Context: an optimization exercise on an open-source flow, tuned for small area, a short achievable clock period and few clock cycles. The choices shown serve that exercise and are no tape-out recipe.
RTL that was checked went through simulation tests only; none was proved equivalent to the original.
Not every run is shown, and edits may drop behaviour that the tests do not exercise.
The RTL of runs 2 and 4 to 6 was laid out without a check of its function.

<file path="flow/design.v">
module mult32x32_fast_arith (
    input logic clk,              
    input logic reset,            
    input logic [31:0] a,         
    input logic [31:0] b,         
    input logic [1:0] a_sel,      
    input logic b_sel,            
    input logic [2:0] shift_sel,  
    input logic upd_prod,         
    input logic clr_prod,         
    output logic a_msb_is_0,      
    output logic b_msw_is_0,      
    output logic [63:0] product   
);
logic [7:0] a_out;
logic [15:0] b_out;
logic [23:0] mult_to_shifter;
logic [63:0] shifter_to_adder;
logic [63:0] adder;
always_comb begin
    a_msb_is_0 = 1'b0;
    b_msw_is_0 = 1'b0;
    if(a[31:24] == 0) begin
        a_msb_is_0 = 1'b1;
    end 
    if (b[31:16] == 0) begin
        b_msw_is_0 = 1'b1;
    end 
end
always_comb begin
    case (a_sel)
        2'b00: begin
            a_out = a[7:0];
        end 
        2'b01: begin
            a_out = a[15:8];
        end 
        2'b10: begin
            a_out = a[23:16];
        end 
        2'b11: begin
            a_out = a[31:24];
        end 
    endcase
end
always_comb begin
    case (b_sel)
        1'b0: begin
            b_out = b[15:0];
        end 
        1'b1: begin
            b_out = b[31:16];
        end 
    endcase
end
always_comb begin
    mult_to_shifter = a_out*b_out;
    case (shift_sel)
        3'b001: begin
            shifter_to_adder = mult_to_shifter << 8;
        end 
        3'b010: begin
            shifter_to_adder = mult_to_shifter << 16;
        end 
        3'b011: begin
            shifter_to_adder = mult_to_shifter << 24;
        end 
        3'b100: begin
            shifter_to_adder = mult_to_shifter << 32;
        end 
        3'b101: begin
            shifter_to_adder = mult_to_shifter << 40;
        end
        default: begin
            shifter_to_adder = mult_to_shifter;
        end 
    endcase
    adder = product + shifter_to_adder;
end
always_ff @(posedge clk, posedge reset) begin
    if (reset == 1'b1) begin
       product <= 64'b0;
    end
    else begin
        if(clr_prod == 1'b1) begin
            product <= 64'b0;
        end 
        else if(upd_prod == 1'b1) begin
            product <= adder;  
        end
    end
end
endmodule
module mult32x32_fast_fsm (
    input logic clk,               
    input logic reset,             
    input logic start,             
    input logic a_msb_is_0,        
    input logic b_msw_is_0,        
    output logic busy,             
    output logic [1:0] a_sel,      
    output logic b_sel,            
    output logic [2:0] shift_sel,  
    output logic upd_prod,         
    output logic clr_prod          
);
typedef enum {
    idle_st,
    AC,
    AD,
    AE,
    AF,
    BC,
    BD,
    BE,
    BF
  } sm_type;
sm_type current_state;
sm_type next_state;
always_ff @(posedge clk, posedge reset) begin
    if (reset == 1'b1) begin
        current_state <= idle_st;
    end
    else begin
        current_state <= next_state;
    end
end
always_comb begin
    next_state = current_state;
    upd_prod = 1'b0;
    clr_prod = 1'b0;
    a_sel = 2'd0;
    b_sel = 1'b0;
    shift_sel = 3'b000;
    busy = 1'b0;
    case(current_state)
        idle_st: begin
            if(start == 1'b1) begin
                next_state = AC;
                clr_prod = 1'b1;   
            end 
        end   
        AC: begin
            busy = 1'b1;
            upd_prod = 1'b1;
            next_state = AD;
        end
        AD: begin
            a_sel = 2'b01;
            shift_sel = 3'b001;
            busy = 1'b1;
            upd_prod = 1'b1;
            next_state = AE;
        end
        AE: begin
            a_sel = 2'b10;
            shift_sel = 3'b010;
            busy = 1'b1;
            upd_prod = 1'b1;
            if(a_msb_is_0 == 1 && b_msw_is_0 == 0) begin
                next_state = BC;
            end else if(a_msb_is_0 == 1 && b_msw_is_0 == 1) begin
                next_state = idle_st;
            end
            else begin 
            next_state = AF;
            end
        end
        AF: begin
            a_sel = 2'b11;
            shift_sel = 3'b011;
            busy = 1'b1;
            upd_prod = 1'b1;
            if(a_msb_is_0 == 0 && b_msw_is_0 == 1) begin
                next_state = idle_st;
            end
            else begin
                next_state = BC;
            end
        end
        BC: begin
            b_sel = 1'b1;
            shift_sel = 3'b010;
            busy = 1'b1;
            upd_prod = 1'b1;
            next_state = BD;
        end
        BD: begin
            a_sel = 2'b01;
            b_sel = 1'b1;
            shift_sel = 3'b011;
            busy = 1'b1;
            upd_prod = 1'b1;
            next_state = BE;
        end
        BE: begin
            a_sel = 2'b10;
            b_sel = 1'b1;
            shift_sel = 3'b100;
            busy = 1'b1;
            upd_prod = 1'b1;
            if(a_msb_is_0 == 1 && b_msw_is_0 == 0) begin
                next_state = idle_st;
            end
            else begin
                next_state = BF;
            end
        end
        BF: begin
            a_sel = 2'b11;
            b_sel = 1'b1;
            shift_sel = 3'b101;
            busy = 1'b1;
            upd_prod = 1'b1;
            next_state = idle_st;
        end
    endcase
end
endmodule
module mult32x32_fast (
    input logic clk,             
    input logic reset,           
    input logic start,           
    input logic [31:0] a,        
    input logic [31:0] b,        
    output logic busy,           
    output logic [63:0] product  
);
    logic [1:0] a_sel;     
    logic b_sel;          
    logic [2:0] shift_sel;
    logic upd_prod;
    logic clr_prod;
    logic a_msb_is_0;
    logic b_msw_is_0;
mult32x32_fast_fsm fast_fsm_u(
    .clk(clk),
    .reset(reset),
    .start(start),
    .a_msb_is_0(a_msb_is_0),
    .b_msw_is_0(b_msw_is_0), 
    .busy(busy),
    .a_sel(a_sel),
    .b_sel(b_sel),
    .shift_sel(shift_sel),
    .upd_prod(upd_prod),
    .clr_prod(clr_prod)
);
mult32x32_fast_arith fast_arith_u(
    .clk(clk),
    .reset(reset),
    .a(a),
    .b(b),
    .a_sel(a_sel),
    .b_sel(b_sel),
    .shift_sel(shift_sel),
    .upd_prod(upd_prod),
    .clr_prod(clr_prod),
    .a_msb_is_0(a_msb_is_0),
    .b_msw_is_0(b_msw_is_0), 
    .product(product)
);
endmodule
</file>
<file path="flow/constraint.sdc">
create_clock -name core_clock -period 12.0 [get_ports {clk}]
set_input_delay 2.4000 -clock core_clock [delete_from_list [all_inputs] [get_ports {clk}]]
set_output_delay 2.4000 -clock core_clock [all_outputs]
set_load 0.01 [all_outputs]
</file>
<file path="flow/run.sh">
#!/bin/bash
# synth_recipe.tcl (not shown) runs the flow's synth.tcl, then flattens the netlist and writes it again
# the make line also repeats each setting of config.mk as NAME=value (left out here)
make -C /OpenROAD-flow-scripts/flow DESIGN_CONFIG=/design/flow/config.mk WORK_HOME=/design/flow/orfs CLKGATE_MAP_FILE= SYNTH_SCRIPT=/design/flow/synth_recipe.tcl finish
</file>
<file path="flow/config.mk">
export PLATFORM = sky130hd
export DESIGN_NAME = mult32x32_fast
export DESIGN_NICKNAME = mult32x32_fast
export VERILOG_FILES = /design/flow/design.v
export SDC_FILE = /design/flow/constraint.sdc
export NUM_CORES = 4
export LEC_CHECK = 0
export CAP_MARGIN = 20
export CORE_MARGIN = 2
export CORE_UTILIZATION = 40
export PLACE_DENSITY = 0.6
export SLEW_MARGIN = 20
</file>
Run 1, met1 routing:
(2 px per um) Supply wires on this layer in gray.
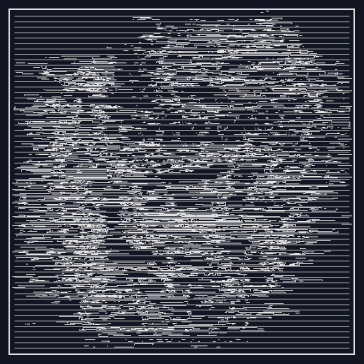
nets with wire on the layer	1668
main direction	horizontal
final WL: 34.85 mm
routed via count: 10880

Run 1, M2 wires:
(3 px per um) Cells faint in the background.
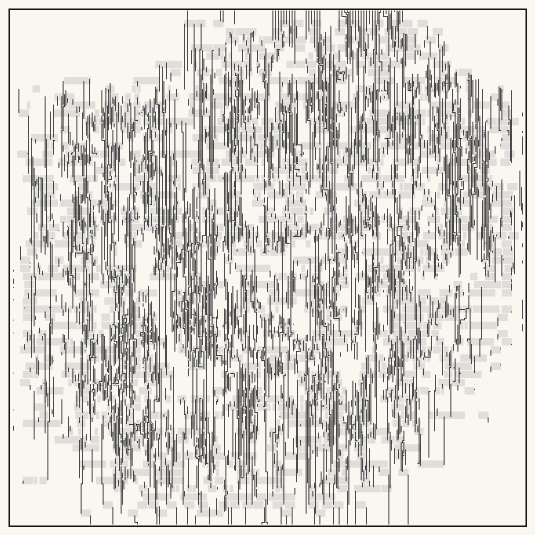
nets with wire on the layer	1534
main direction	vertical
share of all routed wire	47%
met2 Use GR: 39.53%

Run 1, signal wires on met3:
(3 px per um)
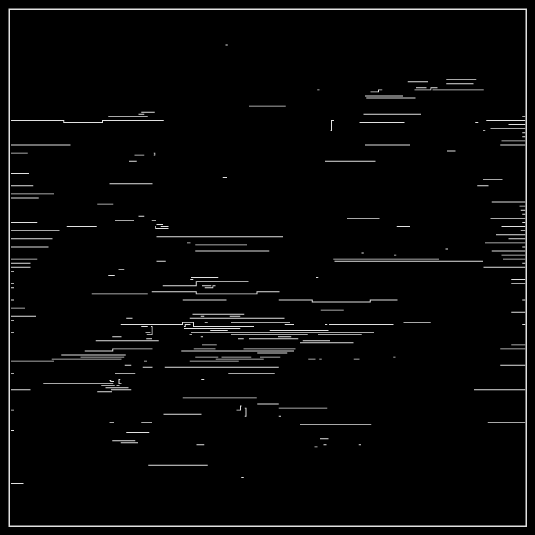
nets with wire on the layer	161
wire length on this layer	1910 um
main direction	horizontal
longest straight run	60.7 um
met3 usage in global routing: 3.060%

==> flow_summary.yaml, run 1 <==
critical_path:
  reg2reg_from: "fast_fsm_u.current_state[1]"
  crit_path_top_delay_cell: "fa_1"
  crit_path_end_kind: "register"
  arrival_ps: 11320
  cp_max_fo: 11
  slowest_delay_ps: 540
  cp_top_family: "compound AO/OA/AOI/OAI gates"
  startpoint: "a[22]"
  cp.required_ps: 12200
  rr_endpoint: "fast_arith_u.product[63]"
  worstSetupEndpoint: "fast_arith_u.product[37]"
  critical_path_buf_inv_count: 4
  critPathLaunchType: "primary input"
  crit_path_frequent_cell: "a21oi_1"
  r2r_cells: 35
  worst-path-stages: 34
sta:
  setup_viol: 0
  fmax_ghz: 0.08992
  hold_viol: 0
  tightest_slew_ps: 994.4
  slew_headroom_pct: 33.71
  clock_skew_ps: 9.423
  setup_slack_ps: 878.5
  fin_crit_ps: 11120
  drv_slew: 0
  rsz0062_at_grt: "false"
  whs_ps: 516.0
placed_design:
  io_buffers: 131
  dp.final_hpwl_mm: 27.42
  place_area_mm2: 0.01305
  pre_cts_ws_ps: 610.6
  place_inst: 1916
layout:
  instances_no_fill: 1931
  layout.nets: 1808
  final_cell_area_mm2: 0.01336
  drive_gt1_share_pct: 5.087
  final_common_cell: "nor2_1"
  n_antenna_cell: 0
  syn_to_final_growth_pct: 18.59
  final_cell_mix: "nor2_1 (175), nand2_1 (152), clkdlybuf4s50_1 (131)"
drt:
  firstDrtPassIters: 5
  drt_iter0_markers: 738
  wl_per_cell_um: 18.05
  antenna_left: 0
  drc_errors: 0
  vias_per_cell: 5.633
floorplan:
  io_pins: 132
  initial_core_util_pct: 40.54
  die_area_mm2: 0.02951
  core_mm2: 0.02778
  fp.dieW_um: 171.8
  die_y_um: 171.8
  rows: 61
synthesis:
  ys_top_cells_by_area: "dfrtp_1 (15%), fa_1 (15%), ha_1 (12%)"
  syn_inst: 1439
  synth_ff_type: "dfrtp_1"
  synth_area_per_cell_um2: 7.826
  synth_seq_cells: 68
  yosysTopAreaCellShare_pct: 15.11
  yosysSeqAreaShare_pct: 15.11
  syn_nets: 1698
  synth_edf_count: 0
  synthArstFlopShare_pct: 100.0
  synth_area_mm2: 0.01126
  ys_warn_count: 2
status:
  outcome: "timing/DRC/antenna clean"
grt:
  grt_pass1_wl_mm: 56.40
  grt_usage_pct: 24.28
  grt-ovfl-total: 0
  grt_max_degree: 69
  grt_pass1_vias: 10620
clock_network:
  cts_sinks: 68
  clk_latency_ps: 350
  cts_hold_buffers: 0
  post_cts.repair.setup_buffers: 0
  clk_pin_slew_ps: 60
  cts-resized-gates: 0
  cts_htree_levels: 3
  cts_tree: "yes"
  clockBufferDepth: 2
  root_buffer: "clkbuf_16"
  cts_made_buffers: 9
job:
  max_cap_violations: 0
worst_hold_path:
  hold_depth: 2
Testbench counts for the RTL of run 1, summed over its fixed seeds: cycles 19,999.
## run 1: logic make-up (layout without fill, tap and decap cells)
family	after synthesis	in the layout	share of synthesized area, %
mux	36	36	3.233
buf+inv	184	298	6.144
compound gates	408	408	23.44
xor+xnor	74	74	5.755
fa+ha+maj	192	192	27.00
flops	68	68	15.11
simple gates	477	477	19.32
## run 1: synth_stat cells (14+ instances only)
master / n
nand2b_1: 14
xor2_1: 39
xnor2_1: 35
fa_1: 85
nand4_1: 14
clkbuf_1: 50
a21oi_1: 93
dfrtp_1: 68
nand2_1: 152
o221ai_1: 25
ha_1: 107
nand3_1: 21
or2_2: 17
o21bai_1: 19
mux2i_1: 33
a21o_1: 40
nor2_1: 175
nor3_1: 20
inv_1: 125
o21ai_0: 120
## run 1: worst min path at each step
stage                                        start                       end  slack, ps
after floorplan           fast_arith_u.product[11]  fast_arith_u.product[11]        540
after global placement    fast_arith_u.product[12]  fast_arith_u.product[12]        510
after detailed placement  fast_arith_u.product[51]  fast_arith_u.product[51]        510
after CTS                 fast_arith_u.product[12]  fast_arith_u.product[12]        530
after global routing      fast_arith_u.product[24]  fast_arith_u.product[24]        550
final                     fast_arith_u.product[12]  fast_arith_u.product[12]        520
## run 1: metal layers
layer / up-vias / global-route usage, % / part of all wire (%)
li1: 5248 / - / -
met1: 5250 / 34.09 / 46
met2: 329 / 39.53 / 47
met3: 51 / 3.060 / 5.5
met4: 0 / 6.248 / 2.1
met5: - / 0 / 0
## run 1: cell type report
type                    count  area [um^2]
clock inverters             5        77.57
multi-input cells        1187         8891
repair buffers            158         1514
fillers                  2781        14430
clock buffers              10        229.0
inverters                 125        469.2
flip-flops and latches     68         1702
well taps                 378        473.0
## run 1: state kept, by name (all words and copies together), names as in the netlist
signal and flops:
fast_arith_u.product 64, fast_fsm_u.current_state 4
## run 1: per-stage QoR
step | util [%]
global placement | 46.97
finish | 48.07
global route | 48.07
CTS | 48.07
detailed placement | 46.97
floorplan | -
Run 1, M4 wires:
(4 px per um) Supply wires on this layer in gray. Cells faint in the background.
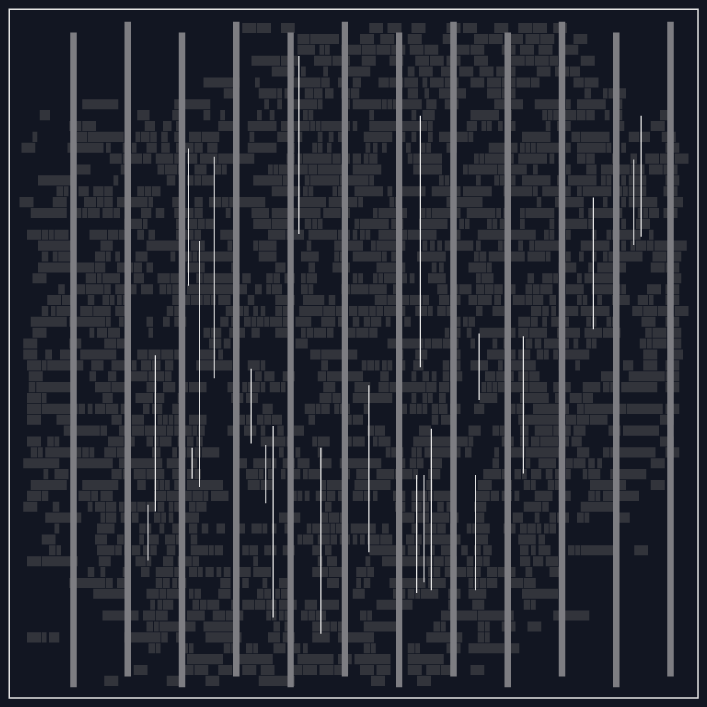

--- run 2 (diff from run 1) ---
==> flow/design.v (replaced) <==
module mult32x32_fast_arith (
    input  logic [31:0] a,
    input  logic [15:0] b,
    input  logic [31:0] acc,
    output logic [47:0] s
);
    assign s = a * b + {16'd0, acc};
endmodule
module mult32x32_fast_fsm (
    input  logic clk,
    input  logic reset,
    input  logic start,
    input  logic b_msw_is_0,
    output logic busy,
    output logic go
);
    assign go = start & ~busy;
    always_ff @(posedge clk, posedge reset) begin
        if (reset)
            busy <= 1'b0;
        else
            busy <= go & ~b_msw_is_0;
    end
endmodule
module mult32x32_fast (
    input  logic        clk,
    input  logic        reset,
    input  logic        start,
    input  logic [31:0] a,
    input  logic [31:0] b,
    output logic        busy,
    output logic [63:0] product
);
    logic        go;
    logic [47:0] s;
    mult32x32_fast_fsm fsm_u (
        .clk(clk), .reset(reset), .start(start), .b_msw_is_0(b[31:16] == 16'd0),
        .busy(busy), .go(go)
    );
    mult32x32_fast_arith arith_u (
        .a(a), .b(busy ? b[31:16] : b[15:0]),
        .acc(busy ? product[47:16] : 32'd0), .s(s)
    );
    always_ff @(posedge clk) begin
        if (go)
            product <= {16'd0, s};
        else if (busy)
            product <= {s, product[15:0]};
    end
endmodule
Run 2, M4 wires:
(3 px per um) Supply wires on this layer in gray. Cells faint in the background.
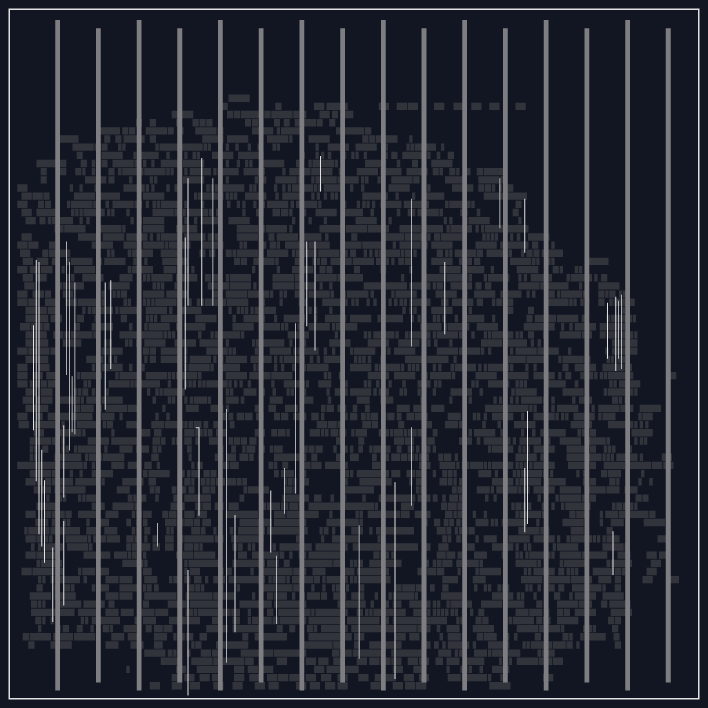
nets with wire on the layer	38
share of all routed wire	2.9%
main direction	vertical
routed via count: 15180
final WL: 54.70 mm

Run 2, the whole layout, all layers:
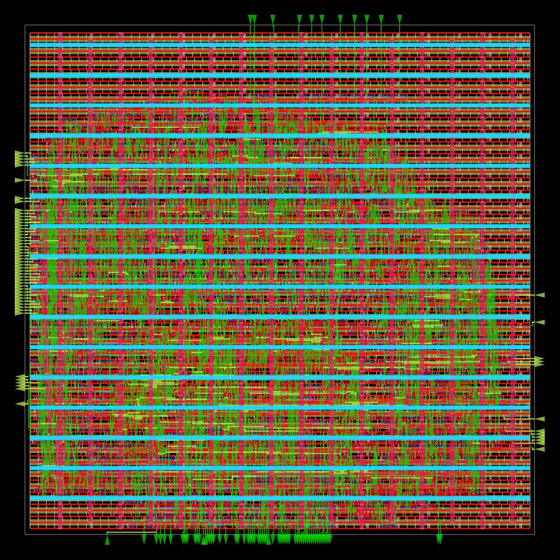
Post-Layout Cell Count: 2995
Die ar.: 0.05259 mm^2
die width: 229.3 um

==> flow_summary.yaml, run 2 <==
status:
  outcome: "timing/DRC/antenna clean"
drt:
  firstDrtPassIters: 6
  drc_errors: 0
  drt_iter0_markers: 901
  antenna_left: 0
  vias_per_cell: 5.067
  wl_per_cell_um: 18.26
clock_network:
  root_buffer: "clkbuf_16"
  cts_made_buffers: 9
  cts_sinks: 65
  clk_latency_ps: 330
  clockBufferDepth: 2
  cts_hold_buffers: 0
  post_cts.repair.setup_buffers: 0
  cts_htree_levels: 3
  clk_pin_slew_ps: 60
  cts-resized-gates: 0
  cts_tree: "yes"
sta:
  rsz0062_at_grt: "false"
  hold_viol: 0
  slew_headroom_pct: 36.24
  fin_crit_ps: 9413
  tightest_slew_ps: 953.4
  clock_skew_ps: 10.21
  setup_slack_ps: 2587
  setup_viol: 0
  drv_slew: 0
  fmax_ghz: 0.1062
grt:
  grt-ovfl-total: 0
  grt_pass1_vias: 16900
  grt_usage_pct: 21.48
  use_met1_pct: 26.92
  grt_util_met3_pct: 1.843
  grt-busiest-layer: "met2"
  grt_pass1_wl_mm: 89.41
  grt_max_degree: 51
  use_met2_pct: 39.46
layout:
  seq_cells: 65
  regMostFlops: "product"
  fillCellCount: 4889
  drive_gt1_share_pct: 2.927
  clk_share_pct: 1.542
  largest_register_ffs: 64
  multi_input_area_mm2: 0.01588
  n_all_buffers: 141
  layout.nets: 2957
  largest_class: "multi-input gates"
  clkbuf_count: 10
  final_cell_mix: "inv_1 (553), fa_1 (450), nand2_1 (412)"
  regArea_mm2: 0.001788
  inv_count: 553
  nMultiInputCombCells: 1548
  multi_input_area_share_pct: 71.17
  n_antenna_cell: 0
  buffer_area_share_pct: 6.212
  seq_share_pct: 8.012
  final_common_cell: "inv_1"
synthesis:
  yosysTopAreaCellShare_pct: 44.36
  synth_area_mm2: 0.02031
  yosysSeqAreaShare_pct: 8.797
  ys_types: 67
  synthArstFlopShare_pct: 1.538
  synth_common_cells: "inv_1 (553), fa_1 (450), nand2_1 (413)"
  synth_edf_count: 48
  synth_area_per_cell_um2: 8.877
  syn_inst: 2288
  synth_seq_cells: 65
  syn_nets: 2927
  ys_top_cells_by_area: "fa_1 (44%), inv_1 (10%), nand2_1 (7.6%)"
  synth_ff_type: "edfxtp_1"
  synth.most_common_cell: "inv_1"
placed_design:
  dp.final_hpwl_mm: 45.82
  pre_cts_ws_ps: 2274
  io_buffers: 131
critical_path:
  critPathLaunchType: "primary input"
  arrival_ps: 9480
  cp_max_fo: 24
  crit_path_end_kind: "register"
  cp.required_ps: 12070
  criticalPathCategory: "primary input to register"
floorplan:
  core_mm2: 0.05017
  io_pins: 132
  n_tap_cell: 672
  initial_core_util_pct: 40.48
job:
  max_cap_violations: 0
run 2: cell types whose count changed in the layout (fill, tap and decap cells not counted), moves of 17 or more:
cell | previous run | this run
a21oi_1 | 93 | 50
and2_1 | 12 | 228
buf_4 | 27 | 10
dfrtp_1 | 68 | 0
edfxtp_1 | 0 | 48
fa_1 | 85 | 450
inv_1 | 124 | 553
mux2i_1 | 33 | 4
nand2_1 | 152 | 412
nor2_1 | 175 | 33
o21ai_0 | 120 | 35
o221ai_1 | 25 | 5
xor2_1 | 38 | 16
run 2: cells by family (layout without fill, tap and decap cells):
kind of cell / count (synthesis) / in the layout / share of synthesized area (%)
DFF: 65 / 65 / 8.797
buffers and inverters: 675 / 710 / 13.02
adders and majority gates: 572 / 572 / 51.87
muxes: 23 / 23 / 1.251
xor gates and xnor gates: 43 / 43 / 1.854
AOI/OAI and AO/OA: 189 / 189 / 6.444
and+or+nand+nor: 721 / 721 / 16.76
run 2: worst paths after layout:
check	from	end	depth (start not counted)
max	b[23]	product[47]	22
min reg2reg	product[63]	product[63]	2
max reg2reg	fsm_u.busy	product[47]	21
min	product[63]	product[63]	2
max in group asynchronous	reset	fsm_u.busy	2
min in group asynchronous	reset	fsm_u.busy	2
run 2: metal layers:
metal	vias to the layer above	part of all wire (%)
met3	96	4.0
met4	0	2.8
met1	7855	41
met5	-	0
li1	6799	-
met2	427	52
run 2: through the flow:
stage / std cells / hold slack, ps / utilization, % / area, um^2
after floorplan: 2288 / 470.8 / - / 20310
after global placement: 2979 / 444.1 / 43.80 / 21970
after detailed placement: 2979 / 444.1 / 43.80 / 21970
after CTS: 2995 / 451.8 / 44.48 / 22320
after global routing: 2995 / 489.9 / 44.48 / 22320
final: 2995 / 448.9 / 44.48 / 22320
run 2: critical path, stage by stage:
cell and delay, ps:
clkdlybuf4s50_1 480, mux2_2 600, buf_4 290, nand2_1 90, fa_1 580, inv_1 50
fa_1 480, fa_1 600, fa_1 470, fa_1 490, inv_1 50, fa_1 470
inv_1 40, ha_1 400, a21o_1 240, o21ba_2 260, o21ai_0 140, a21oi_1 210
o221ai_1 210, a311o_1 450, xnor2_1 350, mux2i_1 120
Run 2, met1 routing:
(1.5 px per um) Supply wires on this layer in gray.
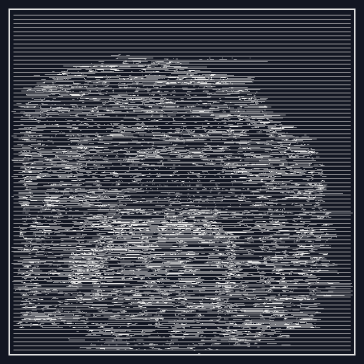

==> run 3: too many edits to list; what changed since run 2 <==
flow/design.v: 50 -> 1691 lines; modules unchanged: 0
  mult32x32_fast_arith: edited, 8 -> 1648 lines
  mult32x32_fast_fsm: edited, 16 -> 16 lines
  mult32x32_fast: edited, 26 -> 27 lines
==> module mult32x32_fast as of run 3 <==
module mult32x32_fast (
    input  logic        clk,
    input  logic        reset,
    input  logic        start,
    input  logic [31:0] a,
    input  logic [31:0] b,
    output logic        busy,
    output logic [63:0] product
);
    logic        sel_hi;      
    logic        top;         
    logic [15:0] chunk;
    logic [47:0] r16;
    logic [63:0] s;
    mult32x32_fast_fsm fsm_u (
        .clk(clk), .reset(reset), .start(start), .b_msw_is_0(b[31:16] == 16'd0),
        .busy(busy), .sel_hi(sel_hi)
    );
    assign chunk = sel_hi ? b[31:16] : b[15:0];
    assign top   = ~busy & (sel_hi ? b[31] : b[15]);
    assign r16   = busy ? product[47:0] : {16'd0, a & {32{top}}};
    mult32x32_fast_arith arith_u (.a(a), .c(chunk), .cl(sel_hi & b[15]), .r16(r16), .s(s));
    always_ff @(posedge clk) begin
        if (start | busy)
            product <= s;
    end
endmodule
==> module mult32x32_fast_fsm as of run 3 <==
module mult32x32_fast_fsm (
    input  logic clk,
    input  logic reset,
    input  logic start,
    input  logic b_msw_is_0,
    output logic busy,
    output logic sel_hi
);
    assign sel_hi = ~busy & ~b_msw_is_0;
    always_ff @(posedge clk, posedge reset) begin
        if (reset)
            busy <= 1'b0;
        else
            busy <= start & sel_hi;
    end
endmodule
Run 3, met1 routing:
(1.5 px per um) Supply wires on this layer in gray.
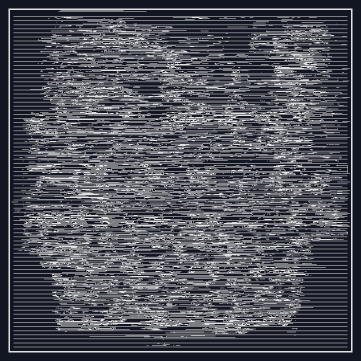
share of all routed wire	40%
nets with wire on the layer	2848
met1 GRT Util: 40.72%
routed via count: 20930
final WL: 80.84 mm

Run 3, M4 wires:
(3 px per um) Supply wires on this layer in gray. Cells faint in the background.
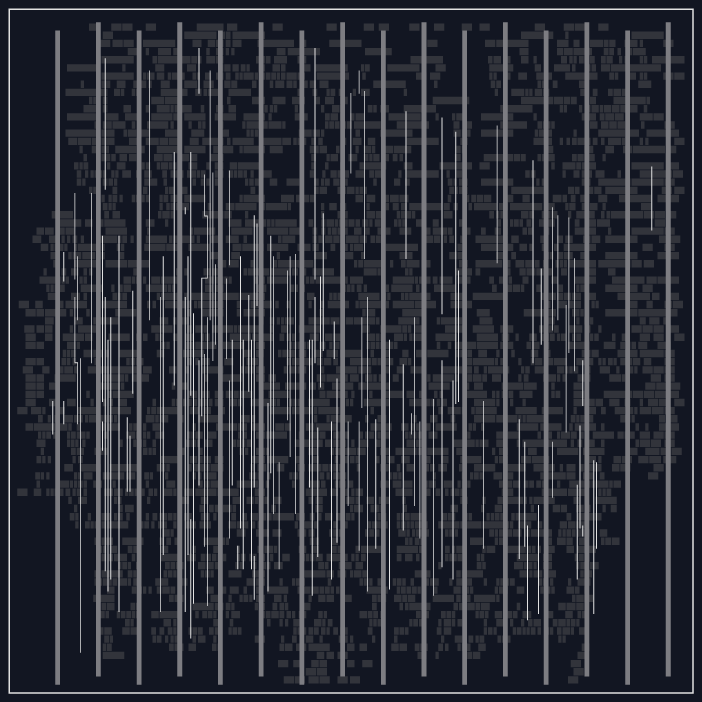
nets with wire on the layer	93
longest straight run	125 um

==> flow_summary.yaml, run 3 <==
grt:
  grt-ovfl-total: 0
  use_met2_pct: 50.60
  grt-busiest-layer: "met2"
  grt_usage_pct: 31.38
  grt_util_met3_pct: 3.846
  grt_max_degree: 65
  grt_pass1_wl_mm: 122.9
synthesis:
  synth_seq_cells: 65
  synthArstFlopShare_pct: 1.538
  ys_warn_count: 2
  synth_area_per_cell_um2: 7.073
  yosysSeqAreaShare_pct: 9.754
  synth_ff_type: "edfxtp_1"
  synth_edf_count: 64
  ys_types: 78
  syn_inst: 2822
  yosysTopAreaCellShare_pct: 21.26
  ys_top_cells_by_area: "fa_1 (21%), nand2_1 (10%), edfxtp_1 (9.6%)"
  synth_area_mm2: 0.01996
clock_network:
  cts_htree_levels: 3
  cts-resized-gates: 0
  root_buffer: "clkbuf_16"
  post_cts.repair.setup_buffers: 0
  cts_hold_buffers: 0
  cts_sinks: 65
  clk_latency_ps: 360
critical_path:
  crit_path_end_kind: "register"
  cp.required_ps: 12100
  cp_max_fo: 46
  critPathLaunchType: "primary input"
  crit_path_frequent_cell: "fa_1"
  arrival_ps: 10980
  criticalPathCategory: "primary input to register"
  crit_path_top_delay_cell: "and2_2"
floorplan:
  fp.dieW_um: 227.4
  core_mm2: 0.04905
  die_y_um: 227.4
  initial_core_util_pct: 40.69
sta:
  fmax_ghz: 0.09191
  slew_headroom_pct: 24.34
  tightest_slew_ps: 1134
  hold_viol: 0
  setup_viol: 0
placed_design:
  dp.final_hpwl_mm: 61.17
job:
  max_cap_violations: 0
drt:
  met1_length_mm: 32.23
  wl_per_cell_um: 23.49
  vias_per_cell: 6.082
  wl_met3_mm: 6.482
  route.met2.wl_mm: 36.74
  drc_errors: 0
  route.top_layer_used: "met5"
  firstDrtPassIters: 6
layout:
  utilization_pct: 44.99
  layout.nets: 3136
status:
  outcome: "timing/DRC/antenna clean"
Testbench counts for the RTL of run 3, summed over its fixed seeds: cycles 4,808.
[run 3: cell types whose count changed in the layout (fill, tap and decap cells not counted), moves of 133 or more]
cell,previous run,this run
nor2_1,33,185
and2_1,228,11
a22oi_1,0,134
nand2_1,412,558
a21oi_1,50,310
o21ai_0,35,168
fa_1,450,212
inv_1,553,275
[run 3: final cells by class]
| class | count | area, um^2 |
|---|---|---|
| fill | 5017 | 26980 |
| multi-input combinational | 2187 | 15880 |
| timing repair buffer | 228 | 2052 |
| sequential | 65 | 1948 |
| inverter | 281 | 1055 |
| tap | 664 | 830.8 |
| clock buffer | 10 | 239.0 |
| clock inverter | 6 | 66.31 |
| antenna | 1 | 2.502 |
[run 3: per-stage QoR]
stage / worst slack (ps) / hold WS, ps / std cells / area (um^2)
5_1_grt: 747.5 / 1092 / 3441 / 22070
4_1_cts: 1287 / 1054 / 3441 / 22070
3_3_place_gp: 1063 / 1030 / 3425 / 21760
2_1_floorplan: 2700 / 904.4 / 2822 / 19960
3_5_place_dp: 927.7 / 1043 / 3425 / 21760
6_report: 1119 / 1047 / 3442 / 22070
[run 3: worst paths after layout]
| check | from | end | slack (ps) | cells after the start |
|---|---|---|---|---|
| hold / removal | product[43] | product[60] | 1050 | 4 |
| hold reg to reg | product[43] | product[60] | 1050 | 4 |
| setup / recovery | b[17] | product[60] | 1120 | 26 |
| max in group asynchronous | reset | fsm_u.busy | 9710 | 2 |
| min in group asynchronous | reset | fsm_u.busy | 2190 | 2 |
| setup reg to reg | fsm_u.busy | product[60] | 3450 | 25 |
[run 3: cell families (layout without fill, tap and decap cells)]
kind of cell / count (synthesis) / after routing / share of synthesized area [%]
buffers and inverters: 570 / 525 / 10.93
adder cells (fa/ha/maj): 302 / 302 / 26.84
flip-flops: 65 / 65 / 9.754
XOR/XNOR: 119 / 119 / 5.222
multiplexers: 16 / 16 / 0.9778
AO/OA/AOI/OAI: 867 / 867 / 27.88
AND/OR/NAND/NOR: 883 / 883 / 18.40
other: 0 / 1 / 0
[run 3: worst register-to-register path: cells and delay by family (launching register included)]
kind	cells	cell delay (ps)
AO/OA/AOI/OAI	11	2780
XOR/XNOR	1	100
adder cells (fa/ha/maj)	5	2300
buffers and inverters	4	830
flip-flops	1	330
multiplexers	1	790
AND/OR/NAND/NOR	3	1190
Run 3, M2 wires:
(2 px per um) Cells faint in the background.
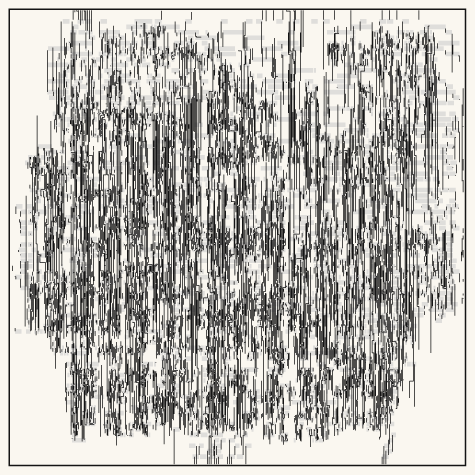

==> run 4: too many edits to list; what changed since run 3 <==
flow/design.v: 1691 -> 2139 lines; modules unchanged: 2
  mult32x32_fast_arith: edited, 1648 -> 2096 lines
--- a/flow/config.mk
+++ b/flow/config.mk
@@ -6,4 +6,5 @@
 export NUM_CORES = 4
 export LEC_CHECK = 0
+export ABC_AREA = 1
 export CAP_MARGIN = 20
 export CORE_MARGIN = 2
Run 4, M2 wires:
(3 px per um) Cells faint in the background.
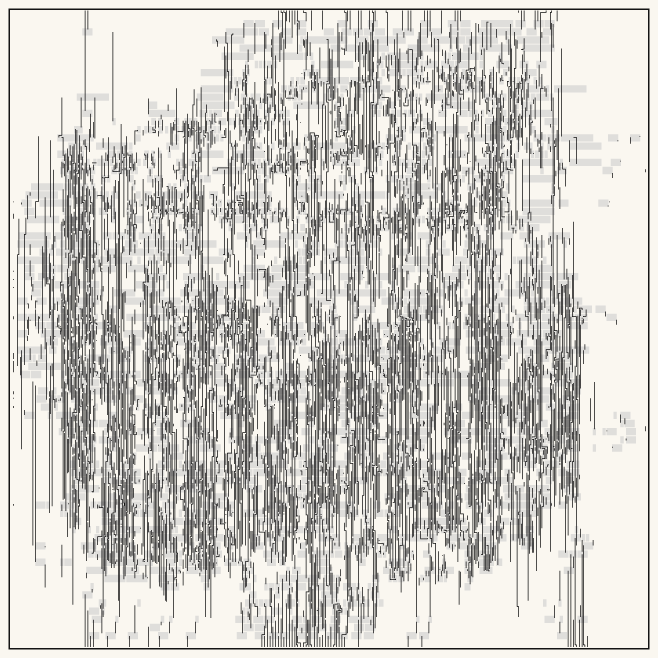
longest straight run	79.9 um
share of all routed wire	44%
main direction	vertical
nets with wire on the layer	2245
wire length on this layer	30.1 mm
routed via count: 16520
final WL: 67.79 mm
met2 Use GR: 47.97%

Run 4, met1 routing:
(2 px per um) Supply wires on this layer in gray.
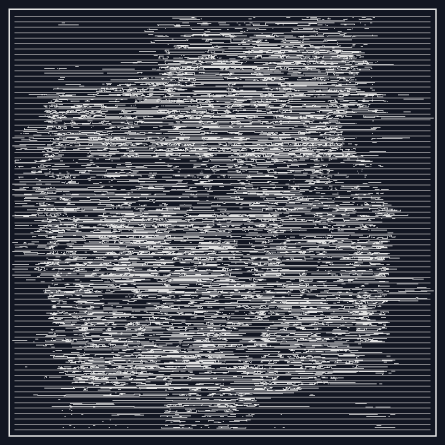
nets with wire on the layer	2411
longest straight run	92.0 um
main direction	horizontal
share of all routed wire	39%
met1 GRT Util: 39.66%

==> flow_summary.yaml, run 4 <==
status:
  outcome: "timing/DRC/antenna clean"
synthesis:
  synth_top_area_cell: "fa_1"
  ys_warn_count: 2
  synth.most_common_cell: "inv_1"
  yosysTopAreaCellShare_pct: 25.29
  ys_types: 50
  synthArstFlopShare_pct: 1.538
  ys_top_cells_by_area: "fa_1 (25%), xor2_1 (15%), edfxtp_1 (11%)"
  syn_inst: 2155
  synth_common_cells: "inv_1 (324), xor2_1 (294), nand2_1 (269)"
  synth_ff_type: "edfxtp_1"
  syn_nets: 2526
  yosysSeqAreaShare_pct: 11.18
  synth_area_mm2: 0.01741
  synth_area_per_cell_um2: 8.080
  synth_seq_cells: 65
  synth_edf_count: 64
clock_network:
  cts_sinks: 65
  cts_hold_buffers: 0
  cts_htree_levels: 3
  clk_pin_slew_ps: 60
  cts_made_buffers: 9
  post_cts.repair.setup_buffers: 0
  cts_tree: "yes"
  clk_latency_ps: 350
  clockBufferDepth: 2
  cts-resized-gates: 0
  root_buffer: "clkbuf_16"
layout:
  final_cell_mix: "inv_1 (324), xor2_1 (294), nand2_1 (267)"
  largest_register_ffs: 64
  regMostFlops: "product"
  utilization_pct: 45.46
  instances_no_fill: 2806
  layout.nets: 2586
  drive_gt1_share_pct: 6.532
  reg_top3: "product: 64 flops, fsm_u.busy: 1 flops"
  syn_to_final_growth_pct: 12.21
  fillCellCount: 4331
  final_common_cell: "inv_1"
job:
  max_cap_violations: 0
sta:
  hold_viol: 0
  setup_viol: 0
  period_share_pct: 85.48
  drv_slew: 0
  rsz0062_at_grt: "false"
  fmax_ghz: 0.09749
  clock_skew_ps: 10.89
  setup_slack_ps: 1743
  slew_headroom_pct: 34.87
  tightest_slew_ps: 976.9
  fin_setup_tns_ps: 0
  fin_crit_ps: 10260
floorplan:
  initial_core_util_pct: 40.51
  die_y_um: 212.6
  io_pins: 132
  die_area_mm2: 0.04521
  fp.dieW_um: 212.6
  core_mm2: 0.04298
  rows: 76
critical_path:
  critPathLaunchType: "primary input"
  cp_max_fo: 31
  reg2reg_from: "fsm_u.busy"
  slowest_delay_ps: 580
  r2r_cells: 30
  cp.required_ps: 12110
  arrival_ps: 10370
  rr_endpoint: "product[56]"
  reg2reg_slack_ps: 3250
  crit_path_top_delay_cell: "buf_4"
  criticalPathCategory: "primary input to register"
  crit_path_end_kind: "register"
grt:
  grt-ovfl-total: 0
  grt_pass1_wl_mm: 104.0
  grt_usage_pct: 30.82
  grt_pass1_vias: 17080
  antenna_found_initial: 4
  grt_max_degree: 65
drt:
  drc_errors: 0
  vias_per_cell: 5.887
  firstDrtPassIters: 6
  antenna_left: 0
  drt_iter0_markers: 1689
  wl_per_cell_um: 24.16
placed_design:
  io_buffers: 131
  pre_cts_ws_ps: 1632
  place_inst: 2789
  dp.final_hpwl_mm: 51.29
worst_hold_path:
  min_from: "product[47]"
  hold_depth: 5
  holdPathEnd: "product[63]"
## run 4: worst max-delay path by stage
stage / from / end / slack [ps] / depth (start not counted)
finish: b[23] / product[56] / 1740 / 33
global route: b[25] / product[62] / 1340 / 32
CTS: b[23] / product[56] / 2010 / 37
detailed placement: b[23] / product[62] / 1630 / 30
global placement: b[31] / product[62] / 1630 / 30
floorplan: b[19] / product[54] / 3910 / 32
## run 4: per-layer routing
layer	vias to the layer above	global-route usage (%)	wire [um]
met5	-	0	27
li1	7175	-	-
met2	1006	47.97	30100
met3	231	7.386	7019
met1	8102	39.66	26710
met4	4	16.37	3932
## run 4: stage by stage
stage | hold WS [ps] | area [um^2]
global route | 875.7 | 19540
finish | 802.3 | 19540
CTS | 798.6 | 19540
floorplan | 767.3 | 17410
detailed placement | 783.9 | 19220
global placement | 776.9 | 19220
## run 4: logic make-up after synthesis
logic type / count (synthesis) / share of synthesized area [%]
fa+ha+maj: 304 / 31.33
compound gates: 497 / 19.11
flops: 65 / 11.18
buf+inv: 476 / 11.00
simple gates: 506 / 11.93
xor+xnor: 307 / 15.44
## run 4: area by class of cell
class                           count  area (um^2)  share of cell area, %
Multi-Input combinational cell   1614        13630                  69.75
Clock buffer                       12        236.5                  1.210
Inverter                          362         1361                  6.968
Clock inverter                      4        77.57                 0.3971
Timing Repair Buffer              163         1551                  7.941
Antenna cell                        1        2.502                0.01281
Tap cell                          585        732.0                  3.746
Sequential cell                    65         1948                  9.971
## run 4: worst max-delay path: cells and delay by family
family / cells / cell delay, ps
adders and majority gates: 5 / 2400
xor gates and xnor gates: 1 / 180
AOI/OAI and AO/OA: 7 / 1310
buffers and inverters: 7 / 1730
and+or+nand+nor: 13 / 2330
Run 4, signal wires on met3:
(3 px per um)
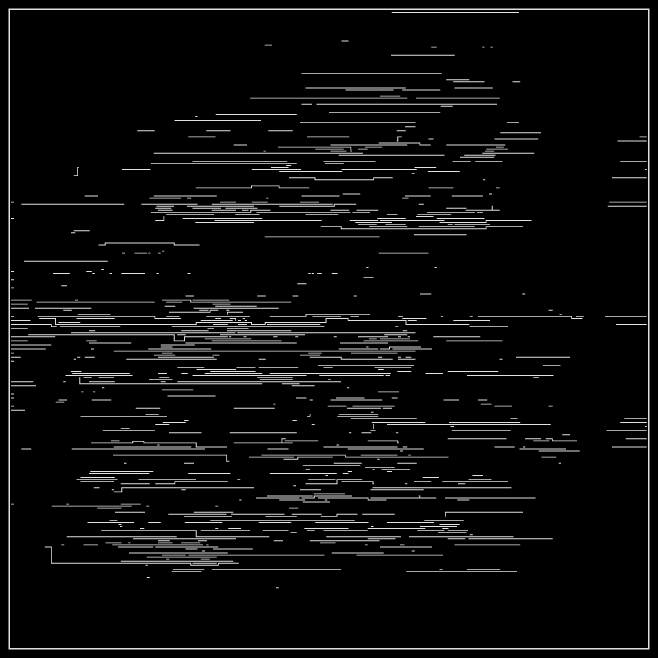

--- run 5 (diff from run 4) ---
--- a/flow/config.mk
+++ b/flow/config.mk
@@ -12,2 +12,3 @@
 export PLACE_DENSITY = 0.6
+export SETUP_SLACK_MARGIN = 3
 export SLEW_MARGIN = 20
Run 5, signal wires on met3:
(3 px per um)
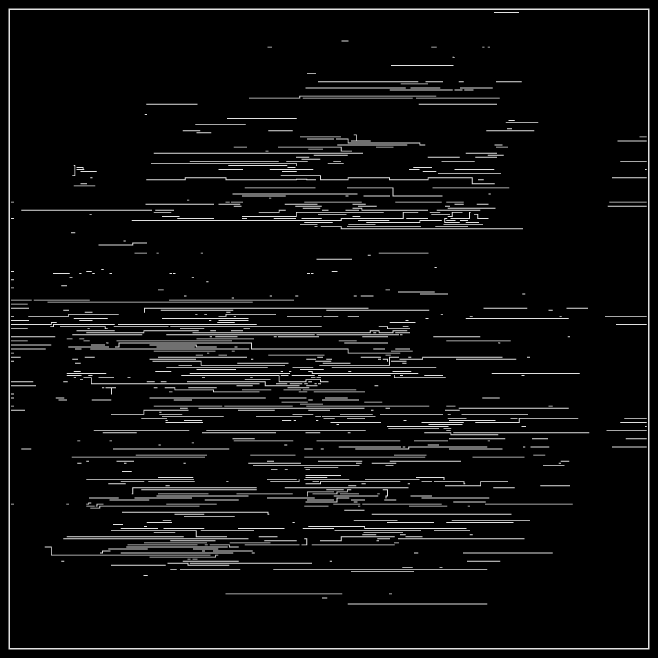
main direction	horizontal
wire length on this layer	7770 um
met3 usage in global routing: 7.725%
routed via count: 17110

==> flow_summary.yaml, run 5 <==
critical_path:
  cp_max_fo: 24
  crit_path_frequent_cell: "nand2_1"
  criticalPathCategory: "primary input to register"
  arrival_ps: 9010
  cp.required_ps: 12110
  critical_path_buf_inv_count: 7
  crit_path_end_kind: "register"
floorplan:
  initial_core_util_pct: 40.51
  core_mm2: 0.04298
  io_pins: 132
synthesis:
  synth_edf_count: 64
  yosysTopAreaCellShare_pct: 25.29
  ys_warn_count: 2
  synth_area_per_cell_um2: 8.080
  synth_area_mm2: 0.01741
  synth.most_common_cell: "inv_1"
  synth_common_cells: "inv_1 (324), xor2_1 (294), nand2_1 (269)"
  synthArstFlopShare_pct: 1.538
  syn_nets: 2526
drt:
  vias_per_cell: 5.941
  drc_errors: 0
  firstDrtPassIters: 9
  drt_iter0_markers: 1874
grt:
  grt_usage_pct: 31.50
  grt_pass1_wl_mm: 106.2
  antenna_found_initial: 3
  grt_max_degree: 65
  grt_pass1_vias: 17410
layout:
  largest_register_ffs: 64
  drive_gt1_share_pct: 15.25
  layout.nets: 2654
  reg_top3: "product: 64 flops, fsm_u.busy: 1 flops"
  regMostFlops: "product"
sta:
  setup_slack_ps: 3100
  slew_headroom_pct: 34.19
  fmax_ghz: 0.1124
  rsz0062_at_grt: "true"
  hold_viol: 0
  period_share_pct: 74.16
  tightest_slew_ps: 981.1
  drv_slew: 0
clock_network:
  clk_latency_ps: 350
  clk_pin_slew_ps: 60
  root_buffer: "clkbuf_16"
  cts_tree: "yes"
  cts_sinks: 65
  cts_hold_buffers: 0
placed_design:
  dp.final_hpwl_mm: 51.29
  place_area_mm2: 0.01922
job:
  max_cap_violations: 0
status:
  outcome: "timing/DRC/antenna clean"
Run 5, the whole layout, all layers:
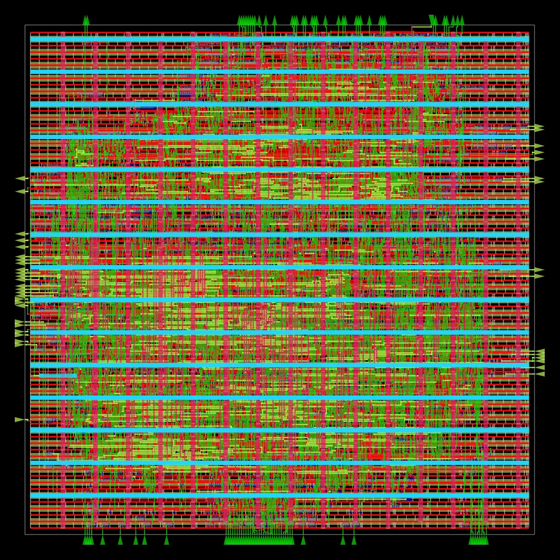
cell area after layout: 0.02128 mm^2
post-layout util: 49.51%
final WL: 71.57 mm
Die ar.: 0.04521 mm^2
row cnt: 76

==> run 5: cell types whose count changed in the layout (fill, tap and decap cells not counted), moves of 15 or more <==
cell / change
fa_1: -15
ha_1: -26
ha_4: +16
o21ai_0: -25
fa_2: +15
buf_12: +17
o21ai_1: +19
buf_4: +33
nor2_1: -17
==> run 5: worst paths after layout <==
check                      slack [ps]  cells past startpoint         from           to
max                              3100                     37        b[29]  product[56]
min                               800                      5  product[47]  product[63]
max reg2reg                      4570                     32   fsm_u.busy  product[56]
min reg2reg                       800                      5  product[47]  product[63]
max in group asynchronous        9730                      2        reset   fsm_u.busy
min in group asynchronous        2170                      2        reset   fsm_u.busy
==> run 5: kinds of logic (layout without fill, tap and decap cells) <==
logic type,after synthesis,in the layout,synth area share (%)
xor+xnor,307,307,15.44
compound gates,497,497,19.11
simple gates,506,508,11.93
other cells,0,7,0
buf+inv,476,607,11.00
flops,65,65,11.18
fa+ha+maj,304,304,31.33
==> run 5: what timing repair did <==
item / 4_1_cts / 5_1_grt
pin swaps: 19 / 89
endpoints found under the setup margin: 49 / 36
setup buffers: 33 / 28
cloned: 3 / 4
resized for setup: 79 / 198
==> run 5: stage by stage <==
stage,hold slack (ps),cells
3_3_place_gp,776.9,2789
6_report,797.4,2880
3_5_place_dp,783.9,2789
2_1_floorplan,767.3,2155
5_1_grt,875.7,2873
4_1_cts,798.6,2841
==> run 5: cell type report <==
| class | instances | area [um^2] | area share, % |
|---|---|---|---|
| repair buffers | 229 | 2385 | 11.21 |
| flip-flops and latches | 65 | 1948 | 9.154 |
| well taps | 585 | 732.0 | 3.439 |
| diodes | 7 | 17.52 | 0.08231 |
| clock inverters | 4 | 77.57 | 0.3645 |
| clock buffers | 12 | 236.5 | 1.111 |
| inverters | 362 | 1391 | 6.538 |
| multi-input cells | 1616 | 14490 | 68.10 |
==> run 5: per-layer routing <==
layer,wire length [um],part of all wire [%],global-route usage [%],vias to the layer above
met5,13,0.018,0,-
met4,4531,6.3,17.00,2
met3,7768,11,7.725,282
met2,31620,44,48.91,1093
met1,27630,39,40.42,8408
li1,-,-,-,7325
Run 5, M4 wires:
(4 px per um) Supply wires on this layer in gray. Cells faint in the background.
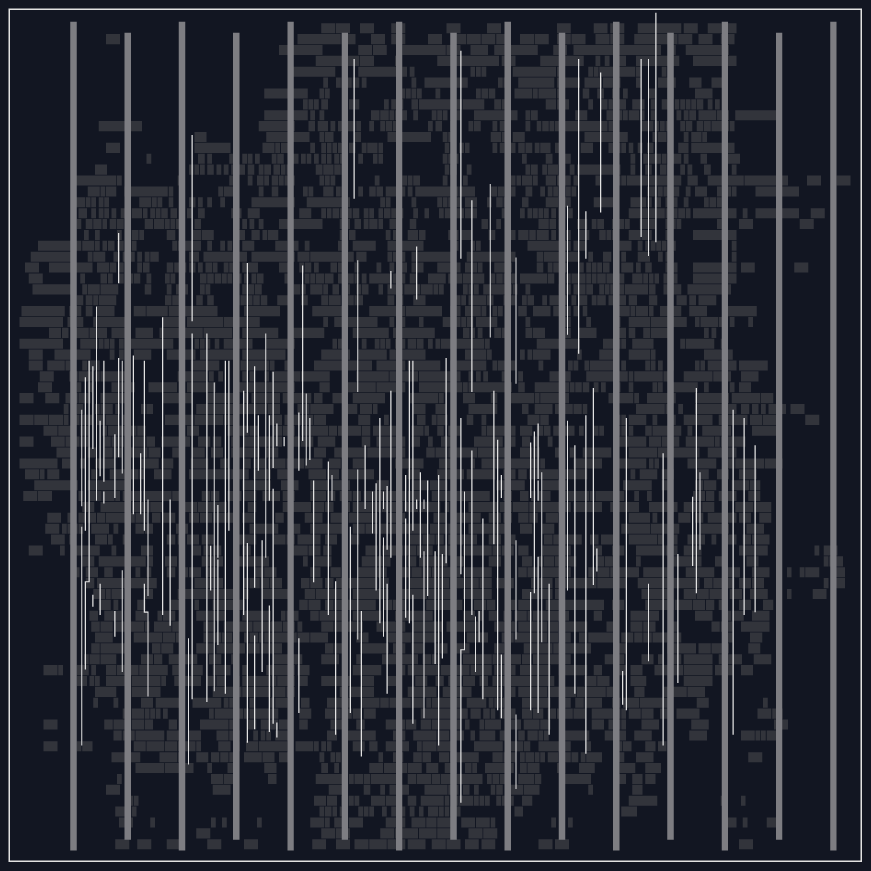

--- run 6 (diff from run 5) ---
--- a/flow/config.mk
+++ b/flow/config.mk
@@ -12,3 +12,3 @@
 export PLACE_DENSITY = 0.6
-export SETUP_SLACK_MARGIN = 3
+export SETUP_SLACK_MARGIN = 5
 export SLEW_MARGIN = 20
Run 6, M4 wires:
(4 px per um) Supply wires on this layer in gray. Cells faint in the background.
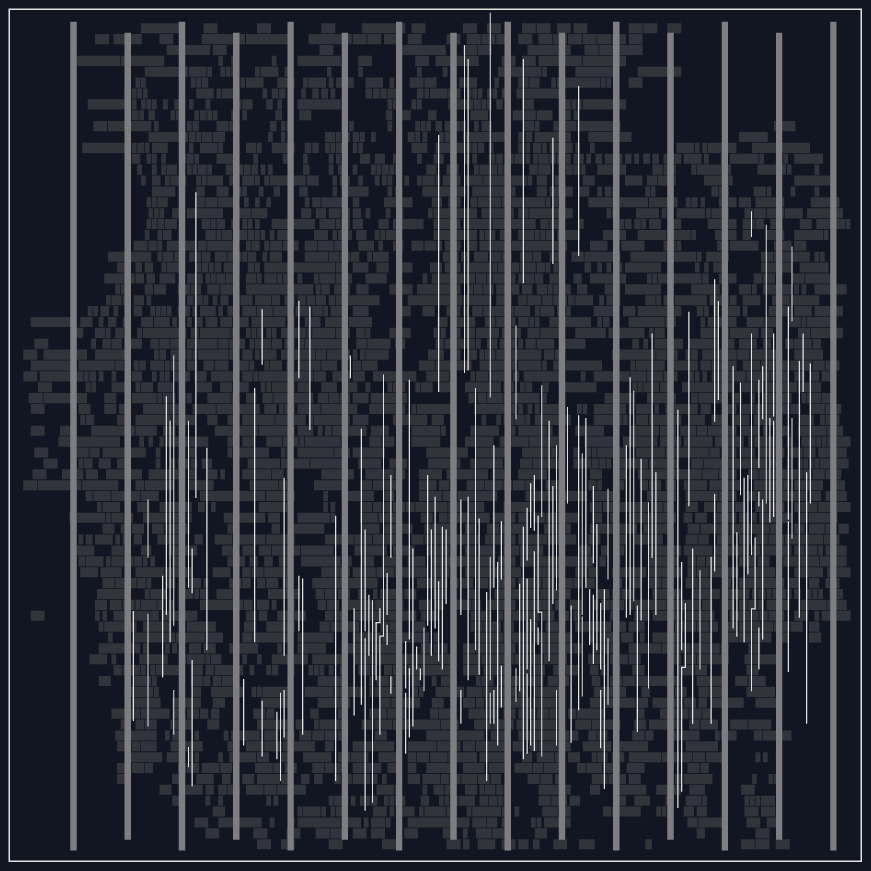
wire length on this layer	4960 um
longest straight run	99.3 um
share of all routed wire	6.2%
routed via count: 17970
final WL: 80.18 mm

==> flow_summary.yaml, run 6 <==
status:
  outcome: "timing/DRC/antenna clean"
critical_path:
  slowest_delay_ps: 550
  r2r_cells: 31
  criticalPathCategory: "primary input to register"
  crit_path_frequent_cell: "nor2_4"
  cp_max_fo: 6
  reg2reg_from: "fsm_u.busy"
  arrival_ps: 8550
  rr_endpoint: "product[58]"
floorplan:
  die_area_mm2: 0.04521
  rows: 76
  io_pins: 132
  fp.dieW_um: 212.6
  core_mm2: 0.04298
  initial_core_util_pct: 40.51
sta:
  fin_crit_ps: 8446
  hold_viol: 0
  setup_slack_ps: 3554
  slew_headroom_pct: 29.18
  tightest_slew_ps: 1062
  rsz0062_at_grt: "true"
  setup_viol: 0
  period_share_pct: 70.38
  fin_setup_tns_ps: 0
  drv_slew: 0
synthesis:
  yosysSeqAreaShare_pct: 11.18
  synth_common_cells: "inv_1 (324), xor2_1 (294), nand2_1 (269)"
  synthArstFlopShare_pct: 1.538
  synth_edf_count: 64
  synth.most_common_cell: "inv_1"
  ys_types: 50
  syn_inst: 2155
  synth_compound_area_share_pct: 19.11
  syn_nets: 2526
  ys_top_cells_by_area: "fa_1 (25%), xor2_1 (15%), edfxtp_1 (11%)"
  synth_area_per_cell_um2: 8.080
  ys_warn_count: 2
drt:
  vias_per_cell: 5.927
  firstDrtPassIters: 5
  antenna_left: 0
grt:
  grt_max_degree: 65
  grt_pass1_wl_mm: 116.6
  grt_usage_pct: 35.11
  grt-ovfl-total: 0
  antenna_found_initial: 1
clock_network:
  cts_htree_levels: 3
  clk_pin_slew_ps: 60
  cts_hold_buffers: 0
layout:
  drive_gt1_share_pct: 36.00
  syn_to_final_growth_pct: 43.72
  reg_top3: "product: 64 flops, fsm_u.busy: 1 flops"
  n_antenna_cell: 0
  largest_register_ffs: 64
  final_cell_area_mm2: 0.02502
placed_design:
  pre_cts_ws_ps: 1336
  dp.final_hpwl_mm: 53.00
  place_area_mm2: 0.01991
job:
  max_cap_violations: 0
worst_hold_path:
  hold_depth: 4
  min_from: "product[47]"
Run 6, the whole layout, all layers:
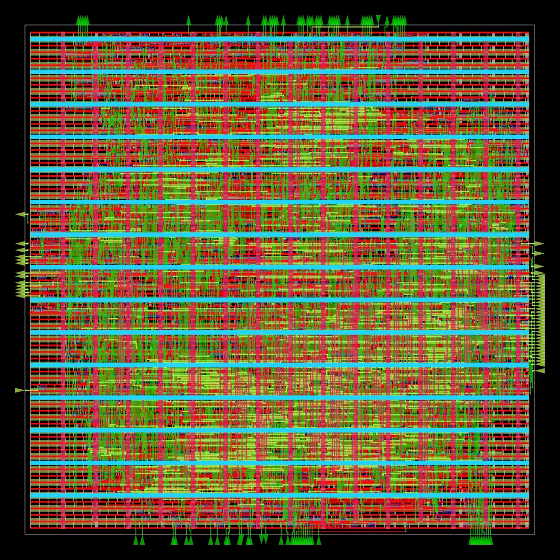
post-layout util: 58.22%
height of the chip: 212.6 um
Post-Layout Cell Count: 3032

## run 6: cell counts after synthesis
Identical to the previous run, type by type.
## run 6: how the worst max path moves through the flow
stage                     start           to  slack [ps]  cells past startpoint
after floorplan           b[27]  product[54]        4060                     30
after global placement    b[27]  product[58]        1320                     31
after detailed placement  b[27]  product[58]        1340                     31
after CTS                 b[29]  product[58]        3800                     35
after global routing      b[27]  product[58]        3300                     34
final                     b[27]  product[58]        3550                     34
## run 6: worst max-delay path, delay by kind of cell
family                     cells  cell delay, ps
adders and majority gates      5            2200
and+or+nand+nor               12            1500
AOI/OAI and AO/OA              7            1060
buffers and inverters          8             930
xor gates and xnor gates       2             410
## run 6: logic make-up after synthesis
group / after synthesis
XOR/XNOR: 307
AND/OR/NAND/NOR: 506
AO/OA/AOI/OAI: 497
flip-flops: 65
buffers and inverters: 476
adder cells (fa/ha/maj): 304
## run 6: cell type report
type | instances | area, um^2
Sequential cell | 65 | 1948
Tap cell | 585 | 732.0
Clock buffer | 10 | 229.0
Multi-Input combinational cell | 1624 | 16670
Timing Repair inverter | 1 | 8.758
Fill cell | 3688 | 17960
Timing Repair Buffer | 379 | 3925
Clock inverter | 6 | 106.4
Inverter | 362 | 1408
## run 6: metal layers
| metal | vias up | routed length [um] | global-route usage [%] |
|---|---|---|---|
| met5 | - | 0 | 0 |
| met4 | 0 | 4962 | 19.41 |
| met3 | 328 | 9419 | 9.129 |
| met2 | 1160 | 34500 | 52.23 |
| met1 | 8865 | 31290 | 46.42 |
| li1 | 7617 | - | - |
## run 6: what timing repair did
item / 4_1_cts / 5_1_grt
cloned: 17 / 3
gates resized for setup: 550 / 190
pin swaps: 225 / 136
endpoints found under the setup margin: 60 / 57
buffers inserted: 173 / 39
## run 6: metrics by stage
stage	utilization [%]	hold slack (ps)
2_1_floorplan	-	767.3
3_3_place_gp	46.31	786.9
3_5_place_dp	46.31	784.5
4_1_cts	55.40	813.9
5_1_grt	58.22	872.5
6_report	58.22	804.3
Run 6, M2 wires:
(3 px per um) Cells faint in the background.
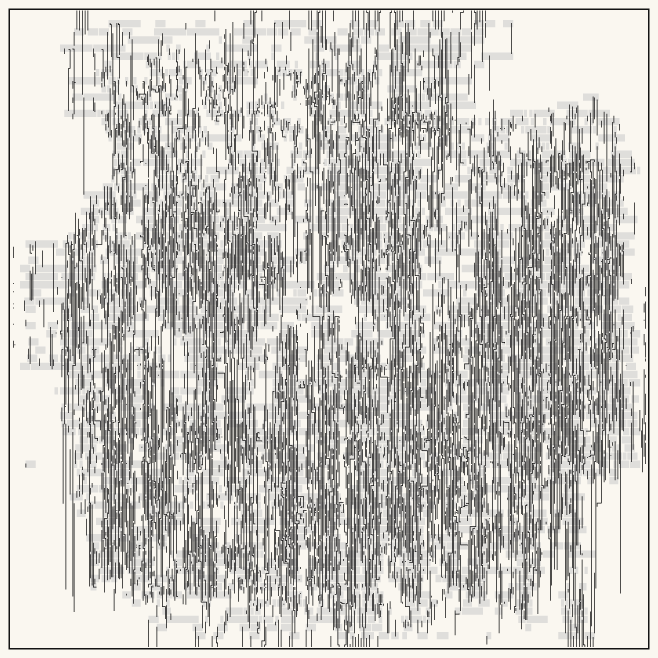

--- run 7 (diff from run 6) ---
--- a/flow/design.v
+++ b/flow/design.v
@@ -2,4 +2,4 @@
     input  logic [31:0] a,
-    input  logic [15:0] c,
-    input  logic        cl,
+    input  logic [31:0] b,
+    input  logic        sel,
     input  logic [47:0] r16,
@@ -10,2 +10,6 @@
 logic neg0;
+logic onel0;
+logic twol0;
+logic oneh0;
+logic twoh0;
 logic pp1;
@@ -47,2 +51,6 @@
 logic neg1;
+logic onel1;
+logic twol1;
+logic oneh1;
+logic twoh1;
 logic pp35;
@@ -84,2 +92,6 @@
 logic neg2;
+logic onel2;
+logic twol2;
+logic oneh2;
+logic twoh2;
 logic pp69;
@@ -121,2 +133,6 @@
 logic neg3;
+logic onel3;
+logic twol3;
+logic oneh3;
+logic twoh3;
 logic pp103;
@@ -158,2 +174,6 @@
 logic neg4;
+logic onel4;
+logic twol4;
+logic oneh4;
+logic twoh4;
 logic pp137;
@@ -195,2 +215,6 @@
 logic neg5;
+logic onel5;
+logic twol5;
+logic oneh5;
+logic twoh5;
 logic pp171;
@@ -232,2 +256,6 @@
 logic neg6;
+logic onel6;
+logic twol6;
+logic oneh6;
+logic twoh6;
 logic pp205;
@@ -269,2 +297,6 @@
 logic neg7;
+logic onel7;
+logic twol7;
+logic oneh7;
+logic twoh7;
 logic pp239;
@@ -1050,5 +1082,9 @@
 logic [63:0] r0, r1;
-assign one0 = c[0] ^ cl;
-assign two0 = (c[1] & ~c[0] & ~cl) | (~c[1] & c[0] & cl);
-assign neg0 = c[1];
+assign onel0 = b[0] ^ 1'b0;
+assign twol0 = (b[1] & ~b[0] & ~1'b0) | (~b[1] & b[0] & 1'b0);
+assign oneh0 = b[16] ^ b[15];
+assign twoh0 = (b[17] & ~b[16] & ~b[15]) | (~b[17] & b[16] & b[15]);
+assign one0 = sel ? oneh0 : onel0;
+assign two0 = sel ? twoh0 : twol0;
+assign neg0 = sel ? b[17] : b[1];
 assign pp1 = ((one0 & a[0])) ^ neg0;
@@ -1087,5 +1123,9 @@
 assign nn34 = ~neg0;
-assign one1 = c[2] ^ c[1];
-assign two1 = (c[3] & ~c[2] & ~c[1]) | (~c[3] & c[2] & c[1]);
-assign neg1 = c[3];
+assign onel1 = b[2] ^ b[1];
+assign twol1 = (b[3] & ~b[2] & ~b[1]) | (~b[3] & b[2] & b[1]);
+assign oneh1 = b[18] ^ b[17];
+assign twoh1 = (b[19] & ~b[18] & ~b[17]) | (~b[19] & b[18] & b[17]);
+assign one1 = sel ? oneh1 : onel1;
+assign two1 = sel ? twoh1 : twol1;
+assign neg1 = sel ? b[19] : b[3];
 assign pp35 = ((one1 & a[0])) ^ neg1;
@@ -1124,5 +1164,9 @@
 assign nn68 = ~neg1;
-assign one2 = c[4] ^ c[3];
-assign two2 = (c[5] & ~c[4] & ~c[3]) | (~c[5] & c[4] & c[3]);
-assign neg2 = c[5];
+assign onel2 = b[4] ^ b[3];
+assign twol2 = (b[5] & ~b[4] & ~b[3]) | (~b[5] & b[4] & b[3]);
+assign oneh2 = b[20] ^ b[19];
+assign twoh2 = (b[21] & ~b[20] & ~b[19]) | (~b[21] & b[20] & b[19]);
+assign one2 = sel ? oneh2 : onel2;
+assign two2 = sel ? twoh2 : twol2;
+assign neg2 = sel ? b[21] : b[5];
 assign pp69 = ((one2 & a[0])) ^ neg2;
@@ -1161,5 +1205,9 @@
 assign nn102 = ~neg2;
-assign one3 = c[6] ^ c[5];
-assign two3 = (c[7] & ~c[6] & ~c[5]) | (~c[7] & c[6] & c[5]);
-assign neg3 = c[7];
+assign onel3 = b[6] ^ b[5];
+assign twol3 = (b[7] & ~b[6] & ~b[5]) | (~b[7] & b[6] & b[5]);
+assign oneh3 = b[22] ^ b[21];
+assign twoh3 = (b[23] & ~b[22] & ~b[21]) | (~b[23] & b[22] & b[21]);
+assign one3 = sel ? oneh3 : onel3;
+assign two3 = sel ? twoh3 : twol3;
+assign neg3 = sel ? b[23] : b[7];
 assign pp103 = ((one3 & a[0])) ^ neg3;
@@ -1198,5 +1246,9 @@
 assign nn136 = ~neg3;
-assign one4 = c[8] ^ c[7];
-assign two4 = (c[9] & ~c[8] & ~c[7]) | (~c[9] & c[8] & c[7]);
-assign neg4 = c[9];
+assign onel4 = b[8] ^ b[7];
+assign twol4 = (b[9] & ~b[8] & ~b[7]) | (~b[9] & b[8] & b[7]);
+assign oneh4 = b[24] ^ b[23];
+assign twoh4 = (b[25] & ~b[24] & ~b[23]) | (~b[25] & b[24] & b[23]);
+assign one4 = sel ? oneh4 : onel4;
+assign two4 = sel ? twoh4 : twol4;
+assign neg4 = sel ? b[25] : b[9];
 assign pp137 = ((one4 & a[0])) ^ neg4;
@@ -1235,5 +1287,9 @@
 assign nn170 = ~neg4;
-assign one5 = c[10] ^ c[9];
-assign two5 = (c[11] & ~c[10] & ~c[9]) | (~c[11] & c[10] & c[9]);
-assign neg5 = c[11];
+assign onel5 = b[10] ^ b[9];
+assign twol5 = (b[11] & ~b[10] & ~b[9]) | (~b[11] & b[10] & b[9]);
+assign oneh5 = b[26] ^ b[25];
+assign twoh5 = (b[27] & ~b[26] & ~b[25]) | (~b[27] & b[26] & b[25]);
+assign one5 = sel ? oneh5 : onel5;
+assign two5 = sel ? twoh5 : twol5;
+assign neg5 = sel ? b[27] : b[11];
 assign pp171 = ((one5 & a[0])) ^ neg5;
@@ -1272,5 +1328,9 @@
 assign nn204 = ~neg5;
-assign one6 = c[12] ^ c[11];
-assign two6 = (c[13] & ~c[12] & ~c[11]) | (~c[13] & c[12] & c[11]);
-assign neg6 = c[13];
+assign onel6 = b[12] ^ b[11];
+assign twol6 = (b[13] & ~b[12] & ~b[11]) | (~b[13] & b[12] & b[11]);
+assign oneh6 = b[28] ^ b[27];
+assign twoh6 = (b[29] & ~b[28] & ~b[27]) | (~b[29] & b[28] & b[27]);
+assign one6 = sel ? oneh6 : onel6;
+assign two6 = sel ? twoh6 : twol6;
+assign neg6 = sel ? b[29] : b[13];
 assign pp205 = ((one6 & a[0])) ^ neg6;
@@ -1309,5 +1369,9 @@
 assign nn238 = ~neg6;
-assign one7 = c[14] ^ c[13];
-assign two7 = (c[15] & ~c[14] & ~c[13]) | (~c[15] & c[14] & c[13]);
-assign neg7 = c[15];
+assign onel7 = b[14] ^ b[13];
+assign twol7 = (b[15] & ~b[14] & ~b[13]) | (~b[15] & b[14] & b[13]);
+assign oneh7 = b[30] ^ b[29];
+assign twoh7 = (b[31] & ~b[30] & ~b[29]) | (~b[31] & b[30] & b[29]);
+assign one7 = sel ? oneh7 : onel7;
+assign two7 = sel ? twoh7 : twol7;
+assign neg7 = sel ? b[31] : b[15];
 assign pp239 = ((one7 & a[0])) ^ neg7;
@@ -2123,3 +2187,2 @@
     logic        top;         
-    logic [15:0] chunk;
     logic [47:0] r16;
@@ -2130,6 +2193,5 @@
     );
-    assign chunk = sel_hi ? b[31:16] : b[15:0];
     assign top   = ~busy & (sel_hi ? b[31] : b[15]);
     assign r16   = busy ? product[47:0] : {16'd0, a & {32{top}}};
-    mult32x32_fast_arith arith_u (.a(a), .c(chunk), .cl(sel_hi & b[15]), .r16(r16), .s(s));
+    mult32x32_fast_arith arith_u (.a(a), .b(b), .sel(sel_hi), .r16(r16), .s(s));
     always_ff @(posedge clk) begin
--- a/flow/config.mk
+++ b/flow/config.mk
@@ -12,3 +12,3 @@
 export PLACE_DENSITY = 0.6
-export SETUP_SLACK_MARGIN = 5
+export SETUP_SLACK_MARGIN = 2
 export SLEW_MARGIN = 20
Run 7, M2 wires:
(3 px per um) Cells faint in the background.
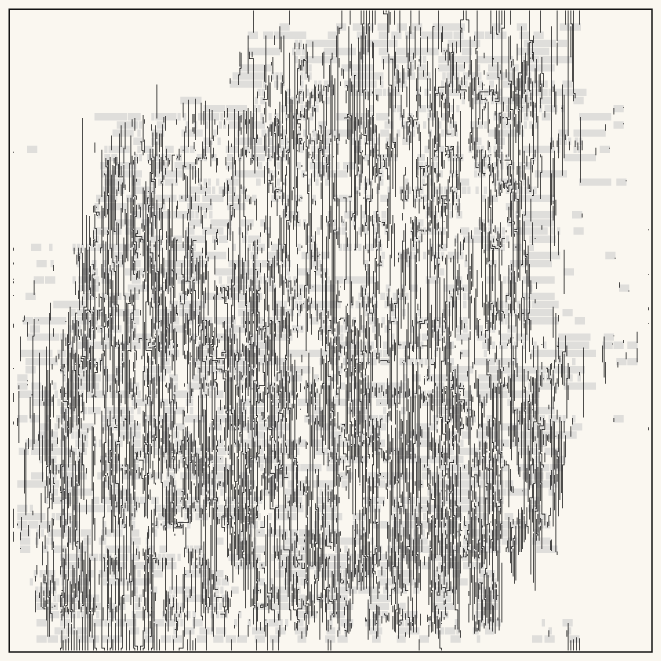
wire length on this layer	28.9 mm
nets with wire on the layer	2216
main direction	vertical
share of all routed wire	43%
longest straight run	86.2 um
final WL: 67.68 mm
met2 Use GR: 45.02%
routed via count: 16590

Run 7, the whole layout, all layers:
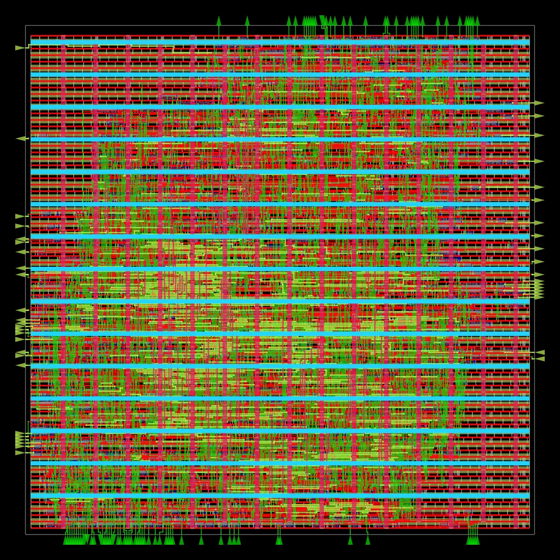
die width: 213.8 um
Die ar.: 0.04569 mm^2
Post-Layout Cell Count: 2811
# IOs: 132

==> flow_summary.yaml, run 7 <==
synthesis:
  synth.most_common_cell: "inv_1"
  synth_area_mm2: 0.01760
  synthArstFlopShare_pct: 1.538
  synth_seq_cells: 65
  synth_edf_count: 64
  synth_common_cells: "inv_1 (309), xor2_1 (295), nand2_1 (275)"
  ys_top_cells_by_area: "fa_1 (25%), xor2_1 (15%), edfxtp_1 (11%)"
  synth_area_per_cell_um2: 8.107
  ys_warn_count: 2
  yosysTopAreaCellShare_pct: 25.14
  synth_ff_type: "edfxtp_1"
  syn_nets: 2541
  syn_inst: 2171
  ys_types: 55
  synth_top_area_cell: "fa_1"
  yosysSeqAreaShare_pct: 11.06
sta:
  rsz0062_at_grt: "false"
  slew_headroom_pct: 29.59
  hold_viol: 0
  tightest_slew_ps: 1056
  fmax_ghz: 0.1036
  period_share_pct: 80.42
  setup_viol: 0
  drv_slew: 0
  fin_setup_tns_ps: 0
  fin_crit_ps: 9650
  clock_skew_ps: 15.77
  setup_slack_ps: 2350
drt:
  route.top_layer_used: "met4"
  wl_per_cell_um: 24.08
  vias_per_cell: 5.901
  firstDrtPassIters: 9
  drt_iter0_markers: 1947
  route.met2.wl_mm: 28.93
  drc_errors: 0
  met1_length_mm: 28.81
  antenna_left: 0
  wl_met3_mm: 7.651
layout:
  final_common_cell: "inv_1"
  drive_gt1_share_pct: 5.396
  fillCellCount: 4271
  regMostFlops: "product"
  layout.nets: 2589
  final_cell_mix: "inv_1 (309), xor2_1 (295), nand2_1 (274)"
  syn_to_final_growth_pct: 11.28
  reg_top3: "product: 64 flops, fsm_u.busy: 1 flops"
  largest_register_ffs: 64
clock_network:
  clk_pin_slew_ps: 60
  cts-resized-gates: 0
  root_buffer: "clkbuf_16"
  cts_sinks: 65
  clockBufferDepth: 2
  clk_latency_ps: 380
  post_cts.repair.setup_buffers: 0
  cts_tree: "yes"
  cts_made_buffers: 9
  cts_htree_levels: 3
  cts_hold_buffers: 0
floorplan:
  rows: 76
  initial_core_util_pct: 40.68
  core_mm2: 0.04327
grt:
  grt_util_met3_pct: 8.685
  grt_pass1_vias: 16990
  grt_usage_pct: 30.24
  use_met1_pct: 41.92
  grt-ovfl-total: 0
  grt-busiest-layer: "met2"
  grt_pass1_wl_mm: 102.9
  grt_max_degree: 65
  antenna_found_initial: 2
job:
  max_cap_violations: 0
critical_path:
  cp_top_family: "compound AO/OA/AOI/OAI gates"
  critical_path_buf_inv_count: 6
  critPathLaunchType: "primary input"
  cp.required_ps: 12130
  arrival_ps: 9780
  cp_max_fo: 32
  criticalPathCategory: "primary input to register"
  crit_path_top_delay_cell: "a31oi_4"
  crit_path_end_kind: "register"
  slowest_delay_ps: 670
placed_design:
  io_buffers: 131
  gp_congestion: 0.9905
  dp.final_hpwl_mm: 51.51
  pre_cts_ws_ps: 2201
status:
  outcome: "timing/DRC/antenna clean"
worst_hold_path:
  hp-class: "register to register"
Testbench counts for the RTL of run 7, summed over its fixed seeds: cycles 4,808.
## run 7: cell count changes in the layout (fill, tap and decap cells not counted), moves of 35 or more
| cell | previous run | this run |
|---|---|---|
| buf_4 | 159 | 17 |
| o22ai_1 | 150 | 225 |
| nand2_1 | 201 | 274 |
| fa_1 | 150 | 221 |
| nor2_1 | 77 | 148 |
| fa_2 | 70 | 0 |
| o22ai_2 | 90 | 22 |
| buf_6 | 59 | 0 |
| a21oi_1 | 40 | 91 |
| nor2_4 | 48 | 0 |
| inv_2 | 46 | 5 |
| ha_1 | 46 | 82 |
| ha_4 | 35 | 0 |
## run 7: cell families after synthesis
| group | after synthesis | synth area share (%) |
|---|---|---|
| buf+inv | 459 | 10.96 |
| compound gates | 518 | 19.12 |
| mux | 1 | 0.07818 |
| xor+xnor | 312 | 15.53 |
| flops | 65 | 11.06 |
| simple gates | 513 | 12.28 |
| fa+ha+maj | 303 | 30.97 |
## run 7: path summary, 6_finish.rpt
check                       startpoint           to  cells after the start  slack (ps)
min                        product[47]  product[63]                      4         770
max reg2reg                 fsm_u.busy  product[63]                     25        4530
min reg2reg                product[47]  product[63]                      4         770
max                              b[23]  product[63]                     28        2350
min in group asynchronous        reset   fsm_u.busy                      2        2160
max in group asynchronous        reset   fsm_u.busy                      2        9750
## run 7: worst min-delay path: stages (launching register included)
cell and delay, ps:
edfxtp_1 370, nor2_1 50, nor2_1 140, nand2_1 70
nand2_1 50
## run 7: stage by stage
stage          instances  util (%)  hold slack, ps  area, um^2
2_1_floorplan       2171         -           763.9       17600
3_3_place_gp        2791     44.37           756.0       19200
3_5_place_dp        2791     44.37           754.0       19200
4_1_cts             2807     45.16           770.3       19540
5_1_grt             2809     45.25           834.8       19580
6_report            2811     45.27           767.2       19590
## run 7: layout make-up
type	count	area [um^2]	area share [%]
multi-input combinational	1647	13770	70.33
tap	585	732.0	3.737
clock inverter	7	116.4	0.5941
sequential	65	1948	9.947
inverter	346	1304	6.657
antenna	2	5.005	0.02555
clock buffer	9	225.2	1.150
timing repair buffer	150	1481	7.564
Run 7, signal wires on met3:
(3 px per um)
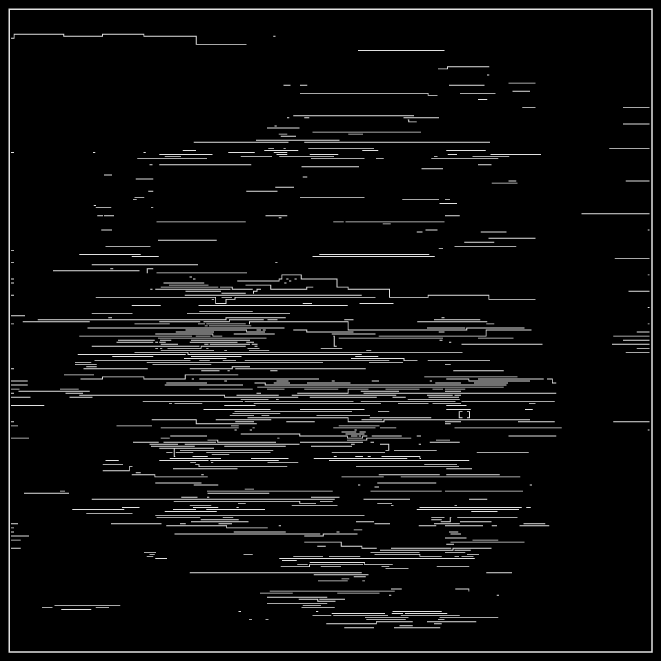

--- run 8 (diff from run 7) ---
--- a/flow/config.mk
+++ b/flow/config.mk
@@ -12,3 +12,3 @@
 export PLACE_DENSITY = 0.6
-export SETUP_SLACK_MARGIN = 2
+export SETUP_SLACK_MARGIN = 3
 export SLEW_MARGIN = 20
Run 8, signal wires on met3:
(3 px per um)
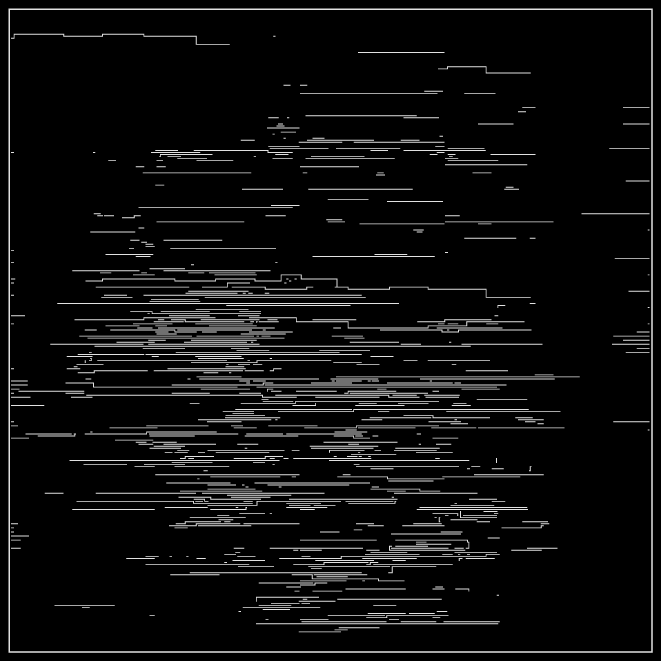
wire length on this layer	8430 um
longest straight run	125 um
main direction	horizontal
met3 usage in global routing: 8.919%
final WL: 69.61 mm
routed via count: 16850

Run 8, the whole layout, all layers:
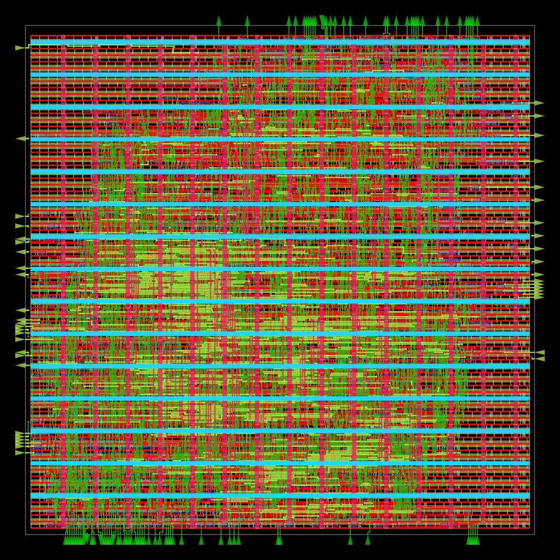
cell area after layout: 0.02007 mm^2
post-layout util: 46.39%

==> flow_summary.yaml, run 8 <==
grt:
  grt_usage_pct: 30.83
  grt_max_degree: 65
  grt_pass1_wl_mm: 104.7
  antenna_found_initial: 1
  grt-ovfl-total: 0
  grt_pass1_vias: 17180
worst_hold_path:
  hp-class: "register to register"
  min_from: "product[47]"
  holdPathEnd: "product[63]"
  hold_depth: 4
clock_network:
  cts_htree_levels: 3
  clk_pin_slew_ps: 60
  clockBufferDepth: 2
  cts_tree: "yes"
  cts_made_buffers: 9
  cts_sinks: 65
  root_buffer: "clkbuf_16"
  cts_hold_buffers: 0
  clk_latency_ps: 380
layout:
  instances_no_fill: 2839
  largest_register_ffs: 64
  drive_gt1_share_pct: 7.057
  multi_input_area_mm2: 0.01394
  fillCellCount: 4221
  final_cell_mix: "inv_1 (309), xor2_1 (295), nand2_1 (274)"
  syn_to_final_growth_pct: 14.03
  regMostFlops: "product"
  reg_top3: "product: 64 flops, fsm_u.busy: 1 flops"
  final_common_cell: "inv_1"
  layout.nets: 2618
  regArea_mm2: 0.001948
synthesis:
  synth_area_mm2: 0.01760
  synthArstFlopShare_pct: 1.538
  ys_types: 55
  yosysTopAreaCellShare_pct: 25.14
  synth_area_per_cell_um2: 8.107
  synth_ff_type: "edfxtp_1"
  synth.most_common_cell: "inv_1"
  synth_common_cells: "inv_1 (309), xor2_1 (295), nand2_1 (275)"
  synth_seq_cells: 65
  synth_edf_count: 64
  ys_warn_count: 2
  syn_nets: 2541
  yosysSeqAreaShare_pct: 11.06
  ys_top_cells_by_area: "fa_1 (25%), xor2_1 (15%), edfxtp_1 (11%)"
sta:
  fmax_ghz: 0.1143
  clock_skew_ps: 15.74
  rsz0062_at_grt: "true"
  fin_setup_tns_ps: 0
  whs_ps: 768.2
  tightest_slew_ps: 989.3
  fin_crit_ps: 8747
  hold_viol: 0
  drv_slew: 0
  setup_viol: 0
  slew_headroom_pct: 34.05
placed_design:
  io_buffers: 131
  place_area_mm2: 0.01920
  place_inst: 2791
  dp.final_hpwl_mm: 51.51
drt:
  antenna_left: 0
  vias_per_cell: 5.935
  wl_per_cell_um: 24.52
  drc_errors: 0
  route.met2.wl_mm: 29.63
  drt_iter0_markers: 2133
  firstDrtPassIters: 6
  wl_met3_mm: 8.427
  met1_length_mm: 28.89
  route.top_layer_used: "met4"
critical_path:
  r2r_cells: 21
  crit_path_top_delay_cell: "clkdlybuf4s50_1"
  reg2reg_from: "fsm_u.busy"
  arrival_ps: 8860
  crit_path_frequent_cell: "fa_1"
  cp.required_ps: 12120
  rr_endpoint: "product[56]"
  critPathLaunchType: "primary input"
  startpoint: "b[21]"
  cp_max_fo: 30
  slowest_delay_ps: 570
  crit_path_end_kind: "register"
  criticalPathCategory: "primary input to register"
floorplan:
  io_pins: 132
  rows: 76
  die_area_mm2: 0.04569
  core_mm2: 0.04327
  initial_core_util_pct: 40.68
  fp.dieW_um: 213.8
job:
  max_cap_violations: 0
status:
  outcome: "timing/DRC/antenna clean"
==> run 8: area by class of cell <==
class / instances / area share [%]
repair buffers: 175 / 8.822
inverters: 346 / 6.633
clock inverters: 7 / 0.5798
diodes: 1 / 0.01247
multi-input cells: 1651 / 69.48
clock buffers: 9 / 1.122
well taps: 585 / 3.647
flip-flops and latches: 65 / 9.707
==> run 8: metal layers <==
metal,vias to the layer above,GRT usage [%]
met3,192,8.919
met4,0,11.06
li1,7320,-
met2,1124,46.19
met1,8214,42.33
met5,-,0
==> run 8: stage by stage <==
stage / worst slack (ps)
after global placement: 2274
after detailed placement: 2201
after floorplan: 4209
after CTS: 2934
after global routing: 2978
final: 3253
==> run 8: critical path, delay by kind of cell <==
kind | cells | cell delay [ps]
AOI/OAI and AO/OA | 3 | 840
adders and majority gates | 5 | 2480
xor gates and xnor gates | 2 | 410
buffers and inverters | 4 | 1050
and+or+nand+nor | 11 | 1630
==> run 8: what timing repair did <==
| item | CTS | global route |
|---|---|---|
| pin swaps | 2 | 8 |
| cloned | 2 | 2 |
| setup endpoints to repair | 21 | 33 |
| buffers inserted | 9 | 18 |
| resized for setup | 12 | 52 |
==> run 8: how the worst max path moves through the flow <==
stage | to | cells past startpoint
2_1_floorplan | product[56] | 28
3_3_place_gp | product[56] | 27
3_5_place_dp | product[56] | 27
4_1_cts | product[56] | 27
5_1_grt | product[58] | 30
6_report | product[56] | 25
==> run 8: kinds of logic after synthesis <==
group	share of synthesized area, %
AND/OR/NAND/NOR	12.28
multiplexers	0.07818
XOR/XNOR	15.53
flip-flops	11.06
buffers and inverters	10.96
AO/OA/AOI/OAI	19.12
adder cells (fa/ha/maj)	30.97
Run 8, met1 routing:
(2 px per um) Supply wires on this layer in gray.
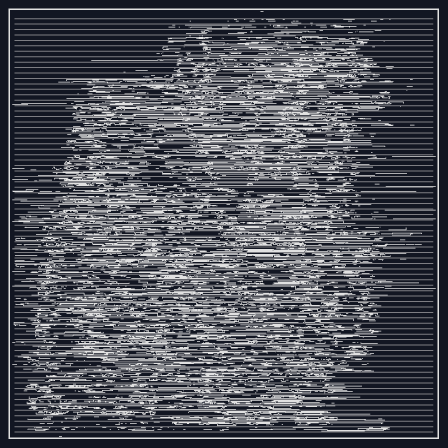

--- run 9 (diff from run 8) ---
==> flow/flow/run.sh (new file) <==
#!/bin/bash
# Layout: the standard flow (standard.sh, its synthesis unchanged), with two changes:
# the ports are buffered with buf_4 cells instead of the delay buffers buffer_ports picks
# by default, and the resizer may swap a cell for one of another footprint.
# make's full output goes to standard_flow.log here; ORFS's per-step logs to orfs/logs/.
set -euo pipefail
bash standard.sh \
  "BUFFER_PORTS_ARGS=-buffer_cell sky130_fd_sc_hd__buf_4" \
  MATCH_CELL_FOOTPRINT=0 \
  finish > standard_flow.log 2>&1
==> flow/standard.sh (new file) <==
#!/bin/bash
# synth_recipe.tcl (not shown) runs the flow's synth.tcl, then flattens the netlist and writes it again
# the make line also repeats each setting of config.mk as NAME=value (left out here)
make -C /OpenROAD-flow-scripts/flow DESIGN_CONFIG=/design/flow/config.mk WORK_HOME=/design/flow/orfs CLKGATE_MAP_FILE= SYNTH_SCRIPT=/design/flow/synth_recipe.tcl "${@:-finish}"
removed: flow/run.sh
Run 9, met1 routing:
(2 px per um) Supply wires on this layer in gray.
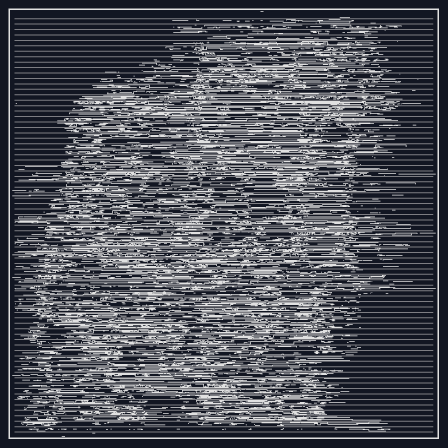
nets with wire on the layer	2389
share of all routed wire	42%
main direction	horizontal
wire length on this layer	28.8 mm
routed via count: 16690
final WL: 68.43 mm
met1 GRT Util: 43.10%

==> flow_summary.yaml, run 9 <==
placed_design:
  place_inst: 2795
  io_buffers: 131
  dp.final_hpwl_mm: 51.57
  place_area_mm2: 0.01890
  gp_congestion: 0.9999
  pre_cts_ws_ps: 2580
layout:
  fillCellCount: 4382
  drive_gt1_share_pct: 12.40
  syn_to_final_growth_pct: 10.37
  layout.nets: 2607
  utilization_pct: 44.90
  final_cell_area_mm2: 0.01942
  final_cell_mix: "inv_1 (308), xor2_1 (295), nand2_1 (272)"
  final_common_cell: "inv_1"
  instances_no_fill: 2827
  regMostFlops: "product"
  largest_register_ffs: 64
  reg_top3: "product: 64 flops, fsm_u.busy: 1 flops"
  n_antenna_cell: 0
sta:
  fin_crit_ps: 8797
  fin_setup_tns_ps: 0
  drv_slew: 0
  rsz0062_at_grt: "false"
  period_share_pct: 73.31
  setup_slack_ps: 3203
  tightest_slew_ps: 1064
  setup_viol: 0
  clock_skew_ps: 28.07
  whs_ps: 799.8
  slew_headroom_pct: 29.00
  fmax_ghz: 0.1137
  hold_viol: 0
grt:
  grt_max_degree: 65
  antenna_found_initial: 1
  use_met2_pct: 44.76
  grt-busiest-layer: "met2"
  grt_pass1_vias: 16720
  grt-ovfl-total: 0
  grt_usage_pct: 30.21
  grt_pass1_wl_mm: 102.2
critical_path:
  cp_top_family: "compound AO/OA/AOI/OAI gates"
  critical_path_buf_inv_count: 4
  crit_path_top_delay_cell: "a31oi_2"
  arrival_ps: 8880
  cp.required_ps: 12090
  critPathLaunchType: "primary input"
  cp_max_fo: 32
  critical_path.cell_chain: "buf_4 -> nor2_1 -> nand2_1 -> nor2_2 -> nand2_4 -> nand2_8 -> inv_4 -> a31oi_2 -> o22ai_1 -> xor2_1 -> ha_1 -> inv_1 -> fa_1 -> fa_1 -> inv_1 -> fa_1 -> ha_1 -> a21oi_1 -> o21ai_0 -> a21oi_1 -> o21ai_4 -> nand2_1 -> nand2_2 -> xor2_1"
  crit_path_end_kind: "register"
  reg2reg_slack_ps: 4910
  crit_path_frequent_cell: "fa_1"
  criticalPathCategory: "primary input to register"
  slowest_delay_ps: 750
synthesis:
  synth_edf_count: 64
  synth_area_mm2: 0.01760
  yosysSeqAreaShare_pct: 11.06
  syn_inst: 2171
  synth.most_common_cell: "inv_1"
  yosysTopAreaCellShare_pct: 25.14
  ys_top_cells_by_area: "fa_1 (25%), xor2_1 (15%), edfxtp_1 (11%)"
  synth_top_area_cell: "fa_1"
  synth_ff_type: "edfxtp_1"
  synth_common_cells: "inv_1 (309), xor2_1 (295), nand2_1 (275)"
  synthArstFlopShare_pct: 1.538
  syn_nets: 2541
  ys_types: 55
  ys_warn_count: 2
  synth_area_per_cell_um2: 8.107
  synth_seq_cells: 65
drt:
  drc_errors: 0
  vias_per_cell: 5.903
  wl_per_cell_um: 24.20
  drt_iter0_markers: 2138
  antenna_left: 0
  firstDrtPassIters: 9
clock_network:
  clk_pin_slew_ps: 60
  cts_sinks: 65
  cts_made_buffers: 9
  cts_hold_buffers: 0
  clk_latency_ps: 390
  clockBufferDepth: 2
  cts_htree_levels: 3
  root_buffer: "clkbuf_16"
  cts_tree: "yes"
floorplan:
  initial_core_util_pct: 40.68
  io_pins: 132
  die_area_mm2: 0.04569
  fp.dieW_um: 213.8
  die_y_um: 213.8
  rows: 76
  core_mm2: 0.04327
worst_hold_path:
  hp-class: "register to register"
job:
  max_cap_violations: 0
status:
  outcome: "timing/DRC/antenna clean"
Run 9, signal wires on met3:
(3 px per um)
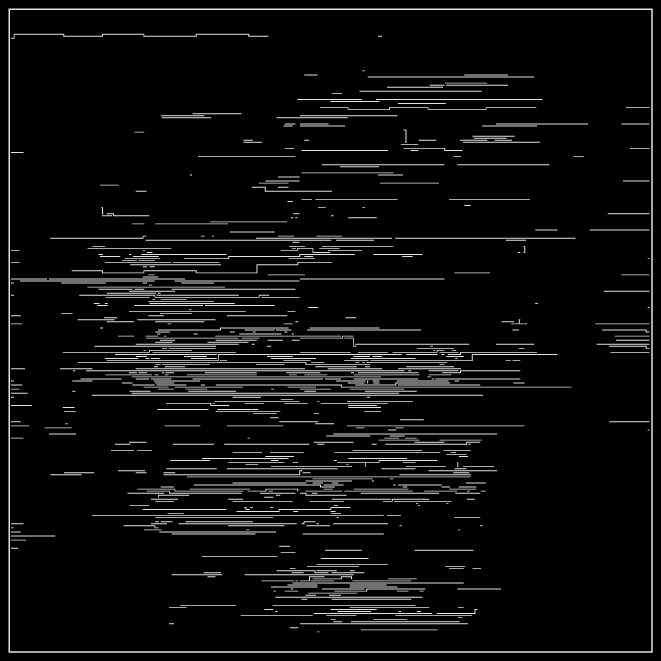
main direction	horizontal
longest straight run	130 um
share of all routed wire	12%
nets with wire on the layer	330
met3 usage in global routing: 7.162%

-- run 9: cell counts after synthesis --
Identical to the previous run, type by type.
-- run 9: layer usage --
metal  wire length (um)  share of wire [%]  up-vias
li1                   -                  -     7285
met1              28840                 42     8087
met2              28750                 42     1117
met3               8366                 12      194
met4               2342                3.4        4
met5                121               0.18        -
-- run 9: repair_timing --
item | in CTS | in global routing
hold endpoints to repair | 0 | 0
pin swaps | 1 | 5
setup buffers | 0 | 13
cloned | 0 | 2
endpoints found under the setup margin | 2 | 21
resized for setup | 1 | 15
-- run 9: cell families (layout without fill, tap and decap cells) --
family                     count (synthesis)  count (layout)  share of synthesized area, %
and+or+nand+nor                          513             514                         12.28
DFF                                       65              65                         11.06
adders and majority gates                303             303                         30.97
AOI/OAI and AO/OA                        518             519                         19.12
muxes                                      1               1                       0.07818
xor gates and xnor gates                 312             312                         15.53
buffers and inverters                    459             528                         10.96
-- run 9: final timing paths --
kind | from | end | cells after the start
setup / recovery | b[25] | product[21] | 24
hold / removal | product[47] | product[63] | 5
setup reg to reg | fsm_u.busy | product[21] | 21
hold reg to reg | product[47] | product[63] | 5
max in group asynchronous | reset | fsm_u.busy | 2
min in group asynchronous | reset | fsm_u.busy | 2
-- run 9: final cells by class --
class                           instances  area, um^2  share of cell area, %
Sequential cell                        65        1948                  10.03
Timing Repair Buffer                  166        1279                  6.583
Clock inverter                          7       101.3                 0.5217
Tap cell                              585       732.0                  3.768
Inverter                              346        1313                  6.757
Multi-Input combinational cell       1649       13830                  71.18
Clock buffer                            9       225.2                  1.159
-- run 9: worst register-to-register path, cell delays in order (launching register included) --
cell and delay [ps]:
dfrtp_2 520, inv_1 300, nand2_8 230, inv_4 360, nor3_4 110, a31oi_2 680
o22ai_1 180, xor2_1 210, ha_1 320, inv_1 50, fa_1 380, fa_1 490
inv_1 50, fa_1 460, ha_1 390, a21oi_1 460, o21ai_0 420, a21oi_1 320
o21ai_4 150, nand2_1 100, nand2_2 100, xor2_1 520
Run 9, M4 wires:
(4 px per um) Supply wires on this layer in gray. Cells faint in the background.
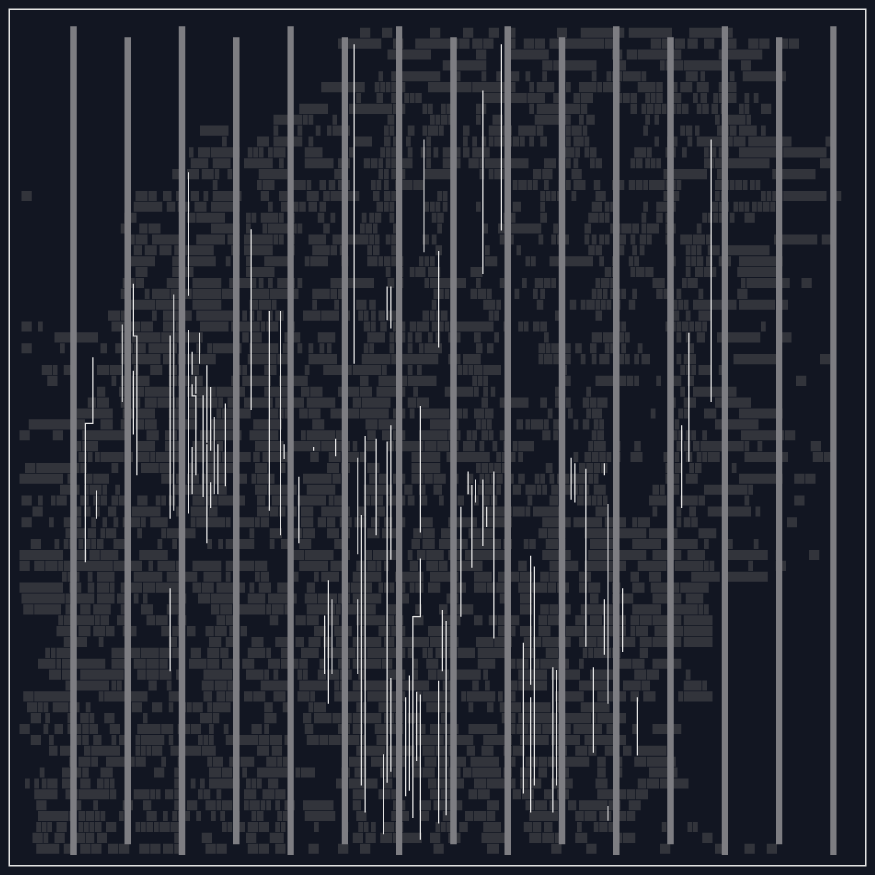

--- run 10 (diff from run 9) ---
--- a/flow/config.mk
+++ b/flow/config.mk
@@ -12,3 +12,3 @@
 export PLACE_DENSITY = 0.6
-export SETUP_SLACK_MARGIN = 3
+export SETUP_SLACK_MARGIN = 4
 export SLEW_MARGIN = 20
Run 10, M4 wires:
(4 px per um) Supply wires on this layer in gray. Cells faint in the background.
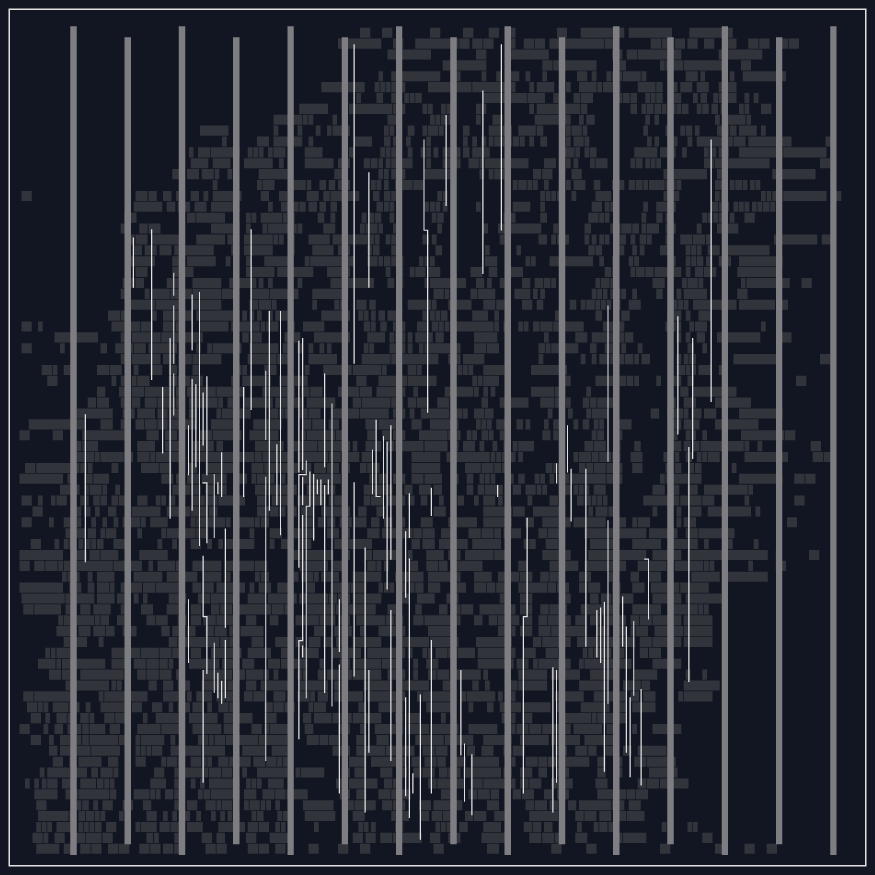
nets with wire on the layer	77
longest straight run	79.6 um
wire length on this layer	2760 um
share of all routed wire	3.9%
main direction	vertical
routed via count: 17060
final WL: 71.16 mm

==> flow_summary.yaml, run 10 <==
status:
  outcome: "timing/DRC/antenna clean"
sta:
  whs_ps: 804.1
  setup_slack_ps: 3867
  setup_viol: 0
  slew_headroom_pct: 32.58
  tightest_slew_ps: 1011
  hold_viol: 0
  period_share_pct: 67.78
  clock_skew_ps: 30.51
  fin_setup_tns_ps: 0
  fmax_ghz: 0.1230
  drv_slew: 0
  fin_crit_ps: 8133
  rsz0062_at_grt: "true"
synthesis:
  synth_seq_cells: 65
  synth_area_mm2: 0.01760
  synth_edf_count: 64
  ys_warn_count: 2
  synth_ff_type: "edfxtp_1"
  ys_top_cells_by_area: "fa_1 (25%), xor2_1 (15%), edfxtp_1 (11%)"
  syn_nets: 2541
  synth_common_cells: "inv_1 (309), xor2_1 (295), nand2_1 (275)"
  synth.most_common_cell: "inv_1"
  synthArstFlopShare_pct: 1.538
  syn_inst: 2171
  synth_top_area_cell: "fa_1"
  ys_types: 55
  yosysTopAreaCellShare_pct: 25.14
  synth_area_per_cell_um2: 8.107
  yosysSeqAreaShare_pct: 11.06
layout:
  multi_input_area_mm2: 0.01476
  syn_to_final_growth_pct: 18.78
  drive_gt1_share_pct: 20.21
  regArea_mm2: 0.001948
  largest_register_ffs: 64
  reg_top3: "product: 64 flops, fsm_u.busy: 1 flops"
  final_cell_mix: "inv_1 (305), xor2_1 (287), nand2_1 (261)"
  regMostFlops: "product"
  fillCellCount: 4229
  final_common_cell: "inv_1"
  layout.nets: 2656
grt:
  use_met1_pct: 43.47
  grt_max_degree: 65
  use_met2_pct: 46.18
  grt_pass1_wl_mm: 105.3
  antenna_found_initial: 0
  grt_usage_pct: 31.19
  grt-ovfl-total: 0
  grt_pass1_vias: 17120
  grt_util_met3_pct: 8.494
  grt-busiest-layer: "met2"
clock_network:
  root_buffer: "clkbuf_16"
  cts_tree: "yes"
  clk_pin_slew_ps: 70
  clockBufferDepth: 2
  cts_hold_buffers: 0
  cts_sinks: 65
  cts_made_buffers: 9
  clk_latency_ps: 400
  cts_htree_levels: 3
placed_design:
  io_buffers: 131
  place_inst: 2795
  dp.final_hpwl_mm: 51.57
  gp_congestion: 0.9999
  pre_cts_ws_ps: 2580
  place_area_mm2: 0.01890
drt:
  wl_per_cell_um: 24.73
  vias_per_cell: 5.930
  antenna_left: 0
  firstDrtPassIters: 6
  drc_errors: 0
  drt_iter0_markers: 2377
critical_path:
  reg2reg_slack_ps: 5230
  cp.required_ps: 12090
  criticalPathCategory: "primary input to register"
  reg2reg_from: "fsm_u.busy"
  rr_endpoint: "product[17]"
  critPathLaunchType: "primary input"
  r2r_cells: 22
  crit_path_end_kind: "register"
  cp_max_fo: 16
  arrival_ps: 8230
worst_hold_path:
  min_from: "product[47]"
  holdPathEnd: "product[63]"
  hold_depth: 5
  hp-class: "register to register"
floorplan:
  fp.dieW_um: 213.8
  rows: 76
  core_mm2: 0.04327
  initial_core_util_pct: 40.68
  die_y_um: 213.8
  io_pins: 132
  die_area_mm2: 0.04569
job:
  max_cap_violations: 0
Run 10, the whole layout, all layers:
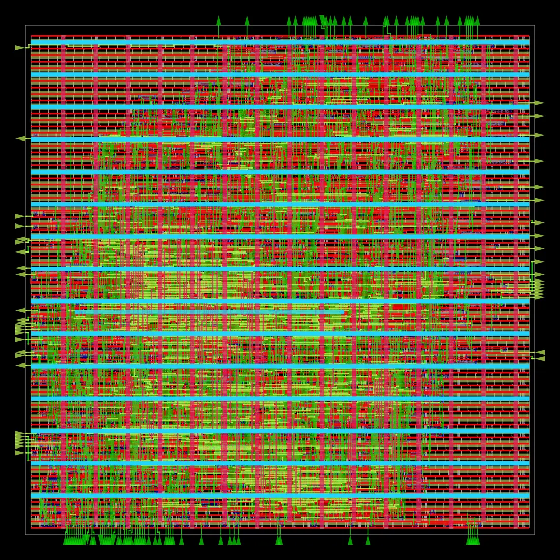
cell area after layout: 0.02091 mm^2
post-layout util: 48.32%
Post-Layout Cell Count: 2877

[run 10: worst max-delay path: stages]
cell	delay [ps]
buf_4	120
nor2_4	50
nand2_1	70
nor2_2	50
nand2_4	160
nand2_8	100
inv_12	200
nor3_4	70
buf_4	160
a31oi_4	420
o22ai_1	150
xor2_1	200
ha_1	310
inv_1	50
fa_1	370
fa_1	490
inv_1	50
fa_1	460
ha_1	380
a21oi_1	470
o21ai_1	340
a21oi_1	300
o21ai_4	150
nand2_1	80
nand2_1	110
xor2_1	490
[run 10: layout make-up]
class                   count  share of cell area, %
repair inverters            1                0.04190
inverters                 346                  6.434
well taps                 585                  3.501
clock inverters             7                 0.4848
diodes                      1                0.01197
repair buffers            210                  8.547
clock buffers               9                  1.077
flip-flops and latches     65                  9.319
multi-input cells        1653                  70.58
[run 10: worst max-delay path by stage]
stage | endpoint | depth (start not counted) | start | slack (ps)
2_1_floorplan | product[56] | 28 | b[23] | 4210
3_3_place_gp | product[56] | 26 | b[25] | 2620
3_5_place_dp | product[56] | 27 | b[25] | 2580
4_1_cts | product[56] | 28 | b[17] | 3930
5_1_grt | product[58] | 30 | b[27] | 3830
6_report | product[17] | 26 | b[25] | 3870
[run 10: logic make-up (layout without fill, tap and decap cells)]
kind of cell | after synthesis | count (layout) | share of synthesized area, %
AO/OA/AOI/OAI | 518 | 520 | 19.12
AND/OR/NAND/NOR | 513 | 517 | 12.28
buffers and inverters | 459 | 573 | 10.96
XOR/XNOR | 312 | 312 | 15.53
adder cells (fa/ha/maj) | 303 | 303 | 30.97
flip-flops | 65 | 65 | 11.06
multiplexers | 1 | 1 | 0.07818
other | 0 | 1 | 0
[run 10: what timing repair did]
action / 4_1_cts / 5_1_grt
setup buffers: 18 / 39
endpoints found under the setup margin: 46 / 43
pin swaps: 14 / 37
gates cloned: 6 / 2
resized for setup: 110 / 181
[run 10: routing by layer]
metal  share of wire (%)  routed length [um]
met1                  42               29700
met2                  42               29920
met3                  12                8655
met4                 3.9                2762
met5                0.16                 111
Run 10, M2 wires:
(3 px per um) Cells faint in the background.
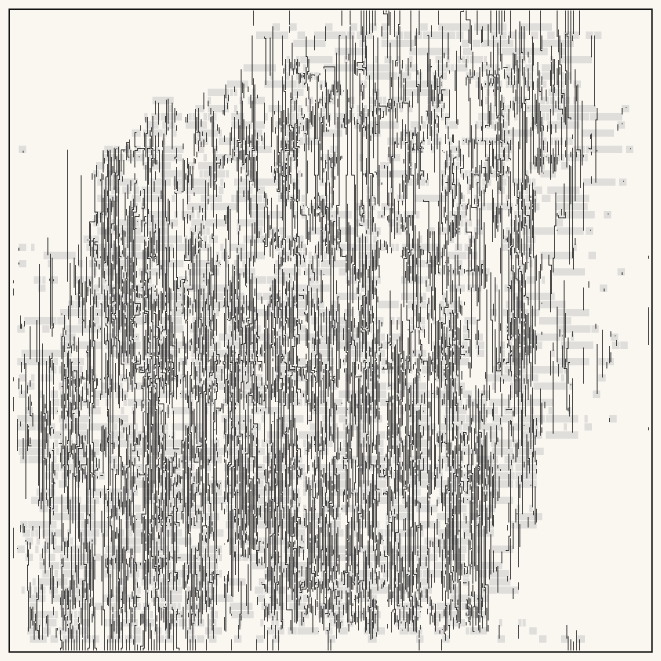

--- run 11 (diff from run 10) ---
--- a/flow/config.mk
+++ b/flow/config.mk
@@ -10,5 +10,5 @@
 export CORE_MARGIN = 2
-export CORE_UTILIZATION = 40
-export PLACE_DENSITY = 0.6
-export SETUP_SLACK_MARGIN = 4
+export CORE_UTILIZATION = 60
+export PLACE_DENSITY = 0.75
+export SETUP_SLACK_MARGIN = 3
 export SLEW_MARGIN = 20
Run 11, M2 wires:
(3 px per um) Cells faint in the background.
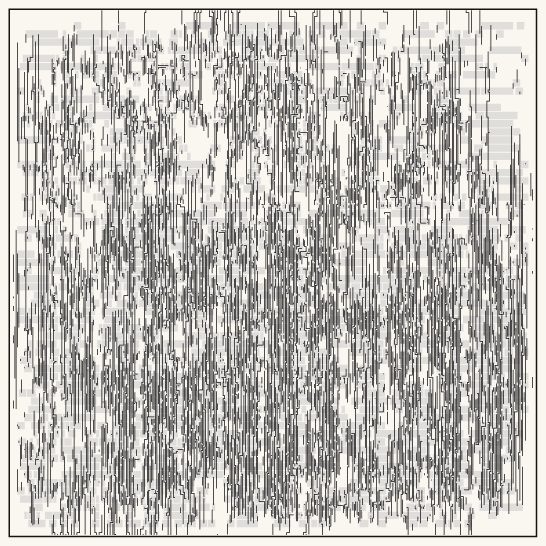
main direction	vertical
share of all routed wire	41%
longest straight run	73.1 um
final WL: 65.64 mm
met2 Use GR: 61.86%

==> flow_summary.yaml, run 11 <==
sta:
  rsz0062_at_grt: "true"
  setup_viol: 0
  clock_skew_ps: 10.87
  whs_ps: 896.1
  hold_viol: 0
  slew_headroom_pct: 33.58
  fin_setup_tns_ps: 0
  period_share_pct: 73.38
clock_network:
  root_buffer: "clkbuf_16"
  cts_tree: "yes"
  cts_sinks: 65
  clockBufferDepth: 2
  cts_hold_buffers: 0
  clk_pin_slew_ps: 70
  cts_htree_levels: 3
synthesis:
  synth_area_per_cell_um2: 8.107
  ys_types: 55
  yosysTopAreaCellShare_pct: 25.14
  synth_edf_count: 64
  synth.most_common_cell: "inv_1"
  syn_nets: 2541
  synth_adder_area_share_pct: 30.97
  synth_seq_cells: 65
  synth_compound_area_share_pct: 19.12
  synth_common_cells: "inv_1 (309), xor2_1 (295), nand2_1 (275)"
  ys_warn_count: 2
  synth_area_mm2: 0.01760
  synth-simple-area-share_pct: 12.28
layout:
  final_common_cell: "inv_1"
  layout.nets: 2600
  syn_to_final_growth_pct: 8.837
  reg_top3: "product: 64 flops, fsm_u.busy: 1 flops"
  drive_gt1_share_pct: 12.17
grt:
  grt_usage_pct: 42.91
  grt_max_degree: 65
  grt_pass1_wl_mm: 99.61
  grt_pass1_vias: 16970
  antenna_found_initial: 3
critical_path:
  arrival_ps: 8960
  reg2reg_from: "fsm_u.busy"
  crit_path_end_kind: "register"
  cp.required_ps: 12150
  startpoint: "b[25]"
floorplan:
  core_mm2: 0.02878
  initial_core_util_pct: 61.15
  die_y_um: 175.3
  io_pins: 132
placed_design:
  dp.final_hpwl_mm: 48.58
status:
  outcome: "timing/DRC/antenna clean"
worst_hold_path:
  hp-class: "register to register"
Run 11, M4 wires:
(4 px per um) Supply wires on this layer in gray. Cells faint in the background.
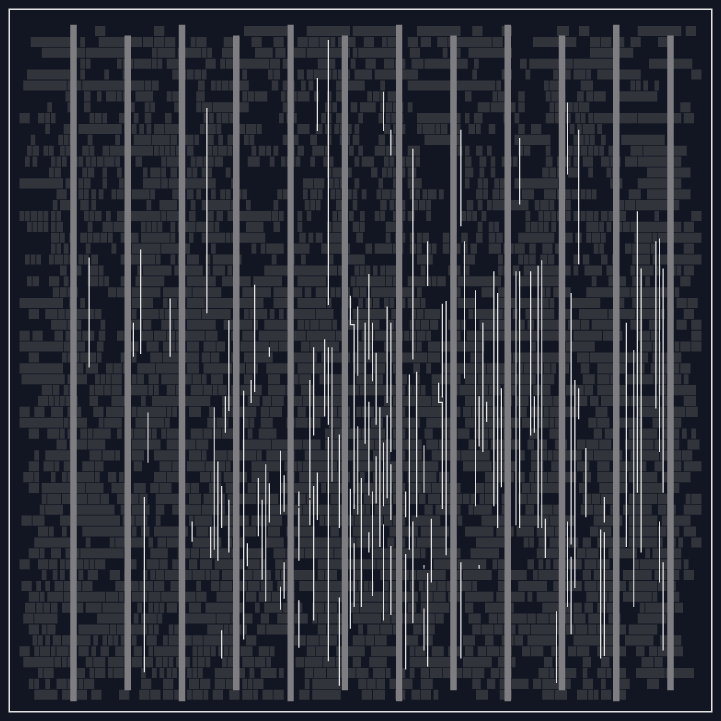
main direction	vertical
wire length on this layer	3240 um
nets with wire on the layer	93
longest straight run	70.7 um
share of all routed wire	4.9%
routed via count: 17130

run 11: kinds of logic after synthesis:
family,Yosys count
multiplexers,1
buffers and inverters,459
adder cells (fa/ha/maj),303
AO/OA/AOI/OAI,518
AND/OR/NAND/NOR,513
flip-flops,65
XOR/XNOR,312
run 11: layout make-up:
type,count,area (um^2)
Antenna cell,2,5.005
Clock buffer,9,225.2
Clock inverter,7,93.84
Fill cell,2460,9625
Inverter,346,1315
Multi-Input combinational cell,1650,13860
Sequential cell,65,1948
Tap cell,384,480.5
Timing Repair Buffer,158,1230
run 11: what timing repair did:
action | 4_1_cts | 5_1_grt
setup endpoints to repair | 5 | 17
gates resized for setup | 5 | 24
gates cloned | 1 | 2
setup buffers | 3 | 4
pin swaps | 2 | 2
run 11: per-layer routing:
metal / up-vias / global-route usage (%) / wire length (um)
li1: 7272 / - / -
met1: 8226 / 59.34 / 25140
met2: 1354 / 61.86 / 27140
met3: 273 / 14.96 / 10100
met4: 2 / 16.63 / 3240
met5: - / 0 / 13
run 11: path summary, 6_finish.rpt:
path / endpoint / slack (ps) / cells past startpoint
max: product[48] / 3190 / 25
min: product[63] / 900 / 5
max reg2reg: product[48] / 4580 / 20
min reg2reg: product[63] / 900 / 5
max in group asynchronous: fsm_u.busy / 10030 / 2
min in group asynchronous: fsm_u.busy / 1870 / 2
run 11: per-stage QoR:
stage | cells | setup WS, ps | util [%]
floorplan | 2171 | 4209 | -
finish | 2621 | 3195 | 66.56
detailed placement | 2593 | 2203 | 64.75
CTS | 2613 | 3037 | 66.08
global route | 2619 | 2982 | 66.54
global placement | 2593 | 2297 | 64.75
run 11: critical path: stages:
cell and delay (ps):
buf_4 130, nor2_1 220, nand2_1 110, nor2_2 150
nand2_4 110, nand2_8 160, nand2_1 110, o21ai_2 200
inv_2 510, xor2_1 320, fa_1 450, fa_1 530
fa_1 520, fa_1 620, inv_1 60, ha_1 500
nand2_1 170, nor2_1 260, inv_1 110, nor4_2 360
nand4_1 120, nand3_1 200, nand3_1 120, o211ai_1 140
xor2_1 330
Run 11, met1 routing:
(2 px per um) Supply wires on this layer in gray.
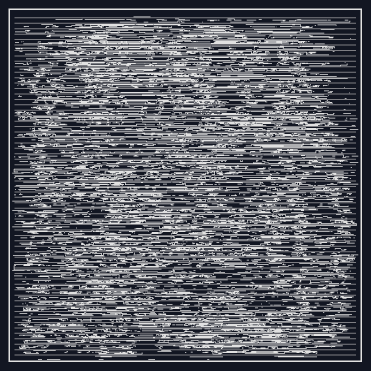

--- run 12 (diff from run 11) ---
==> flow/flow/run.sh (replaced) <==
#!/bin/bash
# Layout: the standard flow (standard.sh, its synthesis unchanged), with two changes:
# the ports are buffered with buf_2 cells instead of the delay buffers buffer_ports picks
# by default, and the resizer may swap a cell for one of another footprint.
# make's full output goes to standard_flow.log here; ORFS's per-step logs to orfs/logs/.
set -euo pipefail
bash standard.sh \
  "BUFFER_PORTS_ARGS=-buffer_cell sky130_fd_sc_hd__buf_2" \
  MATCH_CELL_FOOTPRINT=0 \
  finish > standard_flow.log 2>&1
--- a/flow/config.mk
+++ b/flow/config.mk
@@ -10,4 +10,4 @@
 export CORE_MARGIN = 2
-export CORE_UTILIZATION = 60
-export PLACE_DENSITY = 0.75
+export CORE_UTILIZATION = 40
+export PLACE_DENSITY = 0.6
 export SETUP_SLACK_MARGIN = 3
Run 12, met1 routing:
(2 px per um) Supply wires on this layer in gray.
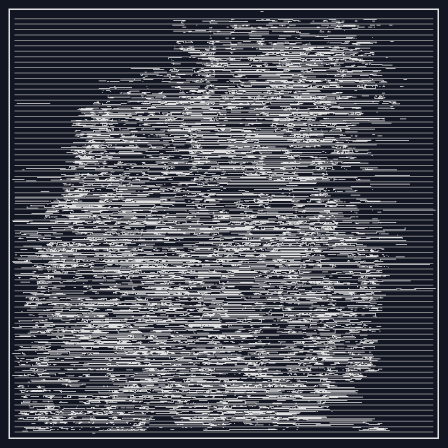
share of all routed wire	41%
wire length on this layer	29.0 mm
final WL: 70.35 mm
met1 GRT Util: 41.88%
routed via count: 16800

Run 12, M2 wires:
(3 px per um) Cells faint in the background.
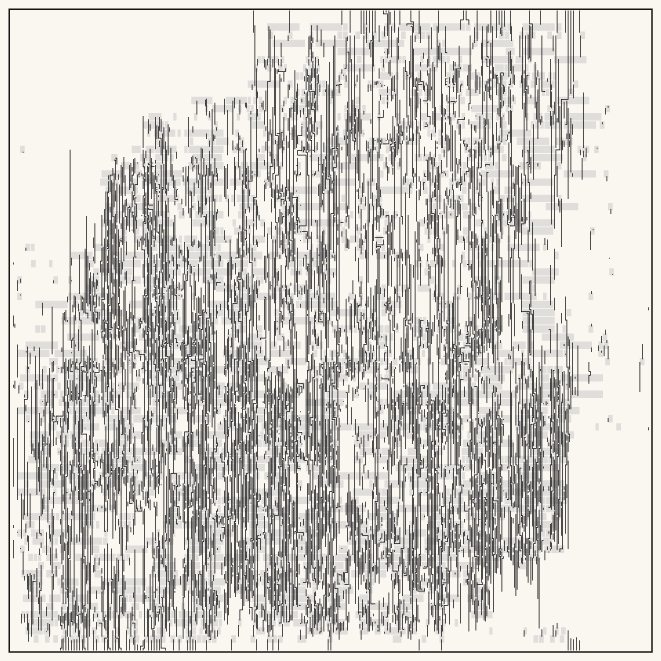
share of all routed wire	43%
longest straight run	68.2 um
wire length on this layer	30.1 mm
nets with wire on the layer	2234
met2 Use GR: 47.32%

==> flow_summary.yaml, run 12 <==
sta:
  whs_ps: 762.6
  fin_crit_ps: 8715
  rsz0062_at_grt: "true"
  fin_setup_tns_ps: 0
  period_share_pct: 72.62
  tightest_slew_ps: 1050
  fmax_ghz: 0.1147
  hold_viol: 0
  setup_viol: 0
  slew_headroom_pct: 30.03
synthesis:
  syn_inst: 2171
  yosysSeqAreaShare_pct: 11.06
  synth.most_common_cell: "inv_1"
  synthArstFlopShare_pct: 1.538
  synth_seq_cells: 65
  synth_area_mm2: 0.01760
  ys_warn_count: 2
  synth_area_per_cell_um2: 8.107
  yosysTopAreaCellShare_pct: 25.14
  synth_common_cells: "inv_1 (309), xor2_1 (295), nand2_1 (275)"
  synth_ff_type: "edfxtp_1"
  ys_top_cells_by_area: "fa_1 (25%), xor2_1 (15%), edfxtp_1 (11%)"
  ys_types: 55
layout:
  largest_register_ffs: 64
  drive_gt1_share_pct: 12.41
  final_cell_mix: "inv_1 (309), xor2_1 (295), nand2_1 (274)"
  reg_top3: "product: 64 flops, fsm_u.busy: 1 flops"
  regArea_mm2: 0.001948
  fillCellCount: 4359
  layout.nets: 2613
  regMostFlops: "product"
  multi_input_area_mm2: 0.01392
  syn_to_final_growth_pct: 9.477
clock_network:
  cts_sinks: 65
  cts_tree: "yes"
  clk_pin_slew_ps: 60
  cts_htree_levels: 3
  clockBufferDepth: 2
  cts_made_buffers: 9
  clk_latency_ps: 370
  root_buffer: "clkbuf_16"
critical_path:
  critPathLaunchType: "primary input"
  cp_max_fo: 37
  crit_path_top_delay_cell: "fa_1"
  criticalPathCategory: "primary input to register"
  slowest_delay_ps: 580
  cp_top_family: "adder cells"
  critical_path_buf_inv_count: 5
  crit_path_end_kind: "register"
  arrival_ps: 8830
floorplan:
  io_pins: 132
  fp.dieW_um: 213.8
  core_mm2: 0.04327
  rows: 76
  initial_core_util_pct: 40.68
  die_area_mm2: 0.04569
  die_y_um: 213.8
drt:
  firstDrtPassIters: 6
  vias_per_cell: 5.932
  drc_errors: 0
  antenna_left: 0
  drt_iter0_markers: 2042
  wl_per_cell_um: 24.83
grt:
  grt_pass1_wl_mm: 106.6
  grt_usage_pct: 31.40
  antenna_found_initial: 3
  grt-ovfl-total: 0
  grt_max_degree: 65
job:
  max_cap_violations: 0
status:
  outcome: "timing/DRC/antenna clean"
placed_design:
  io_buffers: 131
  place_inst: 2793
  dp.final_hpwl_mm: 51.53
worst_hold_path:
  hp-class: "register to register"
-- run 12: changes by cell type in the layout (fill, tap and decap cells not counted), sizes merged --
| cell | change |
|---|---|
| diode | -2 |
| buf | +11 |
| clkbuf | +1 |
| clkinv | -1 |
| nand2 | -1 |
| a31oi | +3 |
-- run 12: worst paths after layout --
check                                 start           to  slack (ps)  cells after the start
worst min register to register  product[47]  product[63]         760                      4
worst max-delay path                  b[25]  product[56]        3290                     27
worst min-delay path            product[47]  product[63]         760                      4
worst max register to register   fsm_u.busy  product[56]        4570                     24
max in group asynchronous             reset   fsm_u.busy       10040                      2
min in group asynchronous             reset   fsm_u.busy        1860                      2
-- run 12: layer usage --
metal,wire [um],track usage [%],up-vias
met5,13,0,-
met4,2589,12.26,2
met3,8647,9.988,187
met2,30140,47.32,1140
met1,28960,41.88,8173
li1,-,-,7302
-- run 12: layout make-up --
type	instances	share of cell area [%]
multi-input combinational	1652	72.24
inverter	346	6.793
tap	585	3.799
sequential	65	10.11
timing repair buffer	169	5.442
clock buffer	10	1.188
clock inverter	6	0.4286
-- run 12: kinds of logic (layout without fill, tap and decap cells) --
family / after synthesis / count (layout) / synth area share (%)
adder cells (fa/ha/maj): 303 / 303 / 30.97
XOR/XNOR: 312 / 312 / 15.53
multiplexers: 1 / 1 / 0.07818
AO/OA/AOI/OAI: 518 / 522 / 19.12
AND/OR/NAND/NOR: 513 / 514 / 12.28
buffers and inverters: 459 / 531 / 10.96
flip-flops: 65 / 65 / 11.06
-- run 12: metrics by stage --
stage                     utilization [%]  setup slack [ps]  cell area, um^2
after floorplan                         -              4209            17600
after global placement              42.89              2318            18560
after detailed placement            42.89              2167            18560
after CTS                           43.81              3020            18950
after global routing                44.53              2932            19270
final                               44.53              3285            19270
-- run 12: repair_timing --
item / in CTS / in global routing
pin swaps: 5 / 7
setup endpoints to repair: 16 / 22
gates resized for setup: 6 / 19
cloned: 5 / 0
buffers inserted: 1 / 18

[separate check: timing with driven ports]
How much do the figures lean on ideal ports? The routed layouts below were timed once more, with nothing changed but the port constraints.
Step 1 (the two cells are an assumption about what drives the block):
set clk [get_ports {clk}]
set_driving_cell -lib_cell sky130_fd_sc_hd__clkbuf_16 $clk
set_driving_cell -lib_cell sky130_fd_sc_hd__buf_2 [delete_from_list [all_inputs] $clk]
Step 2, shift: input delay + t, output delay - t, t = (earliest + latest rising clock arrival at the registers) / 2. This alone moves slack from input paths to output paths.
Three values: ideal ports, drivers, drivers and shift; two values: the first two.
run	t (ns)	setup WS [ns]	worst slew at a driven data input, ns
run 1	0.396	0.878 / 0.905 / 0.510	0.04
run 2	0.365	2.587 / 2.601 / 2.236	0.05
run 3	0.401	1.119 / 1.143 / 0.742	0.05
run 4	0.394	1.743 / 1.768 / 1.374	0.06
run 5	0.401	3.100 / 3.126 / 2.726	0.06
run 6	0.419	3.554 / 3.564 / 3.145	0.06
run 7	0.419	2.350 / 2.378 / 1.959	0.05
run 8	0.420	3.253 / 3.282 / 2.862	0.05
run 9	0.432	3.203 / 3.227 / 2.795	0.05
run 10	0.433	3.867 / 3.885 / 3.451	0.05
run 11	0.406	3.195 / 3.225 / 2.818	0.05
run 12	0.418	3.285 / 3.317 / 2.899	0.04
After both steps setup and hold are still met in every run listed. For run 10, which loses most, drivers alone change the setup slack by +0.018 ns; drivers and shift together by -0.416 ns.
